Source: an optimization exercise on an open RTL-to-GDS flow (aim: small area). Production flows keep margins and buffers that such runs may drop.
The RTL was checked by simulation tests, not by an equivalence proof against the original design.
The series may have gaps, and a smaller design here may also do less where the tests do not look.
In runs 8 to 11 the design's own scripts or RTL, not TritonCTS, make the clock network.
The clock port is modelled as an ideal driver, which makes a skipped or thinned clock tree look cheaper than it is; a real chip needs a root buffer or a tree.
Power and IR-drop figures of this design are not reliable: the tool's default activity estimate is inflated in some of its runs.

**flow/config.mk**
```make
export PLATFORM = sky130hd
export DESIGN_NAME = uart_display
export DESIGN_NICKNAME = uart_display
export VERILOG_FILES = /design/flow/design.v
export SDC_FILE = /design/flow/constraint.sdc
export NUM_CORES = 4
export LEC_CHECK = 0
export CAP_MARGIN = 20
export CORE_MARGIN = 2
export CORE_UTILIZATION = 40
export PLACE_DENSITY = 0.6
export SLEW_MARGIN = 20
```
**flow/constraint.sdc**
```tcl
create_clock -name core_clock -period 20.0 [get_ports {clk}]
set_input_delay 4.0000 -clock core_clock [delete_from_list [all_inputs] [get_ports {clk}]]
set_output_delay 4.0000 -clock core_clock [all_outputs]
set_load 0.01 [all_outputs]
```
**flow/design.v**
```verilog
module seg_decoder
(
    input[3:0]      bin_data,
    output reg[6:0] seg_data
);
wire A,B,C,D;
assign A = bin_data[3];
assign B = bin_data[2];
assign C = bin_data[1];
assign D = bin_data[0];
always@(*)
begin
	seg_data[6] = (~A&~B&~C) | ~A&B&C&D | A&B&~C&~D;
	seg_data[5] = (~A&~B&D) | (~A&~B&C) | (~A&C&D) | (A&B&~C&D);
	seg_data[4] = (~A&D) | (~A&B&~C) | (~B&~C&D);
	seg_data[3] = (~A&~B&~C&D) | (~A&B&~C&~D) + (B&C&D) + (A&~B&C&~D);
	seg_data[2] = (~A&~B&C&~D) | (A&B&~D) | (A&B&C);
	seg_data[1] = (~A&B&~C&D) | (B&C&~D) | (A&B&~D) | (A&C&D);
	seg_data[0] = (~A&~B&~C&D) | (~A&B&~C&~D) | (A&B&~C&D) | (A&~B&C&D);
end
endmodule
module display(
	input        clk,
	input        rst_n,
	input  [7:0] data,
	output [5:0] seg_sel,
	output [7:0] seg_data
);
localparam [15:0] TERM = 16'd61807;
reg [15:0] timer;
reg [2:0]  slot;
wire term = timer == TERM;
wire fb   = ~(timer[15] ^ timer[2]);
wire slot0 = ~slot[2] & ~slot[0];
wire slot1 = ~slot[1] & slot[0];
wire [6:0] seg;
seg_decoder dec(
	.bin_data (slot0 ? data[7:4] : data[3:0]),
	.seg_data (seg)
);
assign seg_sel  = {4'b1111, ~slot1, ~slot0};
assign seg_data = {1'b1, (slot0 | slot1) ? seg : 7'h7f};
always @(posedge clk or negedge rst_n)
begin
	if (!rst_n)
	begin
		timer <= TERM;
		slot <= 3'b100;
	end
	else
	begin
		timer <= {timer[14:0], fb ^ term};
		if (term)
			slot <= {slot[1:0], ~slot[2]};
	end
end
endmodule
module uart_rx #(
	parameter SYNC = 2           
)(
	input        clk,
	input        rst_n,
	input        rx,
	output [7:0] rx_data,
	output       last            
);
localparam [8:0] S217 = 9'd261;
reg [SYNC-1:0] sync;
reg [3:0]      phase;
reg [8:0]      cnt;
reg [7:0]      rx_buffer;
wire rxs  = sync[SYNC-1];
wire term = cnt[7:0] == 8'hd5;    
wire fb   = ~(cnt[8] ^ cnt[4]);
wire idle = ~phase[3] & (phase[1:0] == 2'd0);
assign rx_data = rx_buffer;
assign last    = ~phase[3] & (phase[1:0] == 2'd2) & term;
always @(posedge clk or negedge rst_n)
	if (!rst_n)
		sync <= {SYNC{1'b1}};
	else
		sync <= {sync[SYNC-2:0], rx};
always @(posedge clk)
	cnt <= idle ? S217 : {cnt[7:0], fb ^ term};
always @(posedge clk or negedge rst_n)
begin
	if (!rst_n)
	begin
		phase <= 4'd0;
		rx_buffer <= 8'd0;
	end
	else if (phase[3])
	begin
		if (term)
		begin
			rx_buffer[phase[2:0]] <= rxs;
			phase <= (phase[2:0] == 3'd7) ? 4'd2 : phase + 4'd1;
		end
	end
	else
	case (phase[1:0])
		2'd0: if (!rxs) phase <= 4'd1;
		2'd1: if (term) phase <= rxs ? 4'd0 : 4'd8;
		2'd2: if (term) phase <= 4'd3;
		2'd3:
		begin
			rx_buffer <= rx_buffer ^ 8'h11;
			phase <= 4'd0;
		end
	endcase
end
endmodule
module uart_tx(
	input        clk,
	input        rst_n,
	input        activate,
	input  [7:0] data,
	output       active,
	output       tx,
	output       done
);
localparam [8:0] S0 = 9'd426;
reg [3:0] phase;
reg [8:0] cnt;
reg [7:0] tx_data;
wire term = cnt[7:0] == 8'hd5;
wire fb   = ~(cnt[8] ^ cnt[4]);
wire ready = ~phase[3] & ~phase[2] & ~phase[1];    
wire capt  = ~phase[3] & phase[2] & ~phase[0];
wire start = ~phase[3] & phase[2] & phase[0];
wire stop  = ~phase[3] & ~phase[2] & phase[1];
assign tx     = phase[3] ? tx_data[phase[2:0]] : ~start;
assign active = phase[3] | phase[2] | (stop & ~term);
assign done   = (ready & phase[0]) | (stop & term);
always @(posedge clk)
	cnt <= capt ? S0 : {cnt[7:0], fb ^ term};
always @(posedge clk)
	if (ready & activate)
		tx_data <= data;
always @(posedge clk or negedge rst_n)
begin
	if (!rst_n)
		phase <= 4'd0;
	else if (phase[3])
	begin
		if (term)
			phase <= (phase[2:0] == 3'd7) ? 4'd2 : phase + 4'd1;
	end
	else if (ready)
		phase <= activate ? 4'd4 : 4'd0;
	else if (capt)
		phase <= 4'd5;
	else if (term)
		phase <= start ? 4'd8 : 4'd1;
end
endmodule
module uart_display(
	input 		clk,
	input 		rst_n,
	input			rx,
	input			rx_key,
	output		tx,
	output		done,
	output 		active,
	output[5:0] seg_sel,
	output[7:0]	seg_data
);
wire        last;
wire [7:0]  data;
wire [7:0]  key;
uart_rx #(.SYNC(3)) uart_rx0(
	.clk(clk),
	.rst_n(rst_n),
	.rx(rx),
	.rx_data(data),
	.last(last)
);
uart_rx #(.SYNC(2)) uart_rx1(
	.clk(clk),
	.rst_n(rst_n),
	.rx(rx_key),
	.rx_data(key),
	.last()
);
uart_tx uart_tx0(
	.clk(clk),
	.rst_n(rst_n),
	.activate(last),
	.data(data ^ key),
	.active(active),
	.tx(tx),
	.done(done)
);
display seg_scan_m0(
	.clk(clk),
	.rst_n(rst_n),
	.data(data),
	.seg_sel(seg_sel),
	.seg_data(seg_data)
);
endmodule
```
**flow/run.sh**
```bash
#!/bin/bash
# synth_recipe.tcl (not shown) runs the flow's synth.tcl, then flattens the netlist and writes it again
# the make line also repeats each setting of config.mk as NAME=value (left out here)
make -C /OpenROAD-flow-scripts/flow DESIGN_CONFIG=/design/flow/config.mk WORK_HOME=/design/flow/orfs CLKGATE_MAP_FILE= SYNTH_SCRIPT=/design/flow/synth_recipe.tcl finish
```
run_1/drive_strength.png
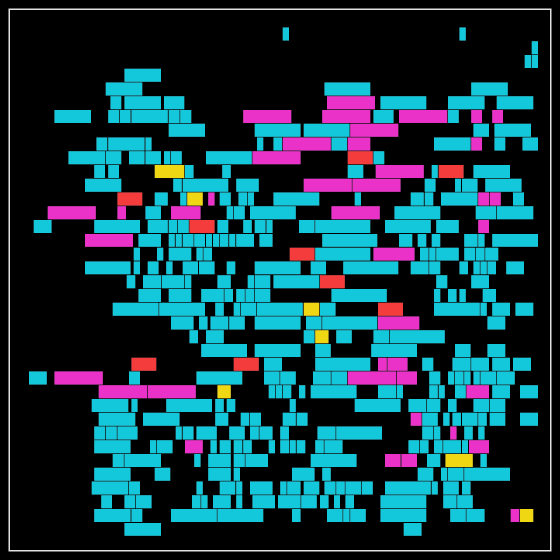
drive 1 or less: marked cyan, cells 349, share 86%. drive 3 to 4: marked yellow, cells 7, share 1.7%. drive 2: marked magenta, cells 40, share 9.9%. drive 6 and up: marked red, cells 9, share 2.2%.

run_1/port_nets.png
Scale bar: 20 µm.
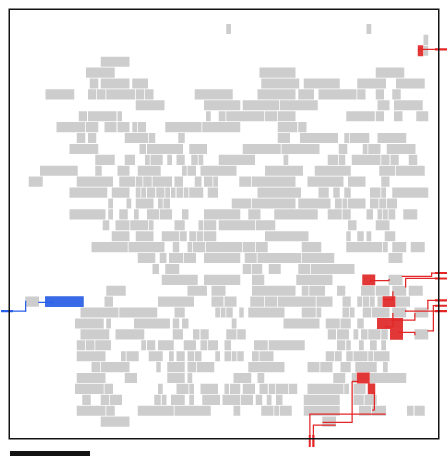
`rx`: marked blue, direction input, end cells 1, buffers 1, wire 9.70 µm. `seg_data`: marked red, direction output, end cells 8, buffers 7, wire 129 µm.

run_1/final_clocks.png
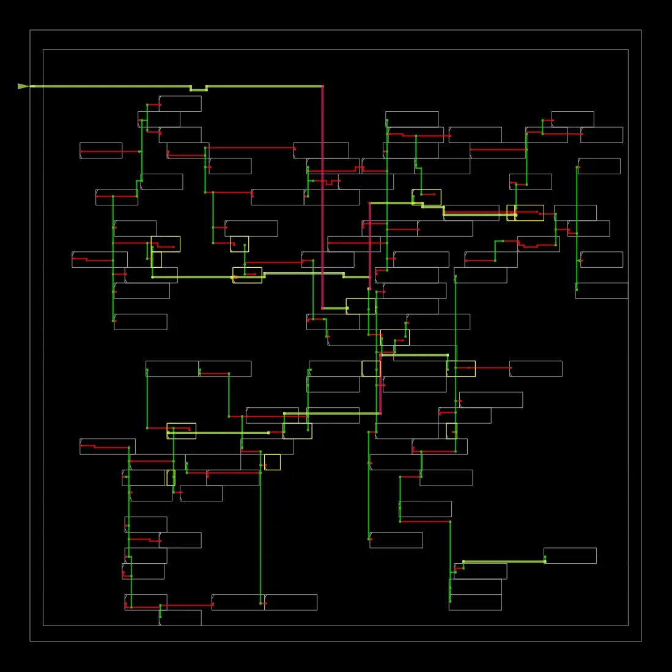
Inserted Clock Buffers: 9
sequential cell count: 87
worst clock skew: 0.01208 ns
clk sinks: 87

==> summary.txt, run 1 <==
Finish
Once layout is complete, the utilization of the core stands at 0.4464. After the flow finishes, the layout carries non-filler instances totaling 541. The repair_antennas step left the layout with diodes totalling 0.

The most flop-heavy register is seg_scan_m0.timer. The final cell area excluding filler cells is between 4000 and 5000 µm². The register with the most flip-flops in the layout has 16 of them.

The final-stage net count is between 400 and 500. The layout overhead on the synthesized area is 8.684%. The share of final-layout standard cells stronger than drive strength 1 is 0.1383. After filler insertion, the fill cell instance count of the layout stands at roughly 990.

Synthesis
The synthesized instance count is ~390. Of the synthesized area, sequential elements account for 0.4982. By count the netlist is led by dfrtp_1, dfxtp_1, nor2_1. In this run the mean area of a mapped cell was 10.85 µm². The cell area that synthesis handed to floorplanning was 4222 µm². dfrtp_1 is the most common cell in the netlist.

The top flip-flop cell by instance count after synthesis is dfrtp_1. The largest area contributor in the synthesized netlist is dfrtp_1. The area share of the largest cell type after synthesis is 0.2075. After synthesis, the share of flip-flops with an asynchronous set or reset is 0.5977. The synthesized design contains 8 enable-type register cells. The Yosys warning count is 5. Yosys attributes the largest share of cell area to dfrtp_1, dfxtp_1, dfstp_2, edfxtp_1, ha_1. The number of synthesized register bits is 87. After synthesis, the netlist uses 65 different library cells.

STA
Derived from the worst setup path, the maximum achievable clock frequency is 150.9 MHz. The worst max-slew margin expressed relative to the limit is 0.5526. Setup repair after global routing left no endpoint under its margin.

The worst path setup slack after routing is 13.37 ns. The final total negative setup slack is 0 ns. Setup violations remaining at the end of the flow were counted as 0. The smallest clock period supported by the final layout is computed as roughly 6.6 ns.

The share of the clock period used by the worst path after layout is 0.3313. The worst hold-check slack is ~0.36 ns. The final-report max-slew violation count is 0.

For the pin with the worst max-slew slack, the measured transition is ~0.67 ns. The total count of hold-check failures in the final report was 0.

Clock network
The insertion delay to the later sink of the worst-skew pair is approximately 0.35 ns. The post-CTS setup buffer count is 0. The CTS tree is built. The number of cells upsized or downsized after cts is 0. The number of buffers inserted by hold repair at cts is 0. The number of H-tree levels is 3. The clock passes through at most 2 buffers. The tree is rooted in a clkbuf_8. The clock transition at the registers of the reported paths is approximately 0.09 ns.

Placement
After legalization and detailed placement, the total HPWL measured 5.260 mm. The number of buffer cells added on primary ports is 15. The post-place setup slack is between 10 and 15 ns. The total instance count after detailed placement is approximately 530.

In this run the cell area measured after placement is approximately 4400 µm². The congestion estimate from routability-driven global placement came to roughly 0.87.

GRT
Entering global routing, the biggest net connects 53 pins. The initial antenna violation count is 0. The total global-route track usage is 0.1414. The number of global-route vias before repair is between 2,000 and 3,000. The global-route congestion overflow total is 0. The first-pass GRT wire length is approximately 13 mm.

Routing
The first-pass iteration count of the detailed router is 6. In the routed design, unresolved DRC markers number 0. The sum of routed wire length over all layers is 7.541 mm.

The wire length per cell is between 10 and 15 µm. The total number of vias is between 2,000 and 3,000. In the routed layout, each cell is associated on average with a via count of around 5.2. In this run the remaining antenna-violating nets after routing total 0.

Setup path
For flop-to-flop paths, the worst setup slack is about 18 ns. The kind of end point of the critical path is an output pin. In this run the worst setup path begins at seg_scan_m0.slot[0]. The number of cells on the worst reg-to-reg path is 6. STA classifies the critical path startpoint as a flip-flop. The endpoint arrival time on the critical path is roughly 2.6 ns. The largest fanout on the critical path is 11. The startpoint of the lowest-slack register-to-register path is uart_rx0.phase[0]. For the worst setup path, the data required time is 16.00 ns. The worst setup path endpoint is seg_data[4]. By startpoint and endpoint, the worst setup path is classified as reg -> out.

The capturing point of the worst reg2reg path is uart_rx0.phase[1].

Floorplan
The initial utilization of the core area, before any placement, comes to 0.4108. The die span in y is 106.7 µm. The die is between 100 and 150 µm wide. The number of standard-cell rows in the floorplan is 37. The core footprint is around 10,000 µm². The top-level I/O count is 21.

Worst hold path
The tightest min-delay check is of the reg -> reg type.

Job
The count of max-cap constraint violations is 0.

Outcome
The run finished with no timing, DRC or antenna violations.
run 1: metal layers:
metal / part of all wire / wire, µm / GRT usage
met5: 0 / 0 / 0
met4: 0.012 / 91 / 0.04174
met3: 0.041 / 307 / 0.04620
met2: 0.44 / 3348 / 0.2207
met1: 0.50 / 3793 / 0.1881
run 1: logic make-up (layout without fill, tap and decap cells):
family	count (synthesis)	count (layout)	synth area share
AO/OA/AOI/OAI	67	67	0.1132
XOR/XNOR	23	23	0.04772
adder cells (fa/ha/maj)	16	16	0.04742
buffers and inverters	36	48	0.04890
flip-flops	87	87	0.4982
multiplexers	18	18	0.05127
other	1	5	0.0008883
AND/OR/NAND/NOR	141	141	0.1924
run 1: cell type report:
type,instances,area [µm²],share of cell area
multi-input cells,270,1932,0.4211
repair buffers,17,160.2,0.03491
clock buffers,11,131.4,0.02863
well taps,136,170.2,0.03709
clock inverters,5,35.03,0.007636
inverters,15,56.30,0.01227
flip-flops and latches,87,2103,0.4584
run 1: worst min-delay path by stage:
stage | slack, ns | cells past startpoint | endpoint | start
floorplan | 0.35 | 0 | uart_rx0.sync[1] | uart_rx0.sync[0]
global placement | 0.35 | 0 | uart_rx1.sync[1] | uart_rx1.sync[0]
detailed placement | 0.35 | 0 | uart_rx0.sync[2] | uart_rx0.sync[1]
CTS | 0.36 | 0 | uart_rx1.sync[1] | uart_rx1.sync[0]
global route | 0.36 | 0 | uart_rx0.sync[1] | uart_rx0.sync[0]
finish | 0.36 | 0 | uart_rx0.sync[2] | uart_rx0.sync[1]
run 1: placed cells by master (no fill, tap or decap), drive strengths merged, types with 10 or more instances in the layout:
master         instances
nand2                 22
xor2                  14
dfrtp                 35
mux2i                 10
dfstp                 17
and2                  15
dfxtp                 27
ha                    16
inv                   15
clkdlybuf4s50         14
o21ai                 22
nor2                  25
clkbuf                11
nand3                 17
run 1: critical path, stage by stage (launching register included):
cell and delay, ns:
dfrtp_1 0.48, nor2_2 0.38, inv_2 0.17, mux2i_1 0.33
inv_1 0.11, o221ai_1 0.22, clkdlybuf4s50_1 0.57
==> inputs of run 2 (changes only) <==
--- a/flow/config.mk
+++ b/flow/config.mk
@@ -8,5 +8,8 @@
 export CAP_MARGIN = 20
 export CORE_MARGIN = 2
 export CORE_UTILIZATION = 40
+export CTS_BUF_LIST = sky130_fd_sc_hd__clkbuf_16
+export CTS_CLUSTER_DIAMETER = 200
+export CTS_CLUSTER_SIZE = 50
 export PLACE_DENSITY = 0.6
 export SLEW_MARGIN = 20
run_2/drive_strength.png
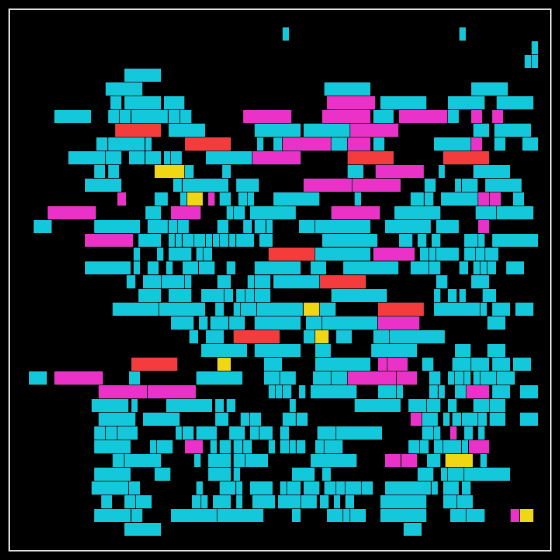
drive 6 and up: marked red, cells 9, share 2.2%. drive 2: marked magenta, cells 40, share 9.9%. drive 1 or less: marked cyan, cells 349, share 86%. drive 3 to 4: marked yellow, cells 7, share 1.7%.

==> summary.txt, run 2 <==
STA
The final total negative setup slack is 0 ns (unchanged). The worst max-slew margin expressed relative to the limit came to 0.5360 (was 0.5526). RSZ-0062 raised after global routing: no (unchanged).

The total count of hold-check failures in the final report is 0 (unchanged). The fmax is 151.3 MHz (was 150.9 MHz). The share of the clock period used by the worst path after layout is 0.3305 (was 0.3313). The final-report setup violation count was 0 (unchanged). The final period demand of the worst path is 6.610 ns (was 6.626 ns). The final-report max-slew violation count was 0 (unchanged). The slew at the pin closest to its max-slew limit is 0.6923 ns (was 0.6674 ns).

Setup path
The total number of cells along the worst setup path was 6 (unchanged). The worst path buffer plus inverter count was 3 (unchanged). The required time at the endpoint of the critical path is 16.00 ns (about the same). The cell with the largest stage delay on the worst path was clkdlybuf4s50_1 (unchanged). The largest fanout on the critical path is 11 (unchanged). The longest individual stage delay on the worst path is 0.58 ns (was 0.57 ns). The type of the worst setup path is reg -> out (unchanged). The number of cells on the worst reg-to-reg path came to 6 (unchanged). The beginning of the critical path is seg_scan_m0.slot[0] (unchanged). The gate family responsible for the most delay along the worst path is buffers and inverters (unchanged). The startpoint of the lowest-slack register-to-register path is uart_rx0.phase[0] (unchanged).

The setup slack on the worst flop-to-flop path came to 17.85 ns (was 17.86 ns). Chain of cells forming the critical path: nor2_2, inv_2, mux2i_1, inv_1, o221ai_1, clkdlybuf4s50_1 (unchanged). The worst setup path endpoint is seg_data[4] (unchanged). The kind of end point of the critical path is an output pin (unchanged). The type of element launching the critical path was a flip-flop (unchanged).

GRT
The number of global-route vias before repair came to 2,640 (was 2,635). The maximum number of pins on one net before global-route repair came to 53 (unchanged). The initial antenna violation count is 0 (unchanged). The global-route congestion overflow total is 0 (unchanged). The total global-route track usage is 0.1411 (was 0.1414).

Floorplan
The die span in y came to 106.7 µm (unchanged). The core footprint is 10,280 µm² (unchanged). The effective utilization at floorplan is 0.4108 (unchanged).

The width of the die was 106.7 µm (unchanged). The number of standard-cell rows in the floorplan is 37 (unchanged). The top-level I/O count came to 21 (unchanged).

Synthesis
The most numerous cell in the Yosys netlist was dfrtp_1 (unchanged). Commonest cells in the synthesized netlist: dfrtp_1, dfxtp_1, nor2_1 (unchanged). The number of enable flip-flop cells after synthesis came to 8 (unchanged). The register area share after synthesis is 0.4982 (unchanged). The synthesized area is 4222 µm² (unchanged). The area share of the largest cell type after synthesis is 0.2075 (unchanged). The mean post-synth cell area is 10.85 µm² (unchanged). The fraction of registers with async set or reset after synthesis came to 0.5977 (unchanged). The Yosys warning count is 5 (unchanged). The number of distinct library cells after synthesis is 65 (unchanged). The largest area contributor in the synthesized netlist is dfrtp_1 (unchanged). The number of synthesized register bits came to 87 (unchanged). The top flip-flop cell by instance count after synthesis is dfrtp_1 (unchanged).

Placement
The placed cell area is 4417 µm² (unchanged). The number of buffer cells added on primary ports came to 15 (unchanged). The estimated wirelength of the detail-placed design is 5.260 mm (unchanged). The weighted congestion at the end of routability-driven global placement was 0.8727 (unchanged).

Clock network
The number of cells upsized or downsized after cts is 0 (unchanged). The clock transition at the registers of the reported paths is 0.06 ns (was 0.09 ns). The number of buffers inserted by hold repair at cts is 0 (unchanged). The number of H-tree levels came to 3 (unchanged).

The post-CTS setup buffer count is 0 (unchanged). The clock sink count came to 87 (unchanged).

Routing
The vias per cell is 5.166 (was 5.181). The remaining antenna violation count is 0 (unchanged). The total number of vias was 2,795 (was 2,803). The sum of routed wire length over all layers is 7.548 mm (was 7.541 mm). The number of remaining DRC errors came to 0 (unchanged).

The first-pass iteration count of the detailed router is 4 (was 6).

Finish
The most common cell after layout, fill and taps aside is dfrtp_1 (unchanged). Highest-count cells in the layout ignoring fill and taps: dfrtp_1, dfxtp_1, nor2_1 (unchanged). The number of flip-flops in the largest register came to 16 (unchanged).

The layout overhead on the synthesized area is 11.08% (was 8.684%). The antenna diode count came to 0 (unchanged). The final cell area excluding filler cells was 4690 µm² (was 4588 µm²).

The share of final-layout standard cells stronger than drive strength 1 was 0.1383 (unchanged). The most flop-heavy register is seg_scan_m0.timer (unchanged). The final-stage net count is 420 (unchanged).

Worst hold path
The class of the tightest hold or removal check is reg -> reg (unchanged).

Outcome
Run status: no timing/DRC/antenna violations (unchanged).

Job
The count of max-cap constraint violations is 0 (unchanged).
run_2/final_clocks.png
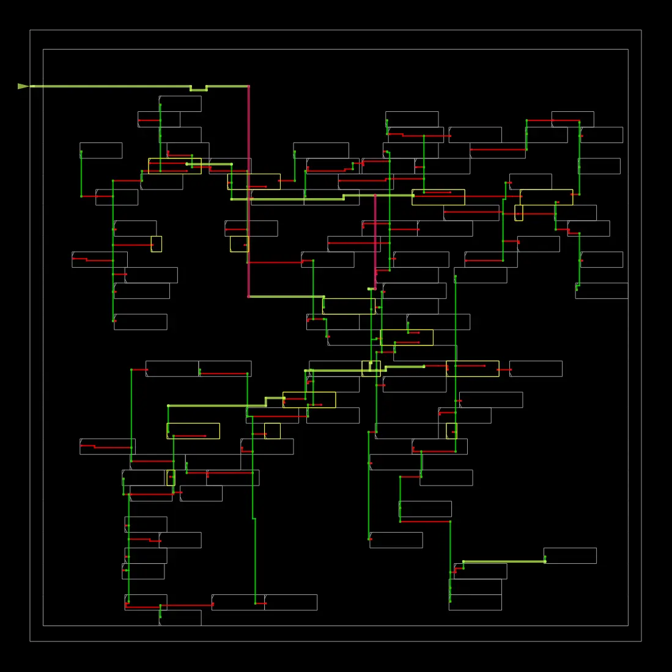
worst clock skew: 0.008187 ns
number of clock buffers in the layout: 9
Worst-Skew Late Latency: 0.33 ns

## run 2: cell counts after synthesis
Identical to the previous run, type by type.
## run 2: per-layer routing
layer | wire length, µm | global-route usage | part of all wire | vias to the layer above
met5 | 0 | 0 | 0 | -
met4 | 80 | 0.04453 | 0.011 | 0
met3 | 266 | 0.04255 | 0.035 | 8
met2 | 3346 | 0.2211 | 0.44 | 47
met1 | 3854 | 0.1877 | 0.51 | 1338
li1 | - | - | - | 1402
## run 2: logic make-up (layout without fill, tap and decap cells)
| logic type | Yosys count | count (layout) | synth area share |
|---|---|---|---|
| AO/OA/AOI/OAI | 67 | 67 | 0.1132 |
| XOR/XNOR | 23 | 23 | 0.04772 |
| adder cells (fa/ha/maj) | 16 | 16 | 0.04742 |
| buffers and inverters | 36 | 48 | 0.04890 |
| flip-flops | 87 | 87 | 0.4982 |
| multiplexers | 18 | 18 | 0.05127 |
| other | 1 | 5 | 0.0008883 |
| AND/OR/NAND/NOR | 141 | 141 | 0.1924 |
## run 2: area by class of cell
class | count | area, µm² | share of cell area
flip-flops and latches | 87 | 2103 | 0.4485
clock inverters | 7 | 42.54 | 0.009072
repair buffers | 17 | 160.2 | 0.03415
inverters | 15 | 56.30 | 0.01201
well taps | 136 | 170.2 | 0.03629
multi-input cells | 270 | 1932 | 0.4120
clock buffers | 9 | 225.2 | 0.04803
## run 2: worst min-delay path by stage
stage                                  end  slack [ns]  depth (start not counted)
final                     uart_rx0.sync[2]        0.36                          0
after CTS                 uart_rx0.sync[1]        0.36                          0
after global routing      uart_rx0.sync[1]        0.36                          0
after floorplan           uart_rx0.sync[1]        0.35                          0
after detailed placement  uart_rx0.sync[2]        0.35                          0
after global placement    uart_rx1.sync[1]        0.35                          0
## run 2: stage by stage
stage | hold slack (ns) | instances | setup slack, ns | utilization
floorplan | 0.3452 | 393 | 14.51 | -
global placement | 0.3463 | 525 | 13.82 | 0.4298
detailed placement | 0.3468 | 525 | 13.79 | 0.4298
CTS | 0.3575 | 541 | 13.39 | 0.4558
global route | 0.3588 | 541 | 13.18 | 0.4563
finish | 0.3552 | 541 | 13.39 | 0.4563
## run 2: worst register-to-register path, stage by stage, from the launching register on
cell and delay, ns:
dfrtp_1 0.55, inv_1 0.14, ha_1 0.36, nor4_1 0.34, a21oi_1 0.07, o22a_1 0.26
mux2_1 0.32
==> inputs of run 3 (changes only) <==
--- a/flow/config.mk
+++ b/flow/config.mk
@@ -8,8 +8,8 @@
 export CAP_MARGIN = 20
 export CORE_MARGIN = 2
 export CORE_UTILIZATION = 40
-export CTS_BUF_LIST = sky130_fd_sc_hd__clkbuf_16
+export CTS_BUF_LIST = sky130_fd_sc_hd__clkbuf_8
 export CTS_CLUSTER_DIAMETER = 200
-export CTS_CLUSTER_SIZE = 50
+export CTS_CLUSTER_SIZE = 30
 export PLACE_DENSITY = 0.6
 export SLEW_MARGIN = 20
run_3/final_clocks.png
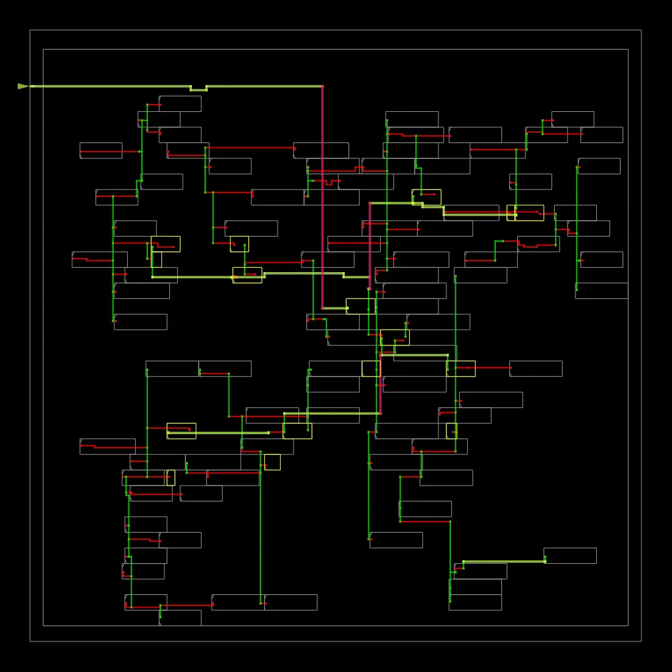
Worst-Skew Late Latency: 0.35 ns
worst clock skew: 0.01208 ns

==> summary.txt, run 3 <==
Synthesis
The fraction of registers with async set or reset after synthesis is 0.5977 (unchanged). The top flip-flop cell by instance count after synthesis is dfrtp_1 (unchanged). The register area share after synthesis was 0.4982 (unchanged). The number of distinct library cells after synthesis was 65 (unchanged). The mean post-synth cell area is 10.85 µm² (unchanged).

The synthesized area is 4222 µm² (unchanged). The number of enable flip-flop cells after synthesis is 8 (unchanged). The area share of the largest cell type after synthesis came to 0.2075 (unchanged).

The most numerous cell in the Yosys netlist is dfrtp_1 (unchanged). The synthesized instance count is 389 (unchanged). Area contributors post-synth: dfrtp_1, dfxtp_1, dfstp_2, edfxtp_1, ha_1 (unchanged). Commonest cells in the synthesized netlist: dfrtp_1, dfxtp_1, nor2_1 (unchanged). The number of synthesized register bits is 87 (unchanged). The Yosys warning count is 5 (unchanged).

The largest area contributor in the synthesized netlist is dfrtp_1 (unchanged).

STA
The fmax is 150.9 MHz (was 151.3 MHz). The share of the clock period used by the worst path after layout is 0.3313 (was 0.3305). RSZ-0062 raised after global routing: no (unchanged).

The final-report setup violation count is 0 (unchanged). The worst max-slew margin expressed relative to the limit is 0.5526 (was 0.5360). The final total negative setup slack came to 0 ns (unchanged).

The total count of hold-check failures in the final report is 0 (unchanged). The final-report max-slew violation count is 0 (unchanged). The final period demand of the worst path is 6.626 ns (was 6.610 ns). The slew at the pin closest to its max-slew limit is 0.6674 ns (was 0.6923 ns).

Routing
The met3 layer wire length in the routed design is 311 µm (was 266 µm). The remaining antenna violation count is 0 (unchanged). The routed length on met1 is 3.802 mm (was 3.854 mm). The sum of routed wire length over all layers is 7.547 mm (was 7.548 mm).

The first-pass iteration count of the detailed router is 4 (unchanged). The amount of wire on met2 after detailed routing is 3.341 mm (was 3.346 mm). The total number of vias is 2,798 (was 2,795). The uppermost metal layer occupied by signal nets is met4 (unchanged).

The wire length per cell is 13.95 µm (about the same). The number of remaining DRC errors was 0 (unchanged).

Clock network
The post-CTS setup buffer count is 0 (unchanged). The CTS tree is built (unchanged). The largest buffer count on any clock path is 2 (unchanged). The number of cells upsized or downsized after cts is 0 (unchanged). The clock sink count was 87 (unchanged).

The master cell of the clock root buffer is clkbuf_8 (was clkbuf_16). The number of H-tree levels is 3 (unchanged). The clock transition at the registers of the reported paths is 0.09 ns (was 0.06 ns). The number of buffers inserted by hold repair at cts is 0 (unchanged).

Finish
The most flop-heavy register is seg_scan_m0.timer (unchanged). The layout overhead on the synthesized area is 8.684% (was 11.08%). The final-layout fill cell count is 988 (was 981). The number of flip-flops in the largest register is 16 (unchanged).

The most common cell after layout, fill and taps aside is dfrtp_1 (unchanged). The share of final-layout standard cells stronger than drive strength 1 was 0.1383 (unchanged). The antenna diode count came to 0 (unchanged).

The final-stage net count is 420 (unchanged). The footprint of the multi-input gates is 1932 µm² (unchanged). The area occupied by registers is 2103 µm² (unchanged). Highest-count cells in the layout ignoring fill and taps: dfrtp_1, dfxtp_1, nor2_1 (unchanged). The final cell area excluding filler cells is 4588 µm² (was 4690 µm²).

GRT
The first-pass GRT wire length is 12.80 mm (was 12.79 mm). The global-route track usage on met1 is 0.1881 (was 0.1877). The number of global-route vias before repair is 2,635 (was 2,640). The maximum number of pins on one net before global-route repair came to 53 (unchanged). The global-route congestion overflow total is 0 (unchanged). The busiest layer in global routing is met2 (unchanged). The met3 global-route usage came to 0.04620 (was 0.04255). The total global-route track usage is 0.1414 (was 0.1411). The met2 usage is 0.2207 (was 0.2211). The initial antenna violation count is 0 (unchanged).

Placement
The weighted congestion at the end of routability-driven global placement is 0.8727 (unchanged). The estimated wirelength of the detail-placed design came to 5.260 mm (unchanged). The number of buffer cells added on primary ports was 15 (unchanged). The placed cell area is 4417 µm² (unchanged).

Setup path
The type of element launching the critical path is a flip-flop (unchanged). The required time at the endpoint of the critical path is 16.00 ns (about the same). The type of the worst setup path was reg -> out (unchanged). The cell with the largest stage delay on the worst path was clkdlybuf4s50_1 (unchanged). Chain of cells forming the critical path: nor2_2, inv_2, mux2i_1, inv_1, o221ai_1, clkdlybuf4s50_1 (unchanged). The setup slack on the worst flop-to-flop path is 17.86 ns (was 17.85 ns). The number of cells on the worst reg-to-reg path is 6 (unchanged). The kind of end point of the critical path is an output pin (unchanged). The longest individual stage delay on the worst path is 0.57 ns (was 0.58 ns). The endpoint arrival time on the critical path was 2.63 ns (was 2.61 ns). The worst setup path endpoint is seg_data[4] (unchanged). The startpoint of the lowest-slack register-to-register path was uart_rx0.phase[0] (unchanged). The largest fanout on the critical path was 11 (unchanged). The beginning of the critical path was seg_scan_m0.slot[0] (unchanged). The capturing point of the worst reg2reg path is uart_rx0.phase[1] (unchanged).

Floorplan
The effective utilization at floorplan is 0.4108 (unchanged). The number of standard-cell rows in the floorplan is 37 (unchanged). The top-level I/O count is 21 (unchanged).

The width of the die is 106.7 µm (unchanged). The core footprint is 10,280 µm² (unchanged).

Outcome
Run status: no timing/DRC/antenna violations (unchanged).

Worst hold path
The class of the tightest hold or removal check is reg -> reg (unchanged).

Job
The count of max-cap constraint violations is 0 (unchanged).
run_3/registers.png
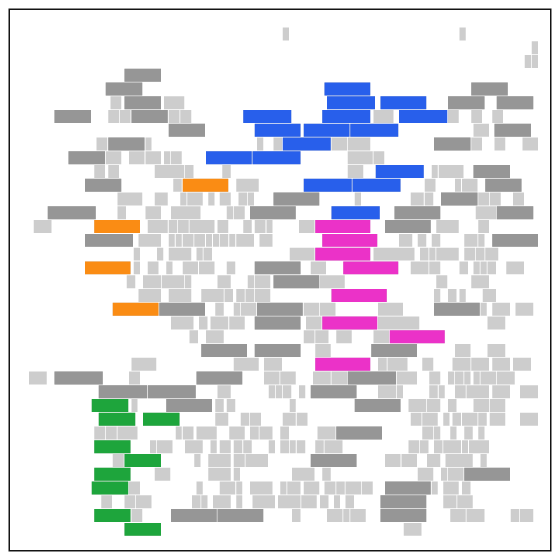
`uart_rx0.cnt`: marked green, sequential cells 9, where lower left. `seg_scan_m0.timer`: marked blue, sequential cells 16. `uart_rx1.phase`: marked orange, sequential cells 4, where middle left. `uart_tx0.tx_data`: marked magenta, sequential cells 8.
Another 50 sequential cells are not coloured.

-- run 3: cell counts after synthesis --
Identical to the previous run, type by type.
-- run 3: stage by stage --
| stage | utilization | worst slack (ns) | cells | hold slack [ns] |
|---|---|---|---|---|
| floorplan | - | 14.51 | 393 | 0.3452 |
| global placement | 0.4298 | 13.82 | 525 | 0.3463 |
| detailed placement | 0.4298 | 13.79 | 525 | 0.3468 |
| CTS | 0.4459 | 13.35 | 541 | 0.3611 |
| global route | 0.4464 | 13.14 | 541 | 0.3631 |
| finish | 0.4464 | 13.37 | 541 | 0.3587 |
-- run 3: cell type report --
type	instances	area share
inverter	15	0.01227
clock buffer	9	0.02700
clock inverter	7	0.009272
tap	136	0.03709
multi-input combinational	270	0.4211
timing repair buffer	17	0.03491
sequential	87	0.4584
-- run 3: critical path, delay by kind of cell (launching register included) --
family | cells | cell delay (ns)
buffers and inverters | 3 | 0.85
flip-flops | 1 | 0.48
AND/OR/NAND/NOR | 1 | 0.38
multiplexers | 1 | 0.33
AO/OA/AOI/OAI | 1 | 0.22
-- run 3: kinds of logic after synthesis --
family / synth area share
fa+ha+maj: 0.04742
mux: 0.05127
flops: 0.4982
other cells: 0.0008883
compound gates: 0.1132
simple gates: 0.1924
buf+inv: 0.04890
xor+xnor: 0.04772
-- run 3: how the worst min path moves through the flow --
| stage | startpoint | endpoint | slack [ns] | cells past startpoint |
|---|---|---|---|---|
| after floorplan | uart_rx0.sync[0] | uart_rx0.sync[1] | 0.35 | 0 |
| after global placement | uart_rx1.sync[0] | uart_rx1.sync[1] | 0.35 | 0 |
| after detailed placement | uart_rx0.sync[1] | uart_rx0.sync[2] | 0.35 | 0 |
| after CTS | uart_rx1.sync[0] | uart_rx1.sync[1] | 0.36 | 0 |
| after global routing | uart_rx0.sync[0] | uart_rx0.sync[1] | 0.36 | 0 |
| final | uart_rx0.sync[1] | uart_rx0.sync[2] | 0.36 | 0 |
==> inputs of run 4 (changes only) <==
==> flow/flow/run.sh (new file) <==
#!/bin/bash
# Own flow: the standard layout (standard.sh), with
#  - synthesis: flow/synth.tcl, the standard synthesis with an area-oriented
#    ABC script (flow/area.abc) for the final mapping;
#  - port buffers: sky130_fd_sc_hd__buf_1 instead of the resizer's default.
# All tool output goes to flow_standard.log here and ORFS's logs under orfs/logs.
set -euo pipefail
W=$(pwd)
bash standard.sh \
  SYNTH_SCRIPT="$W/flow/synth.tcl" \
  AREA_ABC_SCRIPT="$W/flow/area.abc" \
  "BUFFER_PORTS_ARGS=-buffer_cell sky130_fd_sc_hd__buf_1" \
  finish > "$W/flow_standard.log" 2>&1
==> flow/flow/area.abc (new file) <==
strash
&get -n
&deepsyn -T 20
&put
&get -n
&dch -f
&nf -a -R 1000
&put
topo
dnsize -c
==> flow/flow/synth.tcl (new file) <==
# The standard synthesis (synth_recipe.tcl), with the final ABC mapping
# run with an area-oriented script (flow/area.abc) instead of ORFS's speed
# script. Registers are mapped before ABC and are not touched by it.
proc synth {args} { yosys synth -nofsm -noshare {*}$args }
proc abc {args} {
  set i [lsearch -exact $args -script]
  if { $i >= 0 } { lset args [expr { $i + 1 }] $::env(AREA_ABC_SCRIPT) }
  yosys abc {*}$args
}
source $::env(SCRIPTS_DIR)/synth.tcl
# left out here: clear keep_hierarchy, flatten, clean up, hide names made inside functions, write 1_2_yosys.v
==> flow/standard.sh (new file) <==
#!/bin/bash
# synth_recipe.tcl (not shown) runs the flow's synth.tcl, then flattens the netlist and writes it again
# the make line also repeats each setting of config.mk as NAME=value (left out here)
make -C /OpenROAD-flow-scripts/flow DESIGN_CONFIG=/design/flow/config.mk WORK_HOME=/design/flow/orfs CLKGATE_MAP_FILE= SYNTH_SCRIPT=/design/flow/synth_recipe.tcl "${@:-finish}"
--- a/flow/config.mk
+++ b/flow/config.mk
@@ -8,8 +8,5 @@
 export CAP_MARGIN = 20
 export CORE_MARGIN = 2
 export CORE_UTILIZATION = 40
-export CTS_BUF_LIST = sky130_fd_sc_hd__clkbuf_8
-export CTS_CLUSTER_DIAMETER = 200
-export CTS_CLUSTER_SIZE = 30
 export PLACE_DENSITY = 0.6
 export SLEW_MARGIN = 20
removed: flow/run.sh
run_4/final_clocks.png
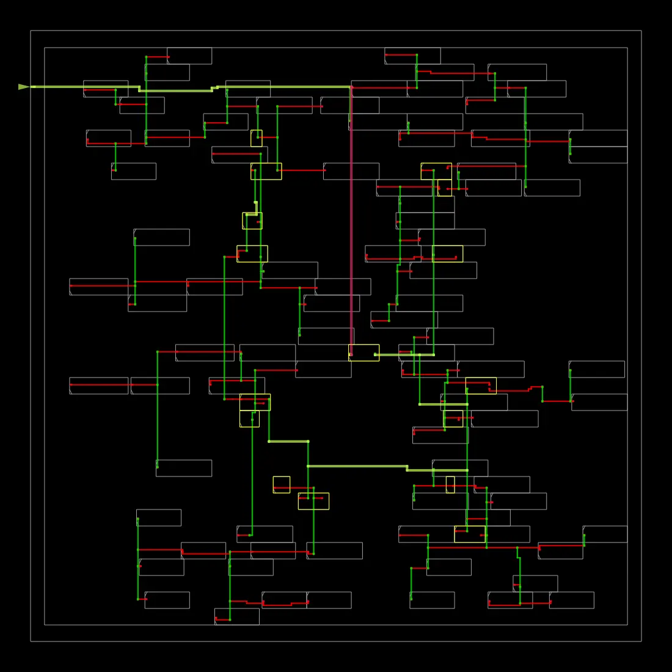
number of clock buffers in the layout: 10
worst clock skew: 0.01078 ns

==> summary.txt, run 4 <==
Outcome
Run status: no timing/DRC/antenna violations (unchanged).

Routing
The remaining antenna violation count was 0 (unchanged). The total number of vias was 2,486 (was 2,798). The first-pass iteration count of the detailed router is 4 (unchanged). The number of remaining DRC errors came to 0 (unchanged). The vias per cell was 5.094 (was 5.172). The wire length per cell is 13.27 µm (was 13.95 µm).

STA
The final period demand of the worst path is 6.717 ns (was 6.626 ns). The final-report max-slew violation count is 0 (unchanged). The final total negative setup slack is 0 ns (unchanged). The final-report setup violation count was 0 (unchanged).

The slew at the pin closest to its max-slew limit is 0.7738 ns (was 0.6674 ns). The worst max-slew margin expressed relative to the limit is 0.4794 (was 0.5526). The worst path setup slack after routing is 13.28 ns (was 13.37 ns). The total count of hold-check failures in the final report is 0 (unchanged). RSZ-0062 raised after global routing: no (unchanged).

GRT
The first-pass GRT wire length is 11.27 mm (was 12.80 mm). The global-route congestion overflow total is 0 (unchanged). The initial antenna violation count is 0 (unchanged).

Finish
The layout overhead on the synthesized area is 9.459% (was 8.684%). The most common cell after layout, fill and taps aside is nand2_1 (was dfrtp_1). The most flop-heavy register is seg_scan_m0.timer (unchanged).

The final-stage net count is 392 (was 420). The number of flip-flops in the largest register is 16 (unchanged). Highest-count cells in the layout ignoring fill and taps: nand2_1, dfrtp_1, dfxtp_1 (was dfrtp_1, dfxtp_1, nor2_1). The non-filler instance count after layout came to 488 (was 541). The antenna diode count is 0 (unchanged). The share of final-layout standard cells stronger than drive strength 1 is 0.09284 (was 0.1383).

Synthesis
The synthesized area came to 3744 µm² (was 4222 µm²). The top flip-flop cell by instance count after synthesis is dfrtp_1 (unchanged). The adder-cell share of the synthesized area is 0.05348 (was 0.04742). The register area share after synthesis is 0.5618 (was 0.4982). The XOR/XNOR share of the synthesized area was 0.03041 (was 0.04772). The number of synthesized register bits is 87 (unchanged).

The synthesized instance count came to 346 (was 389). The fraction of registers with async set or reset after synthesis is 0.5977 (unchanged). The area share of and/or/nand/nor cells after synthesis is 0.2032 (was 0.1924). The number of enable flip-flop cells after synthesis is 8 (unchanged). The Yosys warning count is 5 (unchanged).

Area contributors post-synth: dfrtp_1, dfxtp_1, dfstp_2, edfxtp_1, ha_1 (unchanged). The fraction of the mapped netlist area in compound gates is 0.1043 (was 0.1132). The portion of netlist area occupied by mux cells came to 0.02273 (was 0.05127). The most numerous cell in the Yosys netlist is nand2_1 (was dfrtp_1).

Placement
The weighted congestion at the end of routability-driven global placement is 0.8326 (was 0.8727). The number of buffer cells added on primary ports is 15 (unchanged). The estimated wirelength of the detail-placed design is 4.470 mm (was 5.260 mm). The post-place setup slack is 13.66 ns (was 13.79 ns). The total instance count after detailed placement is 472 (was 525).

Setup path
The required time at the endpoint of the critical path is 16.00 ns (about the same). The endpoint arrival time on the critical path was 2.72 ns (was 2.63 ns). The setup slack on the worst flop-to-flop path came to 17.48 ns (was 17.86 ns).

The type of the worst setup path was reg -> out (unchanged). In this design, the critical path's most frequently occurring cell is nand2_1. The number of cells on the worst reg-to-reg path was 7 (was 6).

The gate family responsible for the most delay along the worst path is simple AND/OR/NAND/NOR gates (was buffers and inverters). The worst path buffer plus inverter count came to 2 (was 3). The cell with the largest stage delay on the worst path was mux2i_1 (was clkdlybuf4s50_1). The longest individual stage delay on the worst path is 0.55 ns (was 0.57 ns). Chain of cells forming the critical path: nor2_1, mux2i_1, xor2_1, clkinv_1, o21ai_0, or2_0, nand2_1, nand2_1, buf_1 (was nor2_2, inv_2, mux2i_1, inv_1, o221ai_1, clkdlybuf4s50_1). The capturing point of the worst reg2reg path is uart_rx0.phase[0] (was uart_rx0.phase[1]).

Clock network
The number of buffers inserted by hold repair at cts is 0 (unchanged). The number of H-tree levels is 3 (unchanged). The post-CTS setup buffer count came to 0 (unchanged). The TritonCTS buffer count is 9 (unchanged). The master cell of the clock root buffer is clkbuf_8 (unchanged). The insertion delay to the later sink of the worst-skew pair came to 0.35 ns (about the same). The clock transition at the registers of the reported paths is 0.08 ns (was 0.09 ns). The CTS tree is built (unchanged).

Job
The count of max-cap constraint violations is 0 (unchanged).

Worst hold path
The class of the tightest hold or removal check is reg -> reg (unchanged).
run_4/registers.png
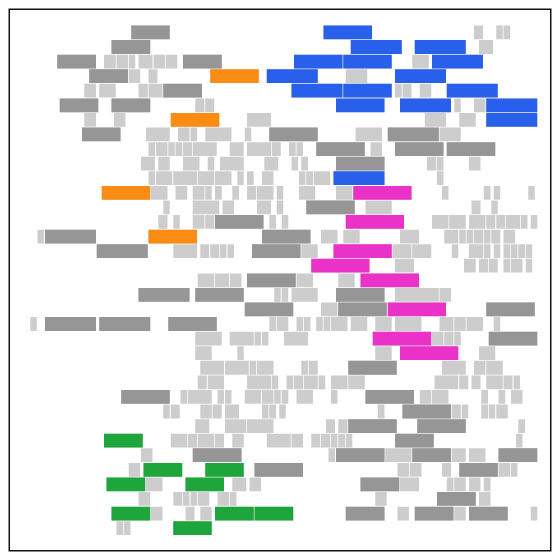
`uart_tx0.tx_data`: marked magenta, sequential cells 8. `seg_scan_m0.timer`: marked blue, sequential cells 16. `uart_rx0.cnt`: marked green, sequential cells 9. `uart_rx1.phase`: marked orange, sequential cells 4.
Another 50 sequential cells are not coloured.

==> run 4: cell types whose count changed in the layout (fill, tap and decap cells not counted), moves of 8 or more <==
cell / before / now
clkinv_1: 0 / 13
buf_1: 0 / 14
o2bb2ai_1: 8 / 0
nand2_1: 22 / 46
inv_1: 15 / 0
clkdlybuf4s50_1: 14 / 0
nand3_1: 17 / 9
and2_1: 15 / 0
nor2b_1: 4 / 15
or2_0: 0 / 9
o21ai_0: 21 / 13
and2_0: 0 / 9
==> run 4: worst min path at each step <==
stage                     startpoint          endpoint  slack, ns  depth (start not counted)
floorplan           uart_rx0.sync[0]  uart_rx0.sync[1]       0.35                          0
global placement    uart_rx0.sync[1]  uart_rx0.sync[2]       0.35                          0
detailed placement  uart_rx0.sync[0]  uart_rx0.sync[1]       0.35                          0
CTS                 uart_rx0.sync[0]  uart_rx0.sync[1]       0.36                          0
global route        uart_rx1.sync[0]  uart_rx1.sync[1]       0.36                          0
finish              uart_rx0.sync[0]  uart_rx0.sync[1]       0.36                          0
==> run 4: logic make-up after synthesis <==
family | count (synthesis)
and+or+nand+nor | 148
adders and majority gates | 16
buffers and inverters | 18
DFF | 87
other | 1
muxes | 7
AOI/OAI and AO/OA | 56
xor gates and xnor gates | 13
==> run 4: per-stage QoR <==
step                cell area, µm²    util  hold WS, ns
detailed placement            3925  0.4288       0.3472
CTS                           4098  0.4477       0.3603
global placement              3925  0.4288       0.3456
finish                        4098  0.4477       0.3593
global route                  4098  0.4477       0.3625
floorplan                     3759       -       0.3452
==> run 4: per-layer routing <==
metal,track usage,routed length (µm),vias to the layer above
met3,0.04369,205,4
met1,0.1989,3362,1177
met2,0.2072,2839,39
met5,0,0,-
met4,0.06006,67,0
li1,-,-,1266
==> run 4: final cells by class <==
cell class / instances / area, µm² / area share
clock buffer: 10 / 127.6 / 0.03114
clock inverter: 6 / 45.04 / 0.01099
inverter: 13 / 48.80 / 0.01191
multi-input combinational: 245 / 1569 / 0.3829
sequential: 87 / 2103 / 0.5133
tap: 111 / 138.9 / 0.03389
timing repair buffer: 16 / 65.06 / 0.01588
==> run 4: worst reg2reg max path: cells and delay by family, from the launching register on <==
| kind | cells | cell delay [ns] |
|---|---|---|
| adder cells (fa/ha/maj) | 1 | 0.21 |
| buffers and inverters | 1 | 0.13 |
| AO/OA/AOI/OAI | 2 | 0.77 |
| flip-flops | 1 | 0.52 |
| AND/OR/NAND/NOR | 3 | 0.79 |
==> inputs of run 5 (changes only) <==
--- a/flow/flow/run.sh
+++ b/flow/flow/run.sh
@@ -10,4 +10,6 @@
   SYNTH_SCRIPT="$W/flow/synth.tcl" \
   AREA_ABC_SCRIPT="$W/flow/area.abc" \
   "BUFFER_PORTS_ARGS=-buffer_cell sky130_fd_sc_hd__buf_1" \
+  ADDER_MAP_FILE= \
+  "CTS_ARGS=-repair_clock_nets -buf_list sky130_fd_sc_hd__clkbuf_16 -root_buf sky130_fd_sc_hd__clkbuf_16" \
   finish > "$W/flow_standard.log" 2>&1
run_5/clock_map.png
Scale bar: 20 µm.
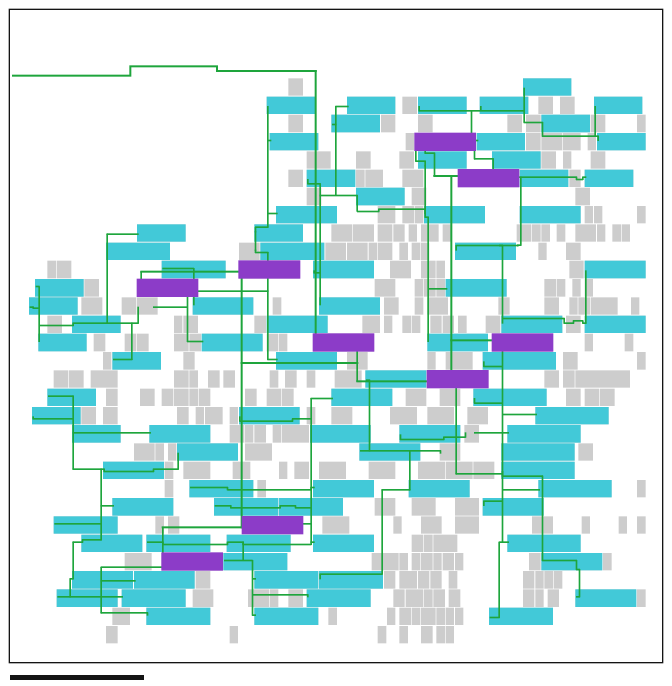
clock wires: marked green, length 1,050 µm. cells driving clock nets: marked purple, count 9. flip-flops: marked cyan, count 87.
There are 10 routed clock nets.

==> summary.txt, run 5 <==
Clock network
The number of buffers inserted by hold repair at cts was 0 (unchanged). The post-CTS setup buffer count is 0 (unchanged). The largest buffer count on any clock path is 2 (unchanged). The clock sink count is 87 (unchanged). The clock transition at the registers of the reported paths is 0.06 ns (was 0.08 ns).

The number of H-tree levels is 3 (unchanged). The CTS tree is built (unchanged). The number of cells upsized or downsized after cts was 0 (unchanged). The insertion delay to the later sink of the worst-skew pair is 0.33 ns (was 0.35 ns).

The master cell of the clock root buffer is clkbuf_16 (was clkbuf_8). The TritonCTS buffer count came to 9 (unchanged).

Synthesis
The mean post-synth cell area was 11.12 µm² (was 10.82 µm²). The number of synthesized register bits came to 87 (unchanged). The number of distinct library cells after synthesis is 42 (was 53).

The Yosys warning count is 5 (unchanged). The number of enable flip-flop cells after synthesis is 8 (unchanged). The fraction of registers with async set or reset after synthesis came to 0.5977 (unchanged). The register area share after synthesis came to 0.6060 (was 0.5618).

The synthesized area is 3471 µm² (was 3744 µm²). The area share of the largest cell type after synthesis is 0.2523 (was 0.2340). Commonest cells in the synthesized netlist: dfrtp_1, nand2_1, nor2_1 (was nand2_1, dfrtp_1, dfxtp_1).

The synthesized instance count is 312 (was 346). The most numerous cell in the Yosys netlist is dfrtp_1 (was nand2_1). The top flip-flop cell by instance count after synthesis is dfrtp_1 (unchanged).

The largest area contributor in the synthesized netlist is dfrtp_1 (unchanged). Area contributors post-synth: dfrtp_1, dfxtp_1, dfstp_2, edfxtp_1, mux2_1 (was dfrtp_1, dfxtp_1, dfstp_2, edfxtp_1, ha_1).

Routing
The sum of routed wire length over all layers was 5.879 mm (was 6.474 mm). The remaining antenna violation count is 0 (unchanged). The wire length per cell is 13.12 µm (was 13.27 µm).

The total number of vias is 2,296 (was 2,486). The first-pass iteration count of the detailed router is 4 (unchanged). The number of remaining DRC errors is 0 (unchanged). The vias per cell is 5.125 (was 5.094). The violation count after the first detailed-routing iteration was 102 (was 91).

Setup path
The number of cells on the worst reg-to-reg path is 4 (was 7). The type of element launching the critical path is a flip-flop (unchanged). The required time at the endpoint of the critical path is 16.00 ns (about the same). The endpoint arrival time on the critical path is 2.97 ns (was 2.72 ns). The kind of end point of the critical path is an output pin (unchanged). The type of the worst setup path is reg -> out (unchanged). The largest fanout on the critical path is 7 (was 6).

Placement
The post-place setup slack is 13.43 ns (was 13.66 ns). The total instance count after detailed placement is 432 (was 472). The estimated wirelength of the detail-placed design is 3.983 mm (was 4.470 mm).

The number of buffer cells added on primary ports was 15 (unchanged). The weighted congestion at the end of routability-driven global placement is 0.8256 (was 0.8326). The placed cell area is 3645 µm² (was 3925 µm²).

GRT
The global-route congestion overflow total is 0 (unchanged). The initial antenna violation count is 0 (unchanged). The total global-route track usage came to 0.1319 (was 0.1431). The number of global-route vias before repair is 2,149 (was 2,354). The maximum number of pins on one net before global-route repair came to 53 (unchanged). The first-pass GRT wire length is 9.956 mm (was 11.27 mm).

Finish
The final cell area excluding filler cells is 3918 µm² (was 4098 µm²). The most common cell after layout, fill and taps aside is dfrtp_1 (was nand2_1). The share of final-layout standard cells stronger than drive strength 1 came to 0.09913 (was 0.09284). Highest-count cells in the layout ignoring fill and taps: dfrtp_1, nand2_1, nor2_1 (was nand2_1, dfrtp_1, dfxtp_1). The most flop-heavy register is seg_scan_m0.timer (unchanged). The non-filler instance count after layout was 448 (was 488). The number of flip-flops in the largest register is 16 (unchanged). The final-stage net count came to 342 (was 392). The antenna diode count is 0 (unchanged). The layout overhead on the synthesized area came to 12.87% (was 9.459%).

STA
The total count of hold-check failures in the final report is 0 (unchanged). The worst max-slew margin expressed relative to the limit is 0.2450 (was 0.4794). The final-report setup violation count came to 0 (unchanged). The final total negative setup slack is 0 ns (unchanged). The clock skew was 0.009124 ns (was 0.01078 ns). The share of the clock period used by the worst path after layout was 0.3486 (was 0.3359). The final-report max-slew violation count is 0 (unchanged). The worst path setup slack after routing is 13.03 ns (was 13.28 ns). The fmax is 143.4 MHz (was 148.9 MHz). The final period demand of the worst path is 6.972 ns (was 6.717 ns). RSZ-0062 raised after global routing: no (unchanged). The slew at the pin closest to its max-slew limit was 1.122 ns (was 0.7738 ns).

Floorplan
The number of standard-cell rows in the floorplan is 33 (was 35). The width of the die is 97.15 µm (was 100.7 µm). The core footprint is 8299 µm² (was 9153 µm²). The effective utilization at floorplan is 0.4182 (was 0.4090).

The die span in y is 97.15 µm (was 100.7 µm). The area of the die is 9438 µm² (was 10,150 µm²). The top-level I/O count is 21 (unchanged).

Worst hold path
The depth of the worst hold-timing path is 0 (unchanged). The class of the tightest hold or removal check is reg -> reg (unchanged).

Job
The count of max-cap constraint violations is 0 (unchanged).

Outcome
Run status: no timing/DRC/antenna violations (unchanged).
run_5/drive_strength.png
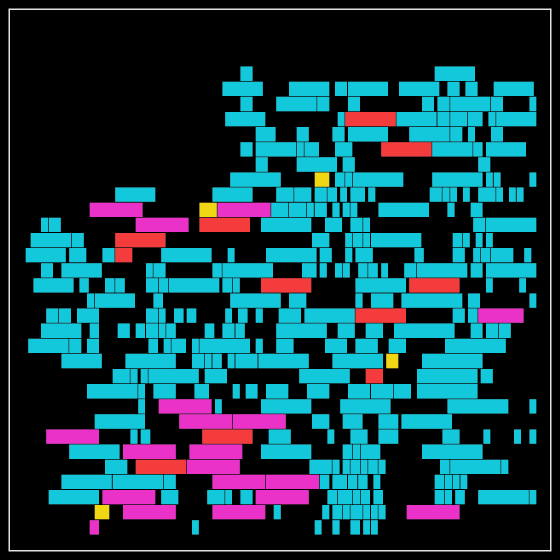
drive 6 and up: marked red, cells 11, share 3.2%. drive 2: marked magenta, cells 19, share 5.5%. drive 1 or less: marked cyan, cells 309, share 90%. drive 3 to 4: marked yellow, cells 4, share 1.2%.

run 5: cell families after synthesis:
family	after synthesis	share of synthesized area
flops	87	0.6060
compound gates	46	0.08291
other cells	1	0.001080
simple gates	136	0.2008
mux	18	0.06056
xor+xnor	12	0.03028
buf+inv	12	0.01839
run 5: layer usage:
layer | wire length [µm] | track usage | vias to the layer above
met3 | 173 | 0.03741 | 8
li1 | - | - | 1152
met1 | 2942 | 0.1836 | 1108
met5 | 0 | 0 | -
met2 | 2654 | 0.1923 | 28
met4 | 109 | 0.05742 | 0
run 5: final timing paths:
path	start	slack, ns	endpoint
max	seg_scan_m0.slot[0]	13.03	seg_data[6]
min	uart_rx1.sync[0]	0.36	uart_rx1.sync[1]
max reg2reg	uart_rx0.cnt[4]	17.72	uart_tx0.tx_data[0]
min reg2reg	uart_rx1.sync[0]	0.36	uart_rx1.sync[1]
max in group asynchronous	rst_n	15.79	uart_rx1.phase[1]
min in group asynchronous	rst_n	3.77	seg_scan_m0.timer[10]
run 5: worst max-delay path, stage by stage (launching register included):
cell	delay [ns]
dfrtp_1	0.41
nor2_1	0.46
mux2i_1	0.59
nand2_1	0.12
nand2_1	0.11
o211ai_1	0.13
o21ai_0	0.28
a21oi_1	0.10
a311o_1	0.29
buf_1	0.15
run 5: area by class of cell:
| cell class | instances | area [µm²] |
|---|---|---|
| clock inverter | 7 | 47.55 |
| sequential | 87 | 2103 |
| multi-input combinational | 217 | 1319 |
| fill | 757 | 4382 |
| tap | 105 | 131.4 |
| clock buffer | 9 | 225.2 |
| timing repair buffer | 16 | 65.06 |
| inverter | 7 | 26.28 |
run 5: stage by stage:
| stage | util | hold slack [ns] |
|---|---|---|
| 6_report | 0.4720 | 0.3570 |
| 5_1_grt | 0.4720 | 0.3608 |
| 4_1_cts | 0.4720 | 0.3562 |
| 3_5_place_dp | 0.4392 | 0.3478 |
| 3_3_place_gp | 0.4392 | 0.3459 |
| 2_1_floorplan | - | 0.3452 |
==> inputs of run 6 (changes only) <==
==> flow/flow/run.sh (replaced) <==
#!/bin/bash
# Own flow: the standard layout (standard.sh), with
#  - synthesis: flow/synth.tcl, the standard synthesis with an area-oriented
#    ABC script (flow/area.abc) for the final mapping;
#  - no adder extraction before ABC (ADDER_MAP_FILE empty), so ABC maps
#    all of the logic;
#  - port buffers: sky130_fd_sc_hd__buf_1 instead of the resizer's default.
# All tool output goes to flow_standard.log here and ORFS's logs under orfs/logs.
set -euo pipefail
W=$(pwd)
bash standard.sh \
  SYNTH_SCRIPT="$W/flow/synth.tcl" \
  AREA_ABC_SCRIPT="$W/flow/area.abc" \
  "BUFFER_PORTS_ARGS=-buffer_cell sky130_fd_sc_hd__buf_1" \
  ADDER_MAP_FILE= \
  finish > "$W/flow_standard.log" 2>&1
run_6/drive_strength.png
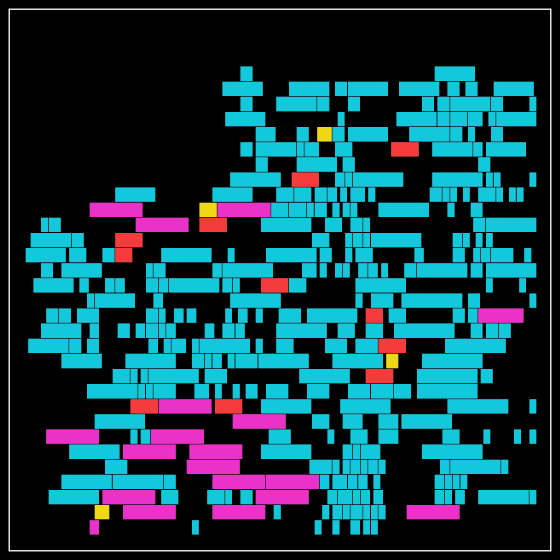
drive 1 or less: marked cyan, cells 309, share 90%. drive 2: marked magenta, cells 19, share 5.5%. drive 6 and up: marked red, cells 11, share 3.2%. drive 3 to 4: marked yellow, cells 4, share 1.2%.

==> summary.txt, run 6 <==
Synthesis
The Yosys warning count is 5 (unchanged). The fraction of registers with async set or reset after synthesis is 0.5977 (unchanged). The area share of the largest cell type after synthesis is 0.2523 (unchanged). The number of distinct library cells after synthesis was 42 (unchanged).

The largest area contributor in the synthesized netlist is dfrtp_1 (unchanged). The mean post-synth cell area was 11.12 µm² (unchanged). Area contributors post-synth: dfrtp_1, dfxtp_1, dfstp_2, edfxtp_1, mux2_1 (unchanged). The number of enable flip-flop cells after synthesis came to 8 (unchanged).

Commonest cells in the synthesized netlist: dfrtp_1, nand2_1, nor2_1 (unchanged). The synthesized area is 3471 µm² (unchanged). The register area share after synthesis is 0.6060 (unchanged). The top flip-flop cell by instance count after synthesis was dfrtp_1 (unchanged). The most numerous cell in the Yosys netlist is dfrtp_1 (unchanged). The synthesized instance count is 312 (unchanged). The number of synthesized register bits is 87 (unchanged).

Worst hold path
The depth of the worst hold-timing path came to 0 (unchanged). The class of the tightest hold or removal check is reg -> reg (unchanged). The startpoint of the lowest-slack hold path is uart_rx1.sync[0] (unchanged).

STA
RSZ-0062 raised after global routing: no (unchanged). The final total negative setup slack was 0 ns (unchanged). The final period demand of the worst path came to 6.955 ns (was 6.972 ns).

The worst hold-check slack was 0.3611 ns (was 0.3570 ns). The total count of hold-check failures in the final report is 0 (unchanged). The final-report setup violation count is 0 (unchanged).

The final-report max-slew violation count is 0 (unchanged). The fmax is 143.8 MHz (was 143.4 MHz). The slew at the pin closest to its max-slew limit is 1.120 ns (was 1.122 ns). The share of the clock period used by the worst path after layout is 0.3478 (was 0.3486). The worst max-slew margin expressed relative to the limit came to 0.2462 (was 0.2450). The clock skew came to 0.01403 ns (was 0.009124 ns).

Clock network
The post-CTS setup buffer count is 0 (unchanged). The master cell of the clock root buffer is clkbuf_8 (was clkbuf_16). The CTS tree is built (unchanged). The TritonCTS buffer count came to 9 (unchanged). The insertion delay to the later sink of the worst-skew pair came to 0.35 ns (was 0.33 ns). The number of cells upsized or downsized after cts was 0 (unchanged).

The number of buffers inserted by hold repair at cts is 0 (unchanged). The largest buffer count on any clock path was 2 (unchanged). The clock sink count came to 87 (unchanged). The clock transition at the registers of the reported paths is 0.09 ns (was 0.06 ns).

The number of H-tree levels came to 3 (unchanged).

Finish
The number of flip-flops in the largest register came to 16 (unchanged). The final-layout fill cell count is 774 (was 757). The non-filler instance count after layout is 448 (unchanged).

The antenna diode count is 0 (unchanged). The share of final-layout standard cells stronger than drive strength 1 is 0.09913 (unchanged). The most common cell after layout, fill and taps aside is dfrtp_1 (unchanged). The final-stage net count is 342 (unchanged). The most flop-heavy register is seg_scan_m0.timer (unchanged).

The layout overhead on the synthesized area is 9.950% (was 12.87%). Highest-count cells in the layout ignoring fill and taps: dfrtp_1, nand2_1, nor2_1 (unchanged).

Setup path
The number of cells on the worst reg-to-reg path was 4 (unchanged). The required time at the endpoint of the critical path is 16.00 ns (about the same). The type of element launching the critical path is a flip-flop (unchanged).

The endpoint arrival time on the critical path is 2.96 ns (was 2.97 ns). The startpoint of the lowest-slack register-to-register path is uart_rx0.cnt[4] (unchanged). The beginning of the critical path is seg_scan_m0.slot[0] (unchanged).

The largest fanout on the critical path was 7 (unchanged). The kind of end point of the critical path is an output pin (unchanged). The type of the worst setup path is reg -> out (unchanged).

Floorplan
The width of the die was 97.15 µm (unchanged). The top-level I/O count is 21 (unchanged). The effective utilization at floorplan is 0.4182 (unchanged). The number of standard-cell rows in the floorplan is 33 (unchanged).

The core footprint was 8299 µm² (unchanged). The die span in y is 97.15 µm (unchanged). The area of the die is 9438 µm² (unchanged).

GRT
The initial antenna violation count is 0 (unchanged). The first-pass GRT wire length is 9.887 mm (was 9.956 mm). The number of global-route vias before repair was 2,113 (was 2,149). The global-route congestion overflow total was 0 (unchanged). The met3 global-route usage is 0.04173 (was 0.03741). The total global-route track usage is 0.1305 (was 0.1319). The global-route track usage on met1 was 0.1823 (was 0.1836). The met2 usage is 0.1907 (was 0.1923). The busiest layer in global routing was met2 (unchanged). The maximum number of pins on one net before global-route repair is 53 (unchanged).

Placement
The estimated wirelength of the detail-placed design is 3.983 mm (unchanged). The total instance count after detailed placement was 432 (unchanged). The number of buffer cells added on primary ports was 15 (unchanged). The weighted congestion at the end of routability-driven global placement was 0.8256 (unchanged).

Routing
The violation count after the first detailed-routing iteration came to 106 (was 102). The wire length per cell is 13.11 µm (was 13.12 µm). The first-pass iteration count of the detailed router was 4 (unchanged). The remaining antenna violation count is 0 (unchanged). The sum of routed wire length over all layers is 5.873 mm (was 5.879 mm). The vias per cell is 5.134 (was 5.125). The total number of vias is 2,300 (was 2,296). The number of remaining DRC errors is 0 (unchanged).

Job
The count of max-cap constraint violations came to 0 (unchanged).

Outcome
Run status: no timing/DRC/antenna violations (unchanged).

Power
run_6/port_nets.png
Scale bar: 20 µm.
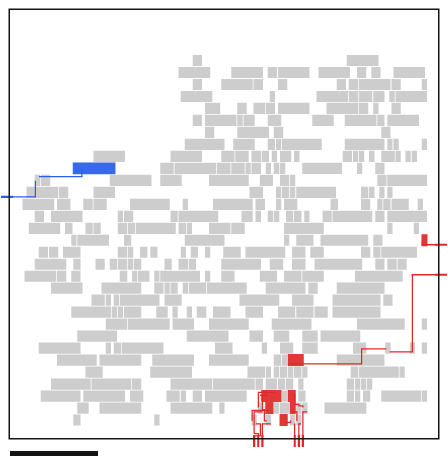
`rx`: marked blue, direction input, end cells 1, buffers 1, wire 20.2 µm. `seg_data`: marked red, direction output, end cells 8, buffers 7, wire 120 µm.

run 6: cell counts after synthesis:
Identical to the previous run, type by type.
run 6: path summary, 6_finish.rpt:
path	to	slack, ns
setup / recovery	seg_data[6]	13.05
min in group asynchronous	seg_scan_m0.timer[11]	3.76
hold / removal	uart_rx1.sync[1]	0.36
setup reg to reg	uart_tx0.tx_data[0]	17.71
max in group asynchronous	uart_rx0.rx_buffer[0]	15.80
hold reg to reg	uart_rx1.sync[1]	0.36
run 6: stage by stage:
stage	setup slack, ns	util	cell area [µm²]
2_1_floorplan	13.88	-	3486
3_3_place_gp	13.58	0.4392	3645
3_5_place_dp	13.43	0.4392	3645
4_1_cts	13.01	0.4598	3816
5_1_grt	12.77	0.4598	3816
6_report	13.05	0.4598	3816
run 6: layer usage:
metal,part of all wire,wire [µm],vias to the layer above
met5,0,0,-
met4,0.014,81,0
met3,0.039,231,7
met2,0.45,2653,38
met1,0.49,2907,1103
li1,-,-,1152
run 6: cells by family after synthesis:
group,count (synthesis),synth area share
simple gates,136,0.2008
flops,87,0.6060
compound gates,46,0.08291
mux,18,0.06056
xor+xnor,12,0.03028
buf+inv,12,0.01839
other cells,1,0.001080
run 6: cell type report:
cell class / instances / area [µm²] / share of cell area
multi-input combinational: 217 / 1319 / 0.3456
sequential: 87 / 2103 / 0.5511
tap: 105 / 131.4 / 0.03443
timing repair buffer: 16 / 65.06 / 0.01705
inverter: 7 / 26.28 / 0.006885
clock inverter: 5 / 40.04 / 0.01049
clock buffer: 11 / 131.4 / 0.03443
run 6: critical path, stage by stage, from the launching register on:
cell	delay, ns
dfrtp_1	0.42
nor2_1	0.46
mux2i_1	0.57
nand2_1	0.11
nand2_1	0.10
o211ai_1	0.13
o21ai_0	0.27
a21oi_1	0.10
a311o_1	0.30
buf_1	0.15
==> inputs of run 7 (changes only) <==
==> flow/flow/run.sh (replaced) <==
#!/bin/bash
# Own flow: the standard layout (standard.sh), with
#  - synthesis: flow/synth.tcl, the standard synthesis with an area-oriented
#    ABC script (flow/area.abc) for the final mapping;
#  - port buffers: sky130_fd_sc_hd__buf_1 instead of the resizer's default.
# All tool output goes to flow_standard.log here and ORFS's logs under orfs/logs.
set -euo pipefail
W=$(pwd)
bash standard.sh \
  SYNTH_SCRIPT="$W/flow/synth.tcl" \
  AREA_ABC_SCRIPT="$W/flow/area.abc" \
  "BUFFER_PORTS_ARGS=-buffer_cell sky130_fd_sc_hd__buf_1" \
  ADDER_MAP_FILE= \
  "CTS_ARGS=-sink_clustering_enable -repair_clock_nets -buf_list sky130_fd_sc_hd__clkbuf_16 -root_buf sky130_fd_sc_hd__clkbuf_16 -sink_clustering_size 100 -sink_clustering_max_diameter 1000 -distance_between_buffers 1000" \
  finish > "$W/flow_standard.log" 2>&1
run_7/registers.png
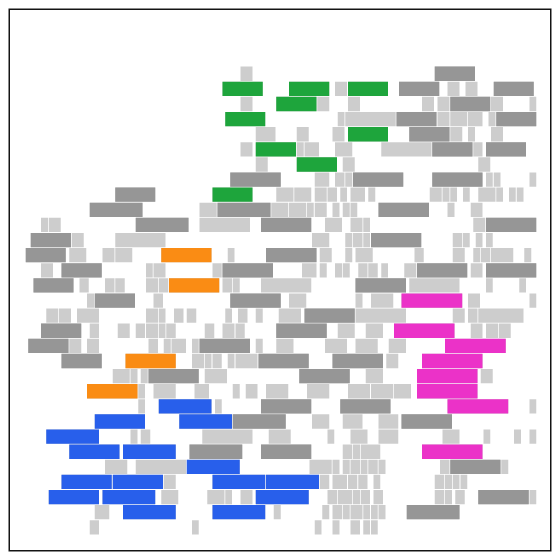
`uart_rx0.cnt`: marked green, sequential cells 9, where top centre. `uart_tx0.tx_data`: marked magenta, sequential cells 8. `seg_scan_m0.timer`: marked blue, sequential cells 16. `uart_rx1.phase`: marked orange, sequential cells 4.

==> summary.txt, run 7 <==
Outcome
Run status: no timing/DRC/antenna violations (unchanged).

Floorplan
The effective utilization at floorplan is 0.4182 (unchanged). The area of the die is 9438 µm² (unchanged). The width of the die was 97.15 µm (unchanged). The core footprint was 8299 µm² (unchanged).

Setup path
The type of element launching the critical path was a flip-flop (unchanged). The endpoint arrival time on the critical path came to 2.97 ns (was 2.96 ns). The kind of end point of the critical path is an output pin (unchanged). The worst setup path endpoint is seg_data[6] (unchanged). The largest fanout on the critical path came to 7 (unchanged).

The type of the worst setup path is reg -> out (unchanged). The startpoint of the lowest-slack register-to-register path is uart_rx0.cnt[4] (unchanged).

Worst hold path
The class of the tightest hold or removal check is reg -> reg (unchanged).

STA
The total count of hold-check failures in the final report was 0 (unchanged). The final-report setup violation count is 0 (unchanged). The fmax came to 143.4 MHz (was 143.8 MHz). RSZ-0062 raised after global routing: no (unchanged). The final total negative setup slack was 0 ns (unchanged).

Synthesis
The XOR/XNOR share of the synthesized area is 0.03028 (unchanged). The top flip-flop cell by instance count after synthesis is dfrtp_1 (unchanged). The area share of the largest cell type after synthesis is 0.2523 (unchanged). The most numerous cell in the Yosys netlist is dfrtp_1 (unchanged).

The number of synthesized register bits is 87 (unchanged). The adder-cell share of the synthesized area is 0 (unchanged). Commonest cells in the synthesized netlist: dfrtp_1, nand2_1, nor2_1 (unchanged).

Area contributors post-synth: dfrtp_1, dfxtp_1, dfstp_2, edfxtp_1, mux2_1 (unchanged). The register area share after synthesis came to 0.6060 (unchanged).

Routing
The number of remaining DRC errors is 0 (unchanged). The wire length per cell was 13.12 µm (was 13.11 µm). The vias per cell came to 5.125 (was 5.134). The remaining antenna violation count is 0 (unchanged).

Clock network
The clock transition at the registers of the reported paths came to 0.06 ns (was 0.09 ns). The number of H-tree levels is 3 (unchanged). The TritonCTS buffer count is 9 (unchanged). The clock sink count came to 87 (unchanged).

Finish
The most common cell after layout, fill and taps aside was dfrtp_1 (unchanged). The share of final-layout standard cells stronger than drive strength 1 is 0.09913 (unchanged). Highest-count cells in the layout ignoring fill and taps: dfrtp_1, nand2_1, nor2_1 (unchanged). The area occupied by registers was 2103 µm² (unchanged). The layout overhead on the synthesized area came to 12.87% (was 9.950%).

The antenna diode count is 0 (unchanged). The non-filler instance count after layout was 448 (unchanged).

Placement
The weighted congestion at the end of routability-driven global placement is 0.8256 (unchanged). The post-place setup slack was 13.43 ns (unchanged). The number of buffer cells added on primary ports is 15 (unchanged). The estimated wirelength of the detail-placed design is 3.983 mm (unchanged).

GRT
The number of global-route vias before repair is 2,149 (was 2,113). The total global-route track usage is 0.1319 (was 0.1305). The global-route congestion overflow total is 0 (unchanged).

The maximum number of pins on one net before global-route repair is 53 (unchanged). The first-pass GRT wire length is 9.956 mm (was 9.887 mm).
run_7/final_clocks.png
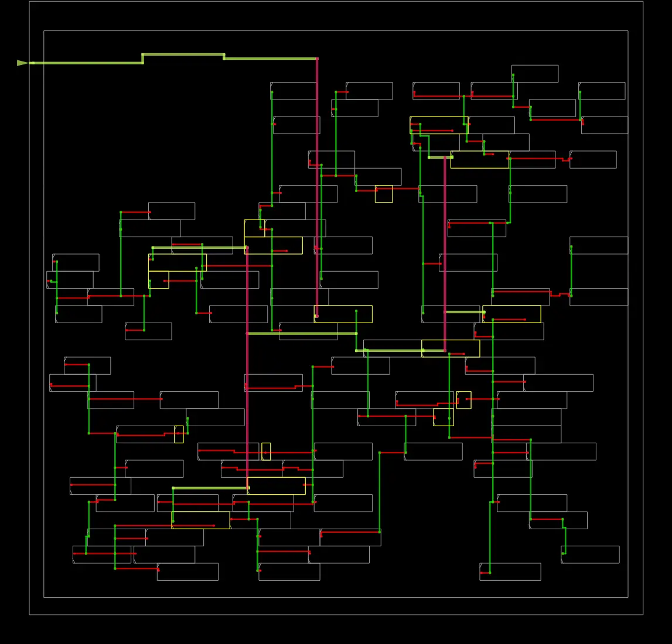
number of clock buffers in the layout: 9
Worst-Skew Late Latency: 0.33 ns

## run 7: cell counts after synthesis
Identical to the previous run, type by type.
## run 7: worst min path at each step
stage	end	from
after floorplan	uart_rx0.sync[1]	uart_rx0.sync[0]
after global placement	uart_rx1.sync[1]	uart_rx1.sync[0]
after detailed placement	uart_rx0.sync[1]	uart_rx0.sync[0]
final	uart_rx1.sync[1]	uart_rx1.sync[0]
after CTS	uart_rx0.sync[1]	uart_rx0.sync[0]
after global routing	uart_rx0.sync[1]	uart_rx0.sync[0]
## run 7: worst max-delay path: stages, from the launching register on
cell and delay, ns:
dfrtp_1 0.41, nor2_1 0.46, mux2i_1 0.59, nand2_1 0.12
nand2_1 0.11, o211ai_1 0.13, o21ai_0 0.28, a21oi_1 0.10
a311o_1 0.29, buf_1 0.15
## run 7: cell type report
cell class,instances,share of cell area
clock inverters,7,0.01214
flip-flops and latches,87,0.5369
well taps,105,0.03354
multi-input cells,217,0.3366
inverters,7,0.006707
clock buffers,9,0.05749
repair buffers,16,0.01661
## run 7: routing by layer
metal	GRT usage	routed length (µm)	up-vias
met5	0	0	-
met4	0.05742	109	0
met3	0.03741	173	8
met2	0.1923	2654	28
met1	0.1836	2942	1108
li1	-	-	1152
## run 7: kinds of logic (layout without fill, tap and decap cells)
kind of cell,after synthesis,count (layout)
AND/OR/NAND/NOR,136,136
buffers and inverters,12,39
AO/OA/AOI/OAI,46,46
flip-flops,87,87
XOR/XNOR,12,12
multiplexers,18,18
other,1,5
## run 7: through the flow
stage	hold WS, ns	cell area [µm²]
2_1_floorplan	0.3452	3486
6_report	0.3570	3918
3_3_place_gp	0.3459	3645
4_1_cts	0.3562	3918
3_5_place_dp	0.3478	3645
5_1_grt	0.3608	3918
==> inputs of run 8 (changes only) <==
==> flow/flow/run.sh (replaced) <==
#!/bin/bash
# Own flow: the standard layout (standard.sh), with
#  - synthesis: flow/synth.tcl, the standard synthesis with an area-oriented
#    ABC script (flow/area.abc) for the final mapping;
#  - no adder extraction before ABC (ADDER_MAP_FILE empty), so ABC maps
#    all of the logic;
#  - port buffers: sky130_fd_sc_hd__buf_1 instead of the resizer's default.
# All tool output goes to flow_standard.log here and ORFS's logs under orfs/logs.
set -euo pipefail
W=$(pwd)
bash standard.sh \
  SYNTH_SCRIPT="$W/flow/synth.tcl" \
  AREA_ABC_SCRIPT="$W/flow/area.abc" \
  "BUFFER_PORTS_ARGS=-buffer_cell sky130_fd_sc_hd__buf_1" \
  ADDER_MAP_FILE= \
  PRE_CTS_TCL="$W/flow/clock_tree.tcl" \
  CLOCK_TREE_NBUF=3 \
  CLOCK_TREE_BUF=sky130_fd_sc_hd__clkbuf_16 \
  CLOCK_TREE_ROOT= \
  finish > "$W/flow_standard.log" 2>&1
==> flow/flow/clock_tree.tcl (new file) <==
# Clock tree for this small design, used in place of TritonCTS: sourced as
# PRE_CTS_TCL, it redefines clock_tree_synthesis to build the tree below.
# The flip-flops are split into CLOCK_TREE_NBUF groups by k-means on their
# placed locations; each group is driven by one CLOCK_TREE_BUF buffer at its
# centre. The leaf buffers are driven by the clock port, or, with
# CLOCK_TREE_ROOT set, by one buffer of that type at the centre of the leaves.
# Every flip-flop is the same number of buffers away from the port.
proc clock_tree_kmeans { pts k } {
  # pts: list of {item x y}; returns list of k groups (lists of pts)
  set n [llength $pts]
  set sorted [lsort -integer -index 1 $pts]
  set cents {}
  for { set c 0 } { $c < $k } { incr c } {
    set p [lindex $sorted [expr { ($c * $n + $n / 2) / $k }]]
    lappend cents [list [lindex $p 1] [lindex $p 2]]
  }
  set cap [expr { ($n + $k - 1) / $k + 2 }]
  for { set iter 0 } { $iter < 30 } { incr iter } {
    # balanced assignment: points in order of their best distance, each to
    # the nearest centre with room left
    set cand {}
    foreach p $pts {
      set ds {}
      for { set c 0 } { $c < $k } { incr c } {
        set cx [lindex $cents $c 0]
        set cy [lindex $cents $c 1]
        lappend ds [list $c [expr { abs([lindex $p 1] - $cx) + abs([lindex $p 2] - $cy) }]]
      }
      set ds [lsort -integer -index 1 $ds]
      lappend cand [list $p $ds [lindex $ds 0 1]]
    }
    set cand [lsort -integer -index 2 $cand]
    set groups {}
    set fill {}
    for { set c 0 } { $c < $k } { incr c } {
      lappend groups {}
      lappend fill 0
    }
    foreach e $cand {
      foreach d [lindex $e 1] {
        set c [lindex $d 0]
        if { [lindex $fill $c] < $cap } {
          lset groups $c [concat [lindex $groups $c] [list [lindex $e 0]]]
          lset fill $c [expr { [lindex $fill $c] + 1 }]
          break
        }
      }
    }
    set newc {}
    for { set c 0 } { $c < $k } { incr c } {
      set g [lindex $groups $c]
      if { [llength $g] == 0 } {
        lappend newc [lindex $cents $c]
        continue
      }
      set sx 0
      set sy 0
      foreach p $g {
        incr sx [lindex $p 1]
        incr sy [lindex $p 2]
      }
      lappend newc [list [expr { $sx / [llength $g] }] [expr { $sy / [llength $g] }]]
    }
    if { $newc == $cents } { break }
    set cents $newc
  }
  return $groups
}

proc clock_tree_synthesis { args } {
  set nbuf 4
  if { [info exists ::env(CLOCK_TREE_NBUF)] } { set nbuf $::env(CLOCK_TREE_NBUF) }
  set bufname sky130_fd_sc_hd__clkbuf_8
  if { [info exists ::env(CLOCK_TREE_BUF)] } { set bufname $::env(CLOCK_TREE_BUF) }
  set rootname ""
  if { [info exists ::env(CLOCK_TREE_ROOT)] } { set rootname $::env(CLOCK_TREE_ROOT) }
  set block [ord::get_db_block]
  set master [[ord::get_db] findMaster $bufname]
  set clk_port_net [[$block findBTerm clk] getNet]
  set sinks {}
  foreach it [$clk_port_net getITerms] {
    set inst [$it getInst]
    set box [$inst getBBox]
    lappend sinks [list $it [expr { ([$box xMin] + [$box xMax]) / 2 }] \
      [expr { ([$box yMin] + [$box yMax]) / 2 }]]
  }
  puts "clock tree: [llength $sinks] sinks, $nbuf x $bufname, root '$rootname'"
  set drv_net $clk_port_net
  if { $rootname != "" } {
    set rinst [odb::dbInst_create $block [[ord::get_db] findMaster $rootname] clkbuf_tree_root]
    set drv_net [odb::dbNet_create $block clk_tree_root]
    $drv_net setSigType CLOCK
    [$rinst findITerm A] connect $clk_port_net
    [$rinst findITerm X] connect $drv_net
  }
  set groups [clock_tree_kmeans $sinks $nbuf]
  set bx 0
  set by 0
  set b 0
  foreach group $groups {
    if { [llength $group] == 0 } { continue }
    set inst [odb::dbInst_create $block $master "clkbuf_tree_$b"]
    set net [odb::dbNet_create $block "clk_tree_$b"]
    $net setSigType CLOCK
    set sx 0
    set sy 0
    foreach s $group {
      set it [lindex $s 0]
      $it disconnect
      $it connect $net
      incr sx [lindex $s 1]
      incr sy [lindex $s 2]
    }
    set cnt [llength $group]
    [$inst findITerm A] connect $drv_net
    [$inst findITerm X] connect $net
    set x [expr { $sx / $cnt }]
    set y [expr { $sy / $cnt }]
    $inst setLocation $x $y
    $inst setPlacementStatus PLACED
    incr bx $x
    incr by $y
    puts "clock tree: clkbuf_tree_$b drives $cnt flip-flops"
    incr b
  }
  if { $rootname != "" } {
    $rinst setLocation [expr { $bx / $b }] [expr { $by / $b }]
    $rinst setPlacementStatus PLACED
  }
  set_propagated_clock [all_clocks]
}
run_8/drive_strength.png
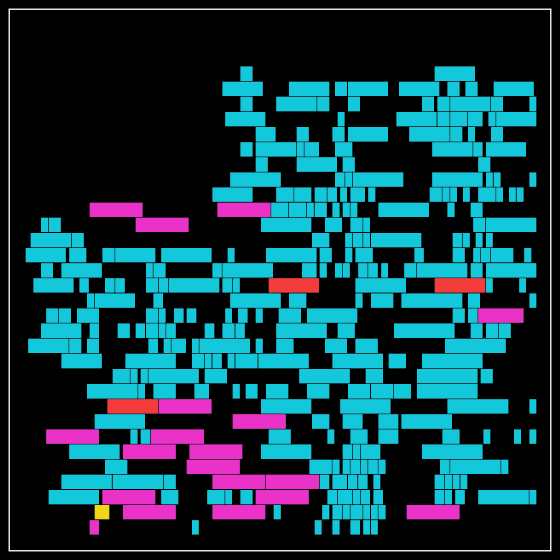
drive 1 or less: marked cyan, cells 307, share 93%. drive 2: marked magenta, cells 19, share 5.8%. drive 3 to 4: marked yellow, cells 1, share 0.30%. drive 6 and up: marked red, cells 3, share 0.91%.

==> summary.txt, run 8 <==
Outcome
Run status: no timing/DRC/antenna violations (unchanged).

Setup path
The endpoint arrival time on the critical path came to 2.79 ns (was 2.97 ns). Chain of cells forming the critical path: nor2_1, mux2i_1, nand2_1, nand2_1, o211ai_1, o21ai_0, a21oi_1, a311o_1, buf_1 (unchanged). The type of the worst setup path is reg -> out (unchanged). The setup slack on the worst flop-to-flop path was 17.74 ns (was 17.72 ns). The longest individual stage delay on the worst path is 0.56 ns (was 0.59 ns). The startpoint of the lowest-slack register-to-register path was uart_rx0.cnt[4] (unchanged). The type of element launching the critical path is a flip-flop (unchanged). The capturing point of the worst reg2reg path is uart_tx0.tx_data[2] (was uart_tx0.tx_data[0]).

The cell with the largest stage delay on the worst path is mux2i_1 (unchanged). The beginning of the critical path is seg_scan_m0.slot[0] (unchanged). The largest fanout on the critical path came to 7 (unchanged). The worst setup path endpoint is seg_data[6] (unchanged). The most prevalent standard cell on the critical path is nand2_1 (unchanged). The kind of end point of the critical path is an output pin (unchanged).

STA
The clock skew is 0.01827 ns (was 0.009124 ns). The final-report max-slew violation count was 0 (unchanged). RSZ-0062 raised after global routing: no (unchanged). The slew at the pin closest to its max-slew limit came to 1.137 ns (was 1.122 ns). The total count of hold-check failures in the final report came to 0 (unchanged). The worst max-slew margin expressed relative to the limit was 0.2347 (was 0.2450).

The fmax is 147.3 MHz (was 143.4 MHz). The final period demand of the worst path is 6.788 ns (was 6.972 ns). The share of the clock period used by the worst path after layout is 0.3394 (was 0.3486).

Routing
The met3 layer wire length in the routed design is 133 µm (was 173 µm). The uppermost metal layer occupied by signal nets is met4 (unchanged). The routed length on met1 is 2.881 mm (was 2.942 mm).

The total number of vias was 2,228 (was 2,296). The wire length per cell was 12.83 µm (was 13.12 µm). The remaining antenna violation count was 0 (unchanged).

The sum of routed wire length over all layers is 5.582 mm (was 5.879 mm). The first-pass iteration count of the detailed router came to 4 (unchanged). The number of remaining DRC errors is 0 (unchanged).

The vias per cell is 5.122 (was 5.125).

Floorplan
The die span in y is 97.15 µm (unchanged). The core footprint is 8299 µm² (unchanged). The area of the die is 9438 µm² (unchanged). The top-level I/O count is 21 (unchanged). The number of standard-cell rows in the floorplan is 33 (unchanged).

GRT
The first-pass GRT wire length is 9.411 mm (was 9.956 mm). The initial antenna violation count is 0 (unchanged). The total global-route track usage was 0.1138 (was 0.1319). The maximum number of pins on one net before global-route repair is 53 (unchanged).

Finish
The layout overhead on the synthesized area is 7.174% (was 12.87%). Highest-count cells in the layout ignoring fill and taps: dfrtp_1, nand2_1, nor2_1 (unchanged). The most common cell after layout, fill and taps aside is dfrtp_1 (unchanged).

The most flop-heavy register is seg_scan_m0.timer (unchanged). The share of final-layout standard cells stronger than drive strength 1 is 0.06970 (was 0.09913). The non-filler instance count after layout is 435 (was 448). The final-layout fill cell count is 782 (was 757). The final-stage net count came to 336 (was 342).

Clock network
The post-CTS setup buffer count is 0 (unchanged). The insertion delay to the later sink of the worst-skew pair is 0.17 ns (was 0.33 ns). The clock transition at the registers of the reported paths came to 0.11 ns (was 0.06 ns).

The number of buffers inserted by hold repair at cts is 0 (unchanged). The number of cells upsized or downsized after cts is 0 (unchanged).

Synthesis
The largest area contributor in the synthesized netlist was dfrtp_1 (unchanged). The most numerous cell in the Yosys netlist is dfrtp_1 (unchanged). The mean post-synth cell area is 11.12 µm² (unchanged).

Area contributors post-synth: dfrtp_1, dfxtp_1, dfstp_2, edfxtp_1, mux2_1 (unchanged). The number of distinct library cells after synthesis is 42 (unchanged). The number of synthesized register bits is 87 (unchanged).

Worst hold path
The class of the tightest hold or removal check was reg -> reg (unchanged).

Placement
The total instance count after detailed placement was 432 (unchanged). The weighted congestion at the end of routability-driven global placement was 0.8256 (unchanged). The estimated wirelength of the detail-placed design came to 3.983 mm (unchanged).

Job
The count of max-cap constraint violations is 0 (unchanged).
run_8/clock_map.png
Scale bar: 20 µm.
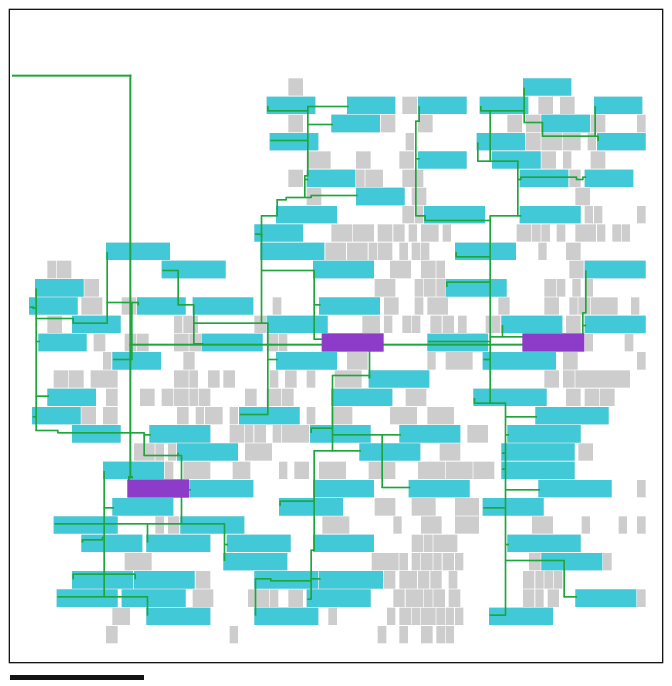
cells driving clock nets: marked purple, count 3. flip-flops: marked cyan, count 87. clock wires: marked green, length 813 µm.
Position of the flops: all over the die.

run 8: critical path: cells and delay by family, from the launching register on:
kind                   cells  cell delay (ns)
muxes                      1             0.56
buffers and inverters      1             0.15
and+or+nand+nor            3             0.67
DFF                        1             0.43
AOI/OAI and AO/OA          4             0.80
run 8: per-layer routing:
layer / GRT usage / vias to the layer above
met5: 0 / -
met4: 0.01192 / 0
met3: 0.008633 / 3
met2: 0.1843 / 18
met1: 0.1739 / 1073
li1: - / 1134
run 8: layout make-up:
type                            instances  area (µm²)  share of cell area
Timing Repair Buffer                   16       65.06             0.01749
Tap cell                              105       131.4             0.03532
Inverter                                7       26.28            0.007064
Sequential cell                        87        2103              0.5654
Buffer                                  3       75.07             0.02018
Multi-Input combinational cell        217        1319              0.3545
run 8: logic make-up (layout without fill, tap and decap cells):
logic type | after synthesis | count (layout) | share of synthesized area
other | 1 | 5 | 0.001080
AND/OR/NAND/NOR | 136 | 136 | 0.2008
flip-flops | 87 | 87 | 0.6060
buffers and inverters | 12 | 26 | 0.01839
multiplexers | 18 | 18 | 0.06056
XOR/XNOR | 12 | 12 | 0.03028
AO/OA/AOI/OAI | 46 | 46 | 0.08291
run 8: worst min-delay path by stage:
stage,start,endpoint,depth (start not counted)
2_1_floorplan,uart_rx0.sync[0],uart_rx0.sync[1],0
3_3_place_gp,uart_rx1.sync[0],uart_rx1.sync[1],0
4_1_cts,uart_rx0.sync[0],uart_rx0.sync[1],0
5_1_grt,uart_rx0.sync[0],uart_rx0.sync[1],0
6_report,uart_rx1.sync[0],uart_rx1.sync[1],0
3_5_place_dp,uart_rx0.sync[0],uart_rx0.sync[1],0
run 8: through the flow:
step	setup slack [ns]	hold WS, ns	instance area [µm²]
final	13.21	0.3450	3720
after global routing	12.94	0.3457	3720
after CTS	13.19	0.3462	3720
after detailed placement	13.43	0.3478	3645
after global placement	13.58	0.3459	3645
after floorplan	13.88	0.3452	3486
==> inputs of run 9 (changes only) <==
--- a/flow/flow/run.sh
+++ b/flow/flow/run.sh
@@ -17,4 +17,5 @@
   CLOCK_TREE_NBUF=3 \
   CLOCK_TREE_BUF=sky130_fd_sc_hd__clkbuf_16 \
   CLOCK_TREE_ROOT= \
+  SKIP_REPAIR_TIE_FANOUT=1 \
   finish > "$W/flow_standard.log" 2>&1
--- a/flow/config.mk
+++ b/flow/config.mk
@@ -7,6 +7,6 @@
 export LEC_CHECK = 0
 export CAP_MARGIN = 20
 export CORE_MARGIN = 2
-export CORE_UTILIZATION = 40
-export PLACE_DENSITY = 0.6
+export CORE_UTILIZATION = 70
+export PLACE_DENSITY = 0.85
 export SLEW_MARGIN = 20
run_9/port_nets.png
Scale bar: 20 µm.
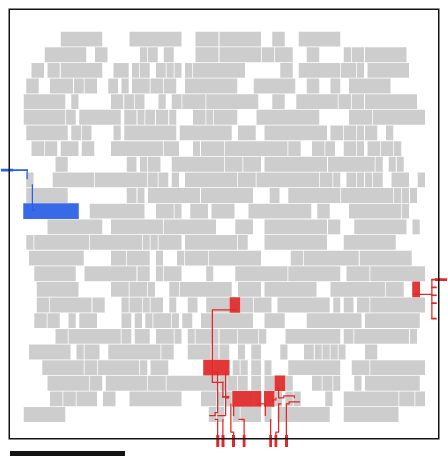
`rx`: marked blue, direction input, end cells 1, buffers 1, wire 8.90 µm. `seg_data`: marked red, direction output, end cells 8, buffers 7, wire 100 µm.

==> summary.txt, run 9 <==
Floorplan
The area of the die was 5538 µm² (was 9438 µm²). The core footprint was 4755 µm² (was 8299 µm²). The top-level I/O count is 21 (unchanged). The number of standard-cell rows in the floorplan is 25 (was 33). The effective utilization at floorplan came to 0.7300 (was 0.4182).

Finish
Highest-count cells in the layout ignoring fill and taps: dfrtp_1, nand2_1, nor2_1 (unchanged). The final-stage net count came to 333 (was 336). The non-filler instance count after layout was 394 (was 435). The number of flip-flops in the largest register is 16 (unchanged). The utilization after layout came to 0.7703 (was 0.4482).

GRT
The maximum number of pins on one net before global-route repair was 53 (unchanged). The first-pass GRT wire length was 9.252 mm (was 9.411 mm).

Routing
The vias per cell is 5.782 (was 5.122). The total number of vias is 2,278 (was 2,228). The remaining antenna violation count is 0 (unchanged). The sum of routed wire length over all layers was 5.450 mm (was 5.582 mm).

Synthesis
The synthesized instance count is 312 (unchanged). The synthesized area was 3471 µm² (unchanged). The largest area contributor in the synthesized netlist is dfrtp_1 (unchanged).

The most numerous cell in the Yosys netlist is dfrtp_1 (unchanged). The number of distinct library cells after synthesis came to 42 (unchanged). The number of synthesized register bits is 87 (unchanged). The register area share after synthesis was 0.6060 (unchanged).

Setup path
The kind of end point of the critical path is an output pin (unchanged). The endpoint arrival time on the critical path was 2.74 ns (was 2.79 ns). The number of cells on the worst reg-to-reg path was 5 (was 4). The longest individual stage delay on the worst path came to 0.57 ns (was 0.56 ns).

The most prevalent standard cell on the critical path is nand2_1 (unchanged). The beginning of the critical path is seg_scan_m0.slot[0] (unchanged). The largest fanout on the critical path is 7 (unchanged). The type of the worst setup path is reg -> out (unchanged).

STA
RSZ-0062 raised after global routing: no (unchanged). The final-report max-slew violation count came to 0 (unchanged). The final total negative setup slack came to 0 ns (unchanged). The slew at the pin closest to its max-slew limit is 0.8804 ns (was 1.137 ns). The worst max-slew margin expressed relative to the limit is 0.4076 (was 0.2347). The fmax came to 148.3 MHz (was 147.3 MHz).

Placement
The estimated wirelength of the detail-placed design is 3.840 mm (was 3.983 mm). The weighted congestion at the end of routability-driven global placement was 0.8030 (was 0.8256). The total instance count after detailed placement is 390 (was 432).

Clock network
The post-CTS setup buffer count is 0 (unchanged). The clock transition at the registers of the reported paths is 0.10 ns (was 0.11 ns).

Worst hold path
The worst hold path endpoint was uart_rx0.sync[1] (was uart_rx1.sync[1]). The startpoint of the lowest-slack hold path was uart_rx0.sync[0] (was uart_rx1.sync[0]). The class of the tightest hold or removal check is reg -> reg (unchanged).

Job
The count of max-cap constraint violations was 0 (unchanged).

Outcome
Run status: no timing/DRC/antenna violations (unchanged).
run_9/final_clocks.png
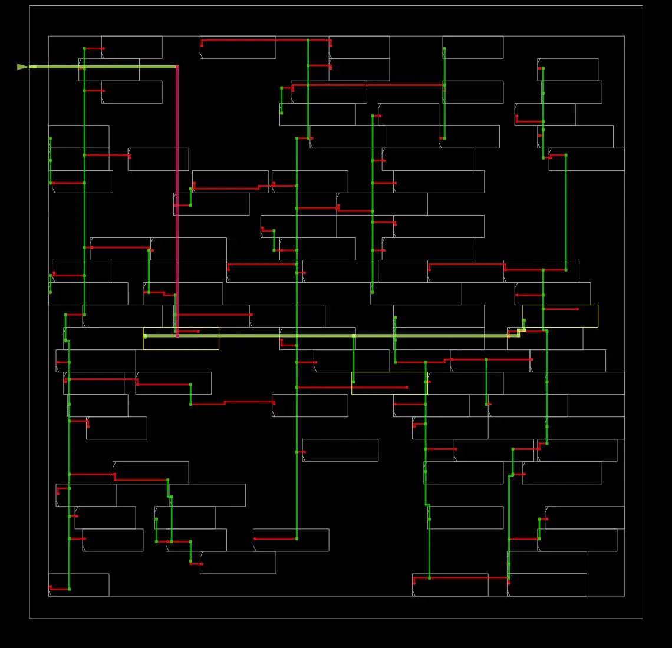
worst clock skew: 0.005445 ns

## run 9: cell counts after synthesis
No cell type changed its count.
## run 9: cells by family after synthesis
logic type	count (synthesis)	share of synthesized area
AOI/OAI and AO/OA	46	0.08291
muxes	18	0.06056
xor gates and xnor gates	12	0.03028
DFF	87	0.6060
buffers and inverters	12	0.01839
and+or+nand+nor	136	0.2008
other	1	0.001080
## run 9: critical path: cells and delay by family (launching register included)
kind / cells / cell delay (ns)
buffers and inverters: 1 / 0.12
multiplexers: 1 / 0.57
AO/OA/AOI/OAI: 4 / 0.82
flip-flops: 1 / 0.43
AND/OR/NAND/NOR: 3 / 0.64
## run 9: worst max-delay path by stage
stage                        endpoint
after global routing      seg_data[6]
after global placement    seg_data[6]
final                     seg_data[6]
after detailed placement  seg_data[6]
after floorplan           seg_data[6]
after CTS                 seg_data[6]
## run 9: routing by layer
metal	vias up	global-route usage	routed length [µm]
li1	1121	-	-
met1	1106	0.2814	2505
met2	45	0.3717	2740
met3	6	0.01491	129
met4	0	0.03770	74
met5	-	0	0
## run 9: per-stage QoR
stage          hold WS [ns]  setup slack, ns  cell area (µm²)
2_1_floorplan        0.3452            13.88             3471
3_3_place_gp         0.3469            13.68             3582
3_5_place_dp         0.3472            13.51             3582
4_1_cts              0.3630            13.31             3657
5_1_grt              0.3662            12.97             3662
6_report             0.3621            13.26             3662
## run 9: layout make-up
cell class	count	area, µm²
plain buffers	3	75.07
fillers	326	1092
inverters	7	26.28
multi-input cells	213	1304
flip-flops and latches	87	2103
well taps	67	83.83
repair buffers	17	70.07
==> inputs of run 10 (changes only) <==
--- a/flow/flow/run.sh
+++ b/flow/flow/run.sh
@@ -14,8 +14,7 @@
   "BUFFER_PORTS_ARGS=-buffer_cell sky130_fd_sc_hd__buf_1" \
   ADDER_MAP_FILE= \
   PRE_CTS_TCL="$W/flow/clock_tree.tcl" \
-  CLOCK_TREE_NBUF=3 \
-  CLOCK_TREE_BUF=sky130_fd_sc_hd__clkbuf_16 \
+  CLOCK_TREE_NBUF=4 \
+  CLOCK_TREE_BUF=sky130_fd_sc_hd__clkbuf_8 \
   CLOCK_TREE_ROOT= \
-  SKIP_REPAIR_TIE_FANOUT=1 \
   finish > "$W/flow_standard.log" 2>&1
run_10/registers.png
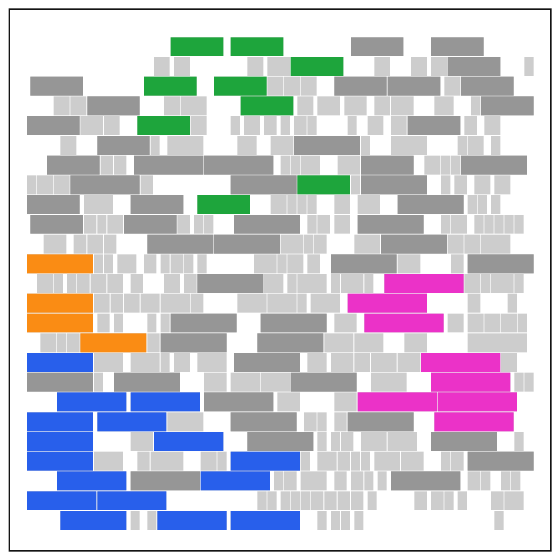
`uart_rx0.cnt`: marked green, sequential cells 9, where top centre. `uart_tx0.tx_data`: marked magenta, sequential cells 8. `seg_scan_m0.timer`: marked blue, sequential cells 16, where lower left. `uart_rx1.phase`: marked orange, sequential cells 4, where middle left.

==> summary.txt, run 10 <==
Synthesis
The fraction of registers with async set or reset after synthesis was 0.5977 (unchanged). The number of synthesized register bits is 87 (unchanged). The register area share after synthesis is 0.6060 (unchanged). Commonest cells in the synthesized netlist: dfrtp_1, nand2_1, nor2_1 (unchanged). Area contributors post-synth: dfrtp_1, dfxtp_1, dfstp_2, edfxtp_1, mux2_1 (unchanged).

The most numerous cell in the Yosys netlist is dfrtp_1 (unchanged). The area share of the largest cell type after synthesis is 0.2523 (unchanged). The number of distinct library cells after synthesis is 42 (unchanged). The synthesized area came to 3471 µm² (unchanged). The Yosys warning count is 5 (unchanged).

Job
The count of max-cap constraint violations is 0 (unchanged).

Clock network
The insertion delay to the later sink of the worst-skew pair is 0.17 ns (was 0.16 ns). The number of buffers inserted by hold repair at cts is 0 (unchanged). The post-CTS setup buffer count came to 0 (unchanged). The clock transition at the registers of the reported paths is 0.12 ns (was 0.10 ns).

Placement
The placed cell area was 3597 µm² (was 3582 µm²). The number of buffer cells added on primary ports is 15 (unchanged). The estimated wirelength of the detail-placed design came to 4.077 mm (was 3.840 mm).

Finish
The final cell area excluding filler cells was 3664 µm² (was 3662 µm²). The final-stage net count is 337 (was 333). The layout overhead on the synthesized area is 5.551% (was 5.515%). The share of final-layout standard cells stronger than drive strength 1 is 0.07855 (was 0.07339).

The utilization after layout is 0.7705 (was 0.7703). The area occupied by registers is 2103 µm² (unchanged). The final-layout fill cell count is 332 (was 326).

Floorplan
The core footprint is 4755 µm² (unchanged). The die span in y is 74.42 µm (unchanged). The area of the die is 5538 µm² (unchanged).

The width of the die is 74.42 µm (unchanged).

Setup path
The endpoint arrival time on the critical path was 2.77 ns (was 2.74 ns). The largest fanout on the critical path is 7 (unchanged). The type of element launching the critical path was a flip-flop (unchanged). The type of the worst setup path is reg -> out (unchanged). The number of cells on the worst reg-to-reg path is 4 (was 5).

Routing
The violation count after the first detailed-routing iteration is 220 (was 95). The number of remaining DRC errors came to 0 (unchanged). The sum of routed wire length over all layers came to 5.645 mm (was 5.450 mm).

STA
The final total negative setup slack is 0 ns (unchanged). The total count of hold-check failures in the final report is 0 (unchanged). The slew at the pin closest to its max-slew limit is 0.8305 ns (was 0.8804 ns). The fmax was 147.6 MHz (was 148.3 MHz). The final-report setup violation count came to 0 (unchanged). The clock skew is 0.01506 ns (was 0.005445 ns).

Worst hold path
The startpoint of the lowest-slack hold path is uart_rx0.sync[1] (was uart_rx0.sync[0]).

GRT
The global-route congestion overflow total was 0 (unchanged).

Outcome
Run status: no timing/DRC/antenna violations (unchanged).
run_10/port_nets.png
Scale bar: 20 µm.
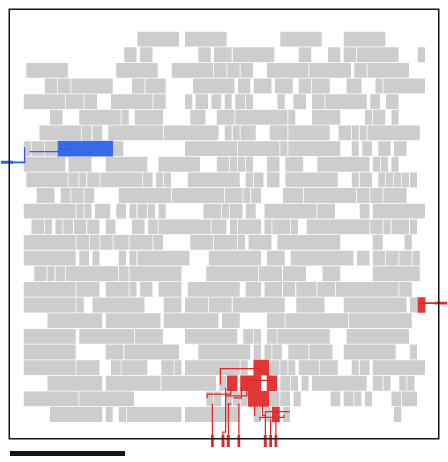
`seg_data`: marked red, direction output, end cells 8, buffers 7, wire 83.7 µm. `rx`: marked blue, direction input, end cells 1, buffers 1, wire 11.9 µm.

run 10: logic make-up after synthesis:
| kind of cell | Yosys count | share of synthesized area |
|---|---|---|
| AND/OR/NAND/NOR | 136 | 0.2008 |
| flip-flops | 87 | 0.6060 |
| AO/OA/AOI/OAI | 46 | 0.08291 |
| multiplexers | 18 | 0.06056 |
| XOR/XNOR | 12 | 0.03028 |
| buffers and inverters | 12 | 0.01839 |
| other | 1 | 0.001080 |
run 10: through the flow:
step	cells	setup slack, ns	hold WS, ns
finish	398	13.23	0.3651
global route	398	13.08	0.3670
CTS	398	13.25	0.3648
detailed placement	394	13.46	0.3468
global placement	394	13.68	0.3459
floorplan	316	13.88	0.3452
run 10: critical path: stages (launching register included):
cell,delay (ns)
dfrtp_1,0.44
nor2_1,0.43
mux2i_1,0.60
nand2_1,0.11
nand2_1,0.12
o211ai_1,0.15
o21ai_0,0.27
a21oi_1,0.10
a311o_1,0.27
buf_1,0.13
run 10: area by class of cell:
class,count,share of cell area
Tap cell,67,0.02288
Buffer,4,0.01503
Timing Repair Buffer,16,0.01776
Inverter,7,0.007172
Sequential cell,87,0.5741
Multi-Input combinational cell,217,0.3630
run 10: how the worst max path moves through the flow:
stage                        to  slack [ns]  cells after the start
finish              seg_data[6]       13.23                      9
global placement    seg_data[6]       13.68                      9
detailed placement  seg_data[6]       13.46                      9
CTS                 seg_data[6]       13.25                      9
floorplan           seg_data[6]       13.88                      8
global route        seg_data[6]       13.08                      9
run 10: per-layer routing:
layer  global-route usage  vias up  share of wire
li1                     -     1132              -
met1               0.3118     1096           0.48
met2               0.3589       41           0.48
met3              0.01084        3          0.032
met4              0.02778        0         0.0081
met5                    0        -              0
==> inputs of run 11 (changes only) <==
--- a/flow/design.v
+++ b/flow/design.v
@@ -26,11 +26,11 @@
 	output [5:0] seg_sel,
 	output [7:0] seg_data
 );
-localparam [15:0] TERM = 16'd61807;
+localparam [15:0] TERM = 16'd16689;
 reg [15:0] timer;
 reg [2:0]  slot;
-wire term = timer == TERM;
-wire fb   = ~(timer[15] ^ timer[2]);
+wire term = {timer[14:8], timer[6:0]} == {TERM[14:8], TERM[6:0]};
+wire fb   = ~(timer[15] ^ timer[8]);
 wire slot0 = ~slot[2] & ~slot[0];
 wire slot1 = ~slot[1] & slot[0];
 wire [6:0] seg;
==> flow/flow/run.sh (replaced) <==
#!/bin/bash
# Own flow: the standard layout (standard.sh), with
#  - synthesis: flow/synth.tcl, the standard synthesis with an area-oriented
#    ABC script (flow/area.abc) for the final mapping;
#  - no adder extraction before ABC (ADDER_MAP_FILE empty), so ABC maps
#    all of the logic;
#  - port buffers: sky130_fd_sc_hd__buf_1 instead of the resizer's default;
#  - clock tree: flow/clock_tree.tcl (PRE_CTS_TCL) replaces TritonCTS with
#    three clkbuf_16 leaf buffers driven by the clock port, each at the
#    centre of its group of flip-flops;
#  - one tie cell for all constant outputs (SKIP_REPAIR_TIE_FANOUT).
# All tool output goes to flow_standard.log here and ORFS's logs under orfs/logs.
set -euo pipefail
W=$(pwd)
bash standard.sh \
  SYNTH_SCRIPT="$W/flow/synth.tcl" \
  AREA_ABC_SCRIPT="$W/flow/area.abc" \
  "BUFFER_PORTS_ARGS=-buffer_cell sky130_fd_sc_hd__buf_1" \
  ADDER_MAP_FILE= \
  PRE_CTS_TCL="$W/flow/clock_tree.tcl" \
  CLOCK_TREE_NBUF=3 \
  CLOCK_TREE_BUF=sky130_fd_sc_hd__clkbuf_16 \
  CLOCK_TREE_ROOT= \
  SKIP_REPAIR_TIE_FANOUT=1 \
  finish > "$W/flow_standard.log" 2>&1
run_11/registers.png
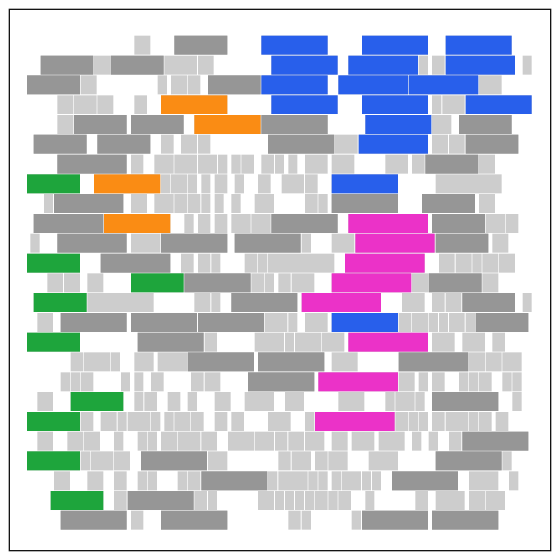
`seg_scan_m0.timer`: marked blue, sequential cells 16. `uart_rx0.cnt`: marked green, sequential cells 9. `uart_rx1.phase`: marked orange, sequential cells 4. `uart_tx0.tx_data`: marked magenta, sequential cells 8.

==> summary.txt, run 11 <==
Finish
The share of final-layout standard cells stronger than drive strength 1 came to 0.05422 (was 0.07855). The antenna diode count is 0 (unchanged). The most common cell after layout, fill and taps aside is dfrtp_1 (unchanged). The layout overhead on the synthesized area was 5.801% (was 5.551%). The number of flip-flops in the largest register is 16 (unchanged). The final-stage net count came to 338 (was 337).

Highest-count cells in the layout ignoring fill and taps: dfrtp_1, nand2_1, dfxtp_1 (was dfrtp_1, nand2_1, nor2_1). The most flop-heavy register was seg_scan_m0.timer (unchanged).

Synthesis
Commonest cells in the synthesized netlist: dfrtp_1, nand2_1, dfxtp_1 (was dfrtp_1, nand2_1, nor2_1). The most numerous cell in the Yosys netlist is dfrtp_1 (unchanged). The number of enable flip-flop cells after synthesis is 8 (unchanged).

The synthesized area is 3451 µm² (was 3471 µm²). The synthesized instance count is 317 (was 312). The number of synthesized register bits is 87 (unchanged). The mean post-synth cell area is 10.89 µm² (was 11.12 µm²). The top flip-flop cell by instance count after synthesis is dfrtp_1 (unchanged). The area share of the largest cell type after synthesis is 0.2973 (was 0.2523). Area contributors post-synth: dfrtp_1, dfxtp_1, dfstp_2, edfxtp_1, nor2b_1 (was dfrtp_1, dfxtp_1, dfstp_2, edfxtp_1, mux2_1).

The Yosys warning count came to 5 (unchanged). The fraction of registers with async set or reset after synthesis came to 0.5977 (unchanged). The register area share after synthesis is 0.6073 (was 0.6060). The largest area contributor in the synthesized netlist is dfrtp_1 (unchanged). The number of distinct library cells after synthesis came to 45 (was 42).

GRT
The met3 global-route usage is 0.01220 (was 0.01084). The global-route track usage on met1 is 0.3088 (was 0.3118). The total global-route track usage came to 0.2217 (was 0.2101). The initial antenna violation count is 0 (unchanged). The met2 usage is 0.3839 (was 0.3589). The first-pass GRT wire length is 9.715 mm (was 9.356 mm). The global-route congestion overflow total is 0 (unchanged). The busiest layer in global routing is met2 (unchanged). The number of global-route vias before repair is 2,130 (was 2,116). The maximum number of pins on one net before global-route repair is 47 (was 53).

STA
The total count of hold-check failures in the final report was 0 (unchanged). The fmax is 145.3 MHz (was 147.6 MHz). The clock skew was 0.01023 ns (was 0.01506 ns). The final-report max-slew violation count is 0 (unchanged).

The final total negative setup slack was 0 ns (unchanged). The share of the clock period used by the worst path after layout came to 0.3440 (was 0.3387). The final period demand of the worst path came to 6.881 ns (was 6.773 ns). The worst max-slew margin expressed relative to the limit is 0.3721 (was 0.4421). The slew at the pin closest to its max-slew limit is 0.9346 ns (was 0.8305 ns). The final-report setup violation count came to 0 (unchanged). RSZ-0062 raised after global routing: no (unchanged).

Worst hold path
The class of the tightest hold or removal check is reg -> reg (unchanged). The startpoint of the lowest-slack hold path is seg_scan_m0.timer[7] (was uart_rx0.sync[1]).

Job
The count of max-cap constraint violations was 0 (unchanged).

Routing
The uppermost metal layer occupied by signal nets is met4 (unchanged). The number of remaining DRC errors came to 0 (unchanged). The remaining antenna violation count was 0 (unchanged). The amount of wire on met2 after detailed routing is 2.917 mm (was 2.714 mm). The vias per cell is 5.900 (was 5.709). The wire length per cell came to 14.93 µm (was 14.18 µm). The violation count after the first detailed-routing iteration is 156 (was 220). The first-pass iteration count of the detailed router is 5 (was 4). The total number of vias is 2,354 (was 2,272).

The routed length on met1 is 2.628 mm (was 2.705 mm). The met3 layer wire length in the routed design is 239 µm (was 178 µm). The sum of routed wire length over all layers came to 5.956 mm (was 5.645 mm).

Clock network
The clock transition at the registers of the reported paths was 0.11 ns (was 0.12 ns). The number of buffers inserted by hold repair at cts came to 0 (unchanged). The number of cells upsized or downsized after cts came to 0 (unchanged).

The insertion delay to the later sink of the worst-skew pair is 0.16 ns (was 0.17 ns). The post-CTS setup buffer count is 0 (unchanged).

Setup path
The cell with the largest stage delay on the worst path is mux2i_1 (unchanged). The longest individual stage delay on the worst path is 0.59 ns (was 0.60 ns). The beginning of the critical path is seg_scan_m0.slot[0] (unchanged). The kind of end point of the critical path is an output pin (unchanged). Chain of cells forming the critical path: nor2_1, mux2i_1, nand2b_1, nor2b_1, nand3b_1, o221a_1, nand2_1, nand2_1, o21ai_0, buf_1 (was nor2_1, mux2i_1, nand2_1, nand2_1, o211ai_1, o21ai_0, a21oi_1, a311o_1, buf_1). The largest fanout on the critical path is 8 (was 7). The type of element launching the critical path is a flip-flop (unchanged). The most prevalent standard cell on the critical path is nand2_1 (unchanged). The required time at the endpoint of the critical path came to 16.00 ns (about the same).

The worst path buffer plus inverter count was 1 (unchanged). The type of the worst setup path is reg -> out (unchanged). The endpoint arrival time on the critical path is 2.88 ns (was 2.77 ns). The gate family responsible for the most delay along the worst path is simple AND/OR/NAND/NOR gates (was compound AO/OA/AOI/OAI gates). The startpoint of the lowest-slack register-to-register path is uart_rx1.cnt[5] (was uart_rx0.cnt[4]).

Floorplan
The core footprint is 4723 µm² (was 4755 µm²). The width of the die is 74.21 µm (was 74.42 µm). The die span in y came to 74.21 µm (was 74.42 µm).

The area of the die is 5507 µm² (was 5538 µm²). The number of standard-cell rows in the floorplan is 25 (unchanged). The top-level I/O count is 21 (unchanged). The effective utilization at floorplan is 0.7306 (was 0.7300).

Placement
The estimated wirelength of the detail-placed design is 4.183 mm (was 4.077 mm). The weighted congestion at the end of routability-driven global placement is 0.9134 (was 1.020). The number of buffer cells added on primary ports is 15 (unchanged).

Outcome
Run status: no timing/DRC/antenna violations (unchanged).
run_11/clock_map.png
Scale bar: 20 µm.
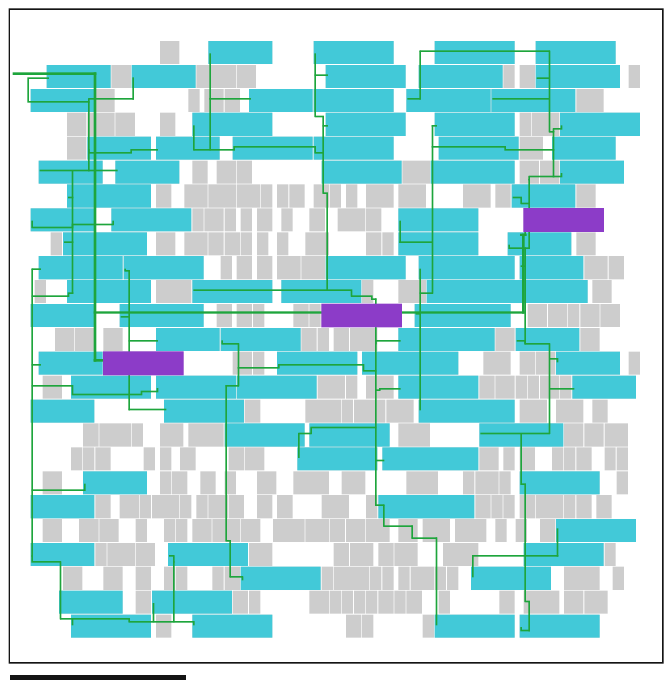
cells driving clock nets: marked purple, count 3. clock wires: marked green, length 703 µm. flip-flops: marked cyan, count 87.
Position of the flops: all over the die. There are 4 routed clock nets.

-- run 11: changes by cell type in the layout (fill, tap and decap cells not counted), sizes merged, moves of 3 or more --
cell / previous run / this run
conb: 5 / 1
nor2b: 19 / 24
nor2: 30 / 26
o21ai: 9 / 16
dfstp: 17 / 11
mux2: 14 / 7
a221oi: 0 / 3
o22ai: 5 / 1
dfrtp: 35 / 41
o221ai: 3 / 0
clkinv: 7 / 4
-- run 11: layout make-up --
type / count / area, µm²
Tap cell: 67 / 83.83
Multi-Input combinational cell: 221 / 1309
Inverter: 4 / 15.01
Sequential cell: 87 / 2096
Buffer: 3 / 75.07
Timing Repair Buffer: 17 / 72.57
Fill cell: 300 / 1072
-- run 11: logic make-up (layout without fill, tap and decap cells) --
group | count (synthesis) | count (layout) | share of synthesized area
xor gates and xnor gates | 9 | 9 | 0.02284
muxes | 11 | 11 | 0.03445
buffers and inverters | 9 | 24 | 0.01523
DFF | 87 | 87 | 0.6073
other | 1 | 1 | 0.001087
and+or+nand+nor | 143 | 143 | 0.2157
AOI/OAI and AO/OA | 57 | 57 | 0.1033
-- run 11: path summary, 6_finish.rpt --
check	endpoint	slack, ns	cells after the start
worst max-delay path	seg_data[2]	13.12	10
min in group asynchronous	uart_tx0.phase[1]	3.64	1
worst min-delay path	seg_scan_m0.timer[8]	0.35	0
worst max register to register	uart_rx1.rx_buffer[1]	17.93	6
worst min register to register	seg_scan_m0.timer[8]	0.35	0
max in group asynchronous	seg_scan_m0.timer[10]	15.56	2
-- run 11: per-stage QoR --
| stage | hold slack [ns] | util | cell area, µm² | std cells | worst slack [ns] |
|---|---|---|---|---|---|
| after floorplan | 0.3330 | - | 3451 | 317 | 13.84 |
| final | 0.3526 | 0.7730 | 3651 | 399 | 13.12 |
| after global routing | 0.3575 | 0.7730 | 3651 | 399 | 12.83 |
| after global placement | 0.3385 | 0.7558 | 3570 | 396 | 13.59 |
| after detailed placement | 0.3414 | 0.7558 | 3570 | 396 | 13.39 |
| after CTS | 0.3607 | 0.7717 | 3645 | 399 | 13.18 |

==> layout pictures side by side <==
Clock network drawn from the DEF.
Scale bar: 20 µm.
picture 1
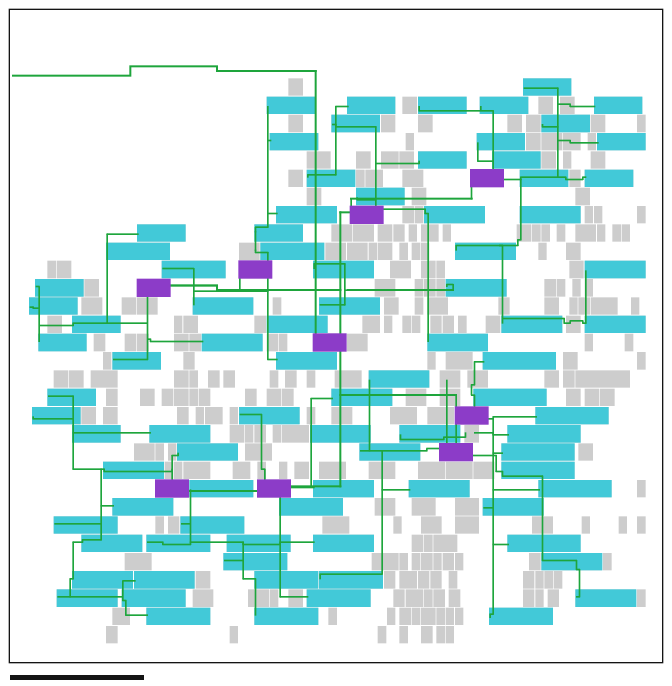
picture 2
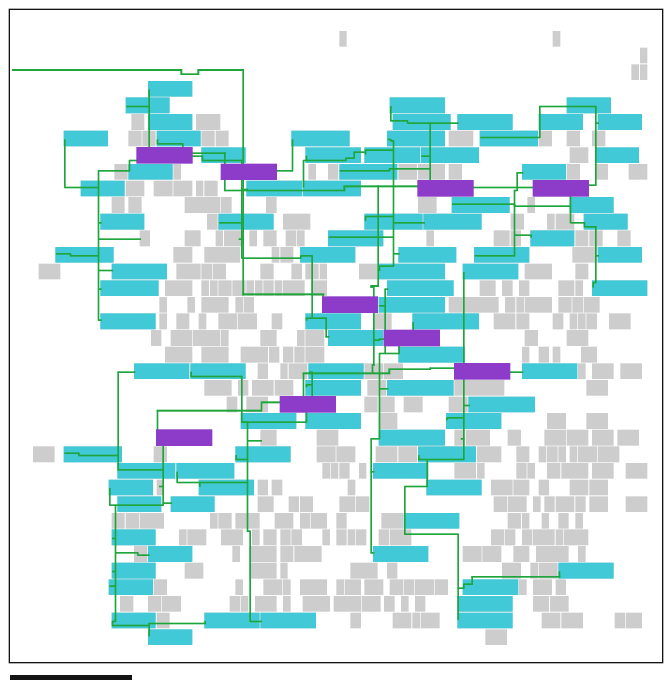
picture 3
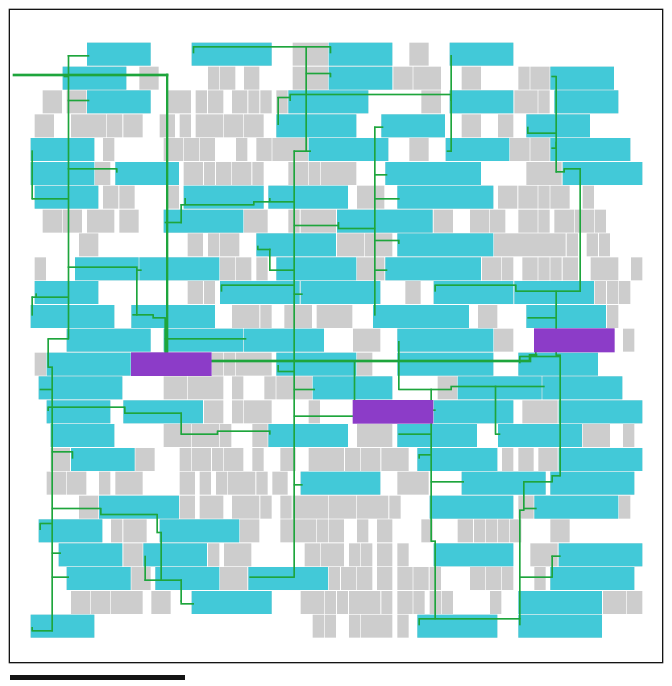
picture 4
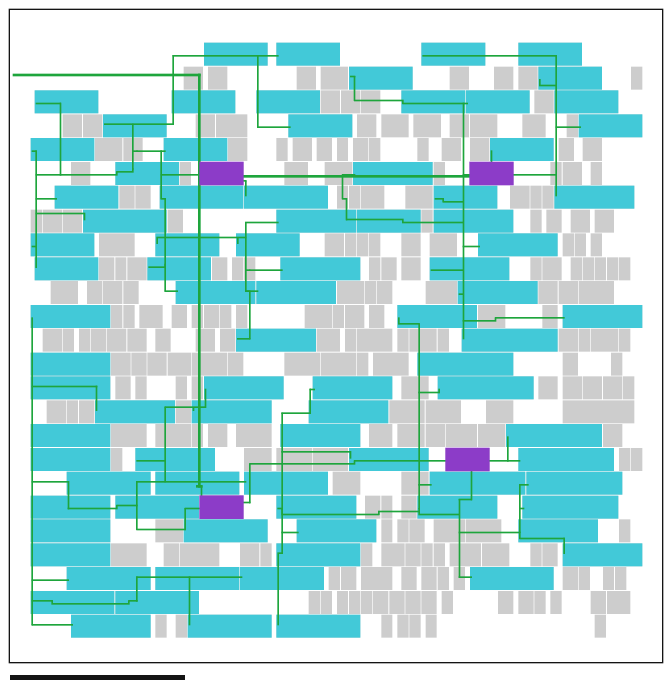
picture 5
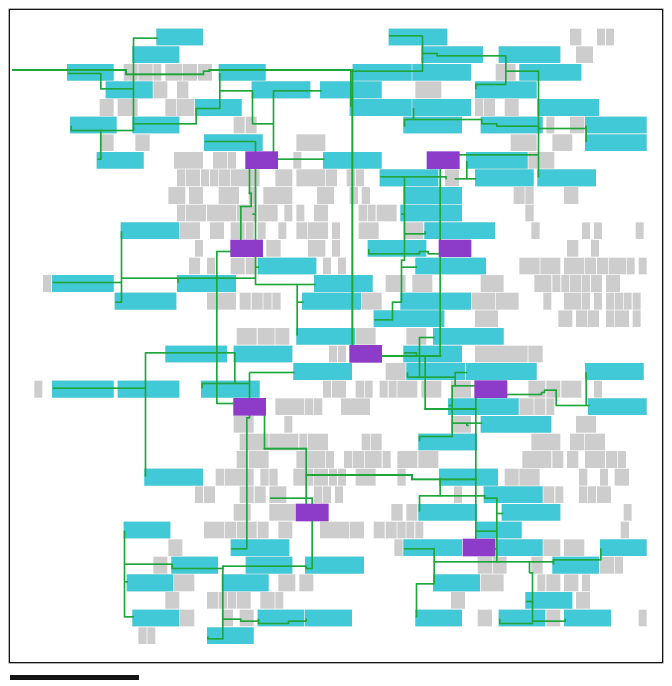
| picture | from |
|---|---|
| picture 1 | run 6 |
| picture 3 | run 9 |
| picture 2 | run 2 |
| picture 5 | run 4 |
| picture 4 | run 10 |

Key to picture 1:
cells driving clock nets: marked purple, count 9. flip-flops: marked cyan, count 87. clock wires: marked green, length 1,020 µm.
Position of the flops: all over the die. There are 10 routed clock nets.

## separate check: timing with driven ports
How much do the figures lean on ideal ports? The routed layouts below were timed once more, with nothing changed but the port constraints. Step 1 assumes that a clkbuf_16 drives the clock port and a buf_2 every other input. Step 2 adds t to the input delays and takes it off the output delays; t is the mean of the earliest and latest rising clock arrival at the registers after step 1. Input paths then give back, and output paths get back, about the clock's delay inside the block. Slacks: no drivers / after step 1 / after step 2; pairs: no drivers / after step 1.
run | t (ns) | slack for setup (ns) | worst hold slack (ns) | worst register clock-pin slew, ns
run 1 | 0.372 | 13.374 / 13.344 / 13.716 | 0.357 / 0.357 / 0.357 | 0.09 / 0.09
run 2 | 0.360 | 13.390 / 13.355 / 13.715 | 0.355 / 0.355 / 0.355 | 0.06 / 0.06
run 3 | 0.372 | 13.374 / 13.344 / 13.716 | 0.359 / 0.359 / 0.359 | 0.09 / 0.09
run 4 | 0.380 | 13.283 / 13.251 / 13.630 | 0.359 / 0.359 / 0.359 | 0.09 / 0.09
run 5 | 0.362 | 13.028 / 12.993 / 13.355 | 0.357 / 0.357 / 0.357 | 0.07 / 0.07
run 6 | 0.371 | 13.045 / 13.015 / 13.386 | 0.361 / 0.361 / 0.361 | 0.09 / 0.09
run 7 | 0.362 | 13.028 / 12.993 / 13.355 | 0.357 / 0.357 / 0.357 | 0.07 / 0.07
run 8 | 0.223 | 13.212 / 13.150 / 13.372 | 0.345 / 0.345 / 0.345 | 0.11 / 0.11
run 9 | 0.219 | 13.259 / 13.201 / 13.420 | 0.362 / 0.362 / 0.362 | 0.10 / 0.10
run 10 | 0.222 | 13.227 / 13.172 / 13.394 | 0.365 / 0.365 / 0.365 | 0.12 / 0.12
run 11 | 0.218 | 13.119 / 13.061 / 13.279 | 0.353 / 0.353 / 0.353 | 0.11 / 0.11
After both steps every run listed still meets setup and hold.
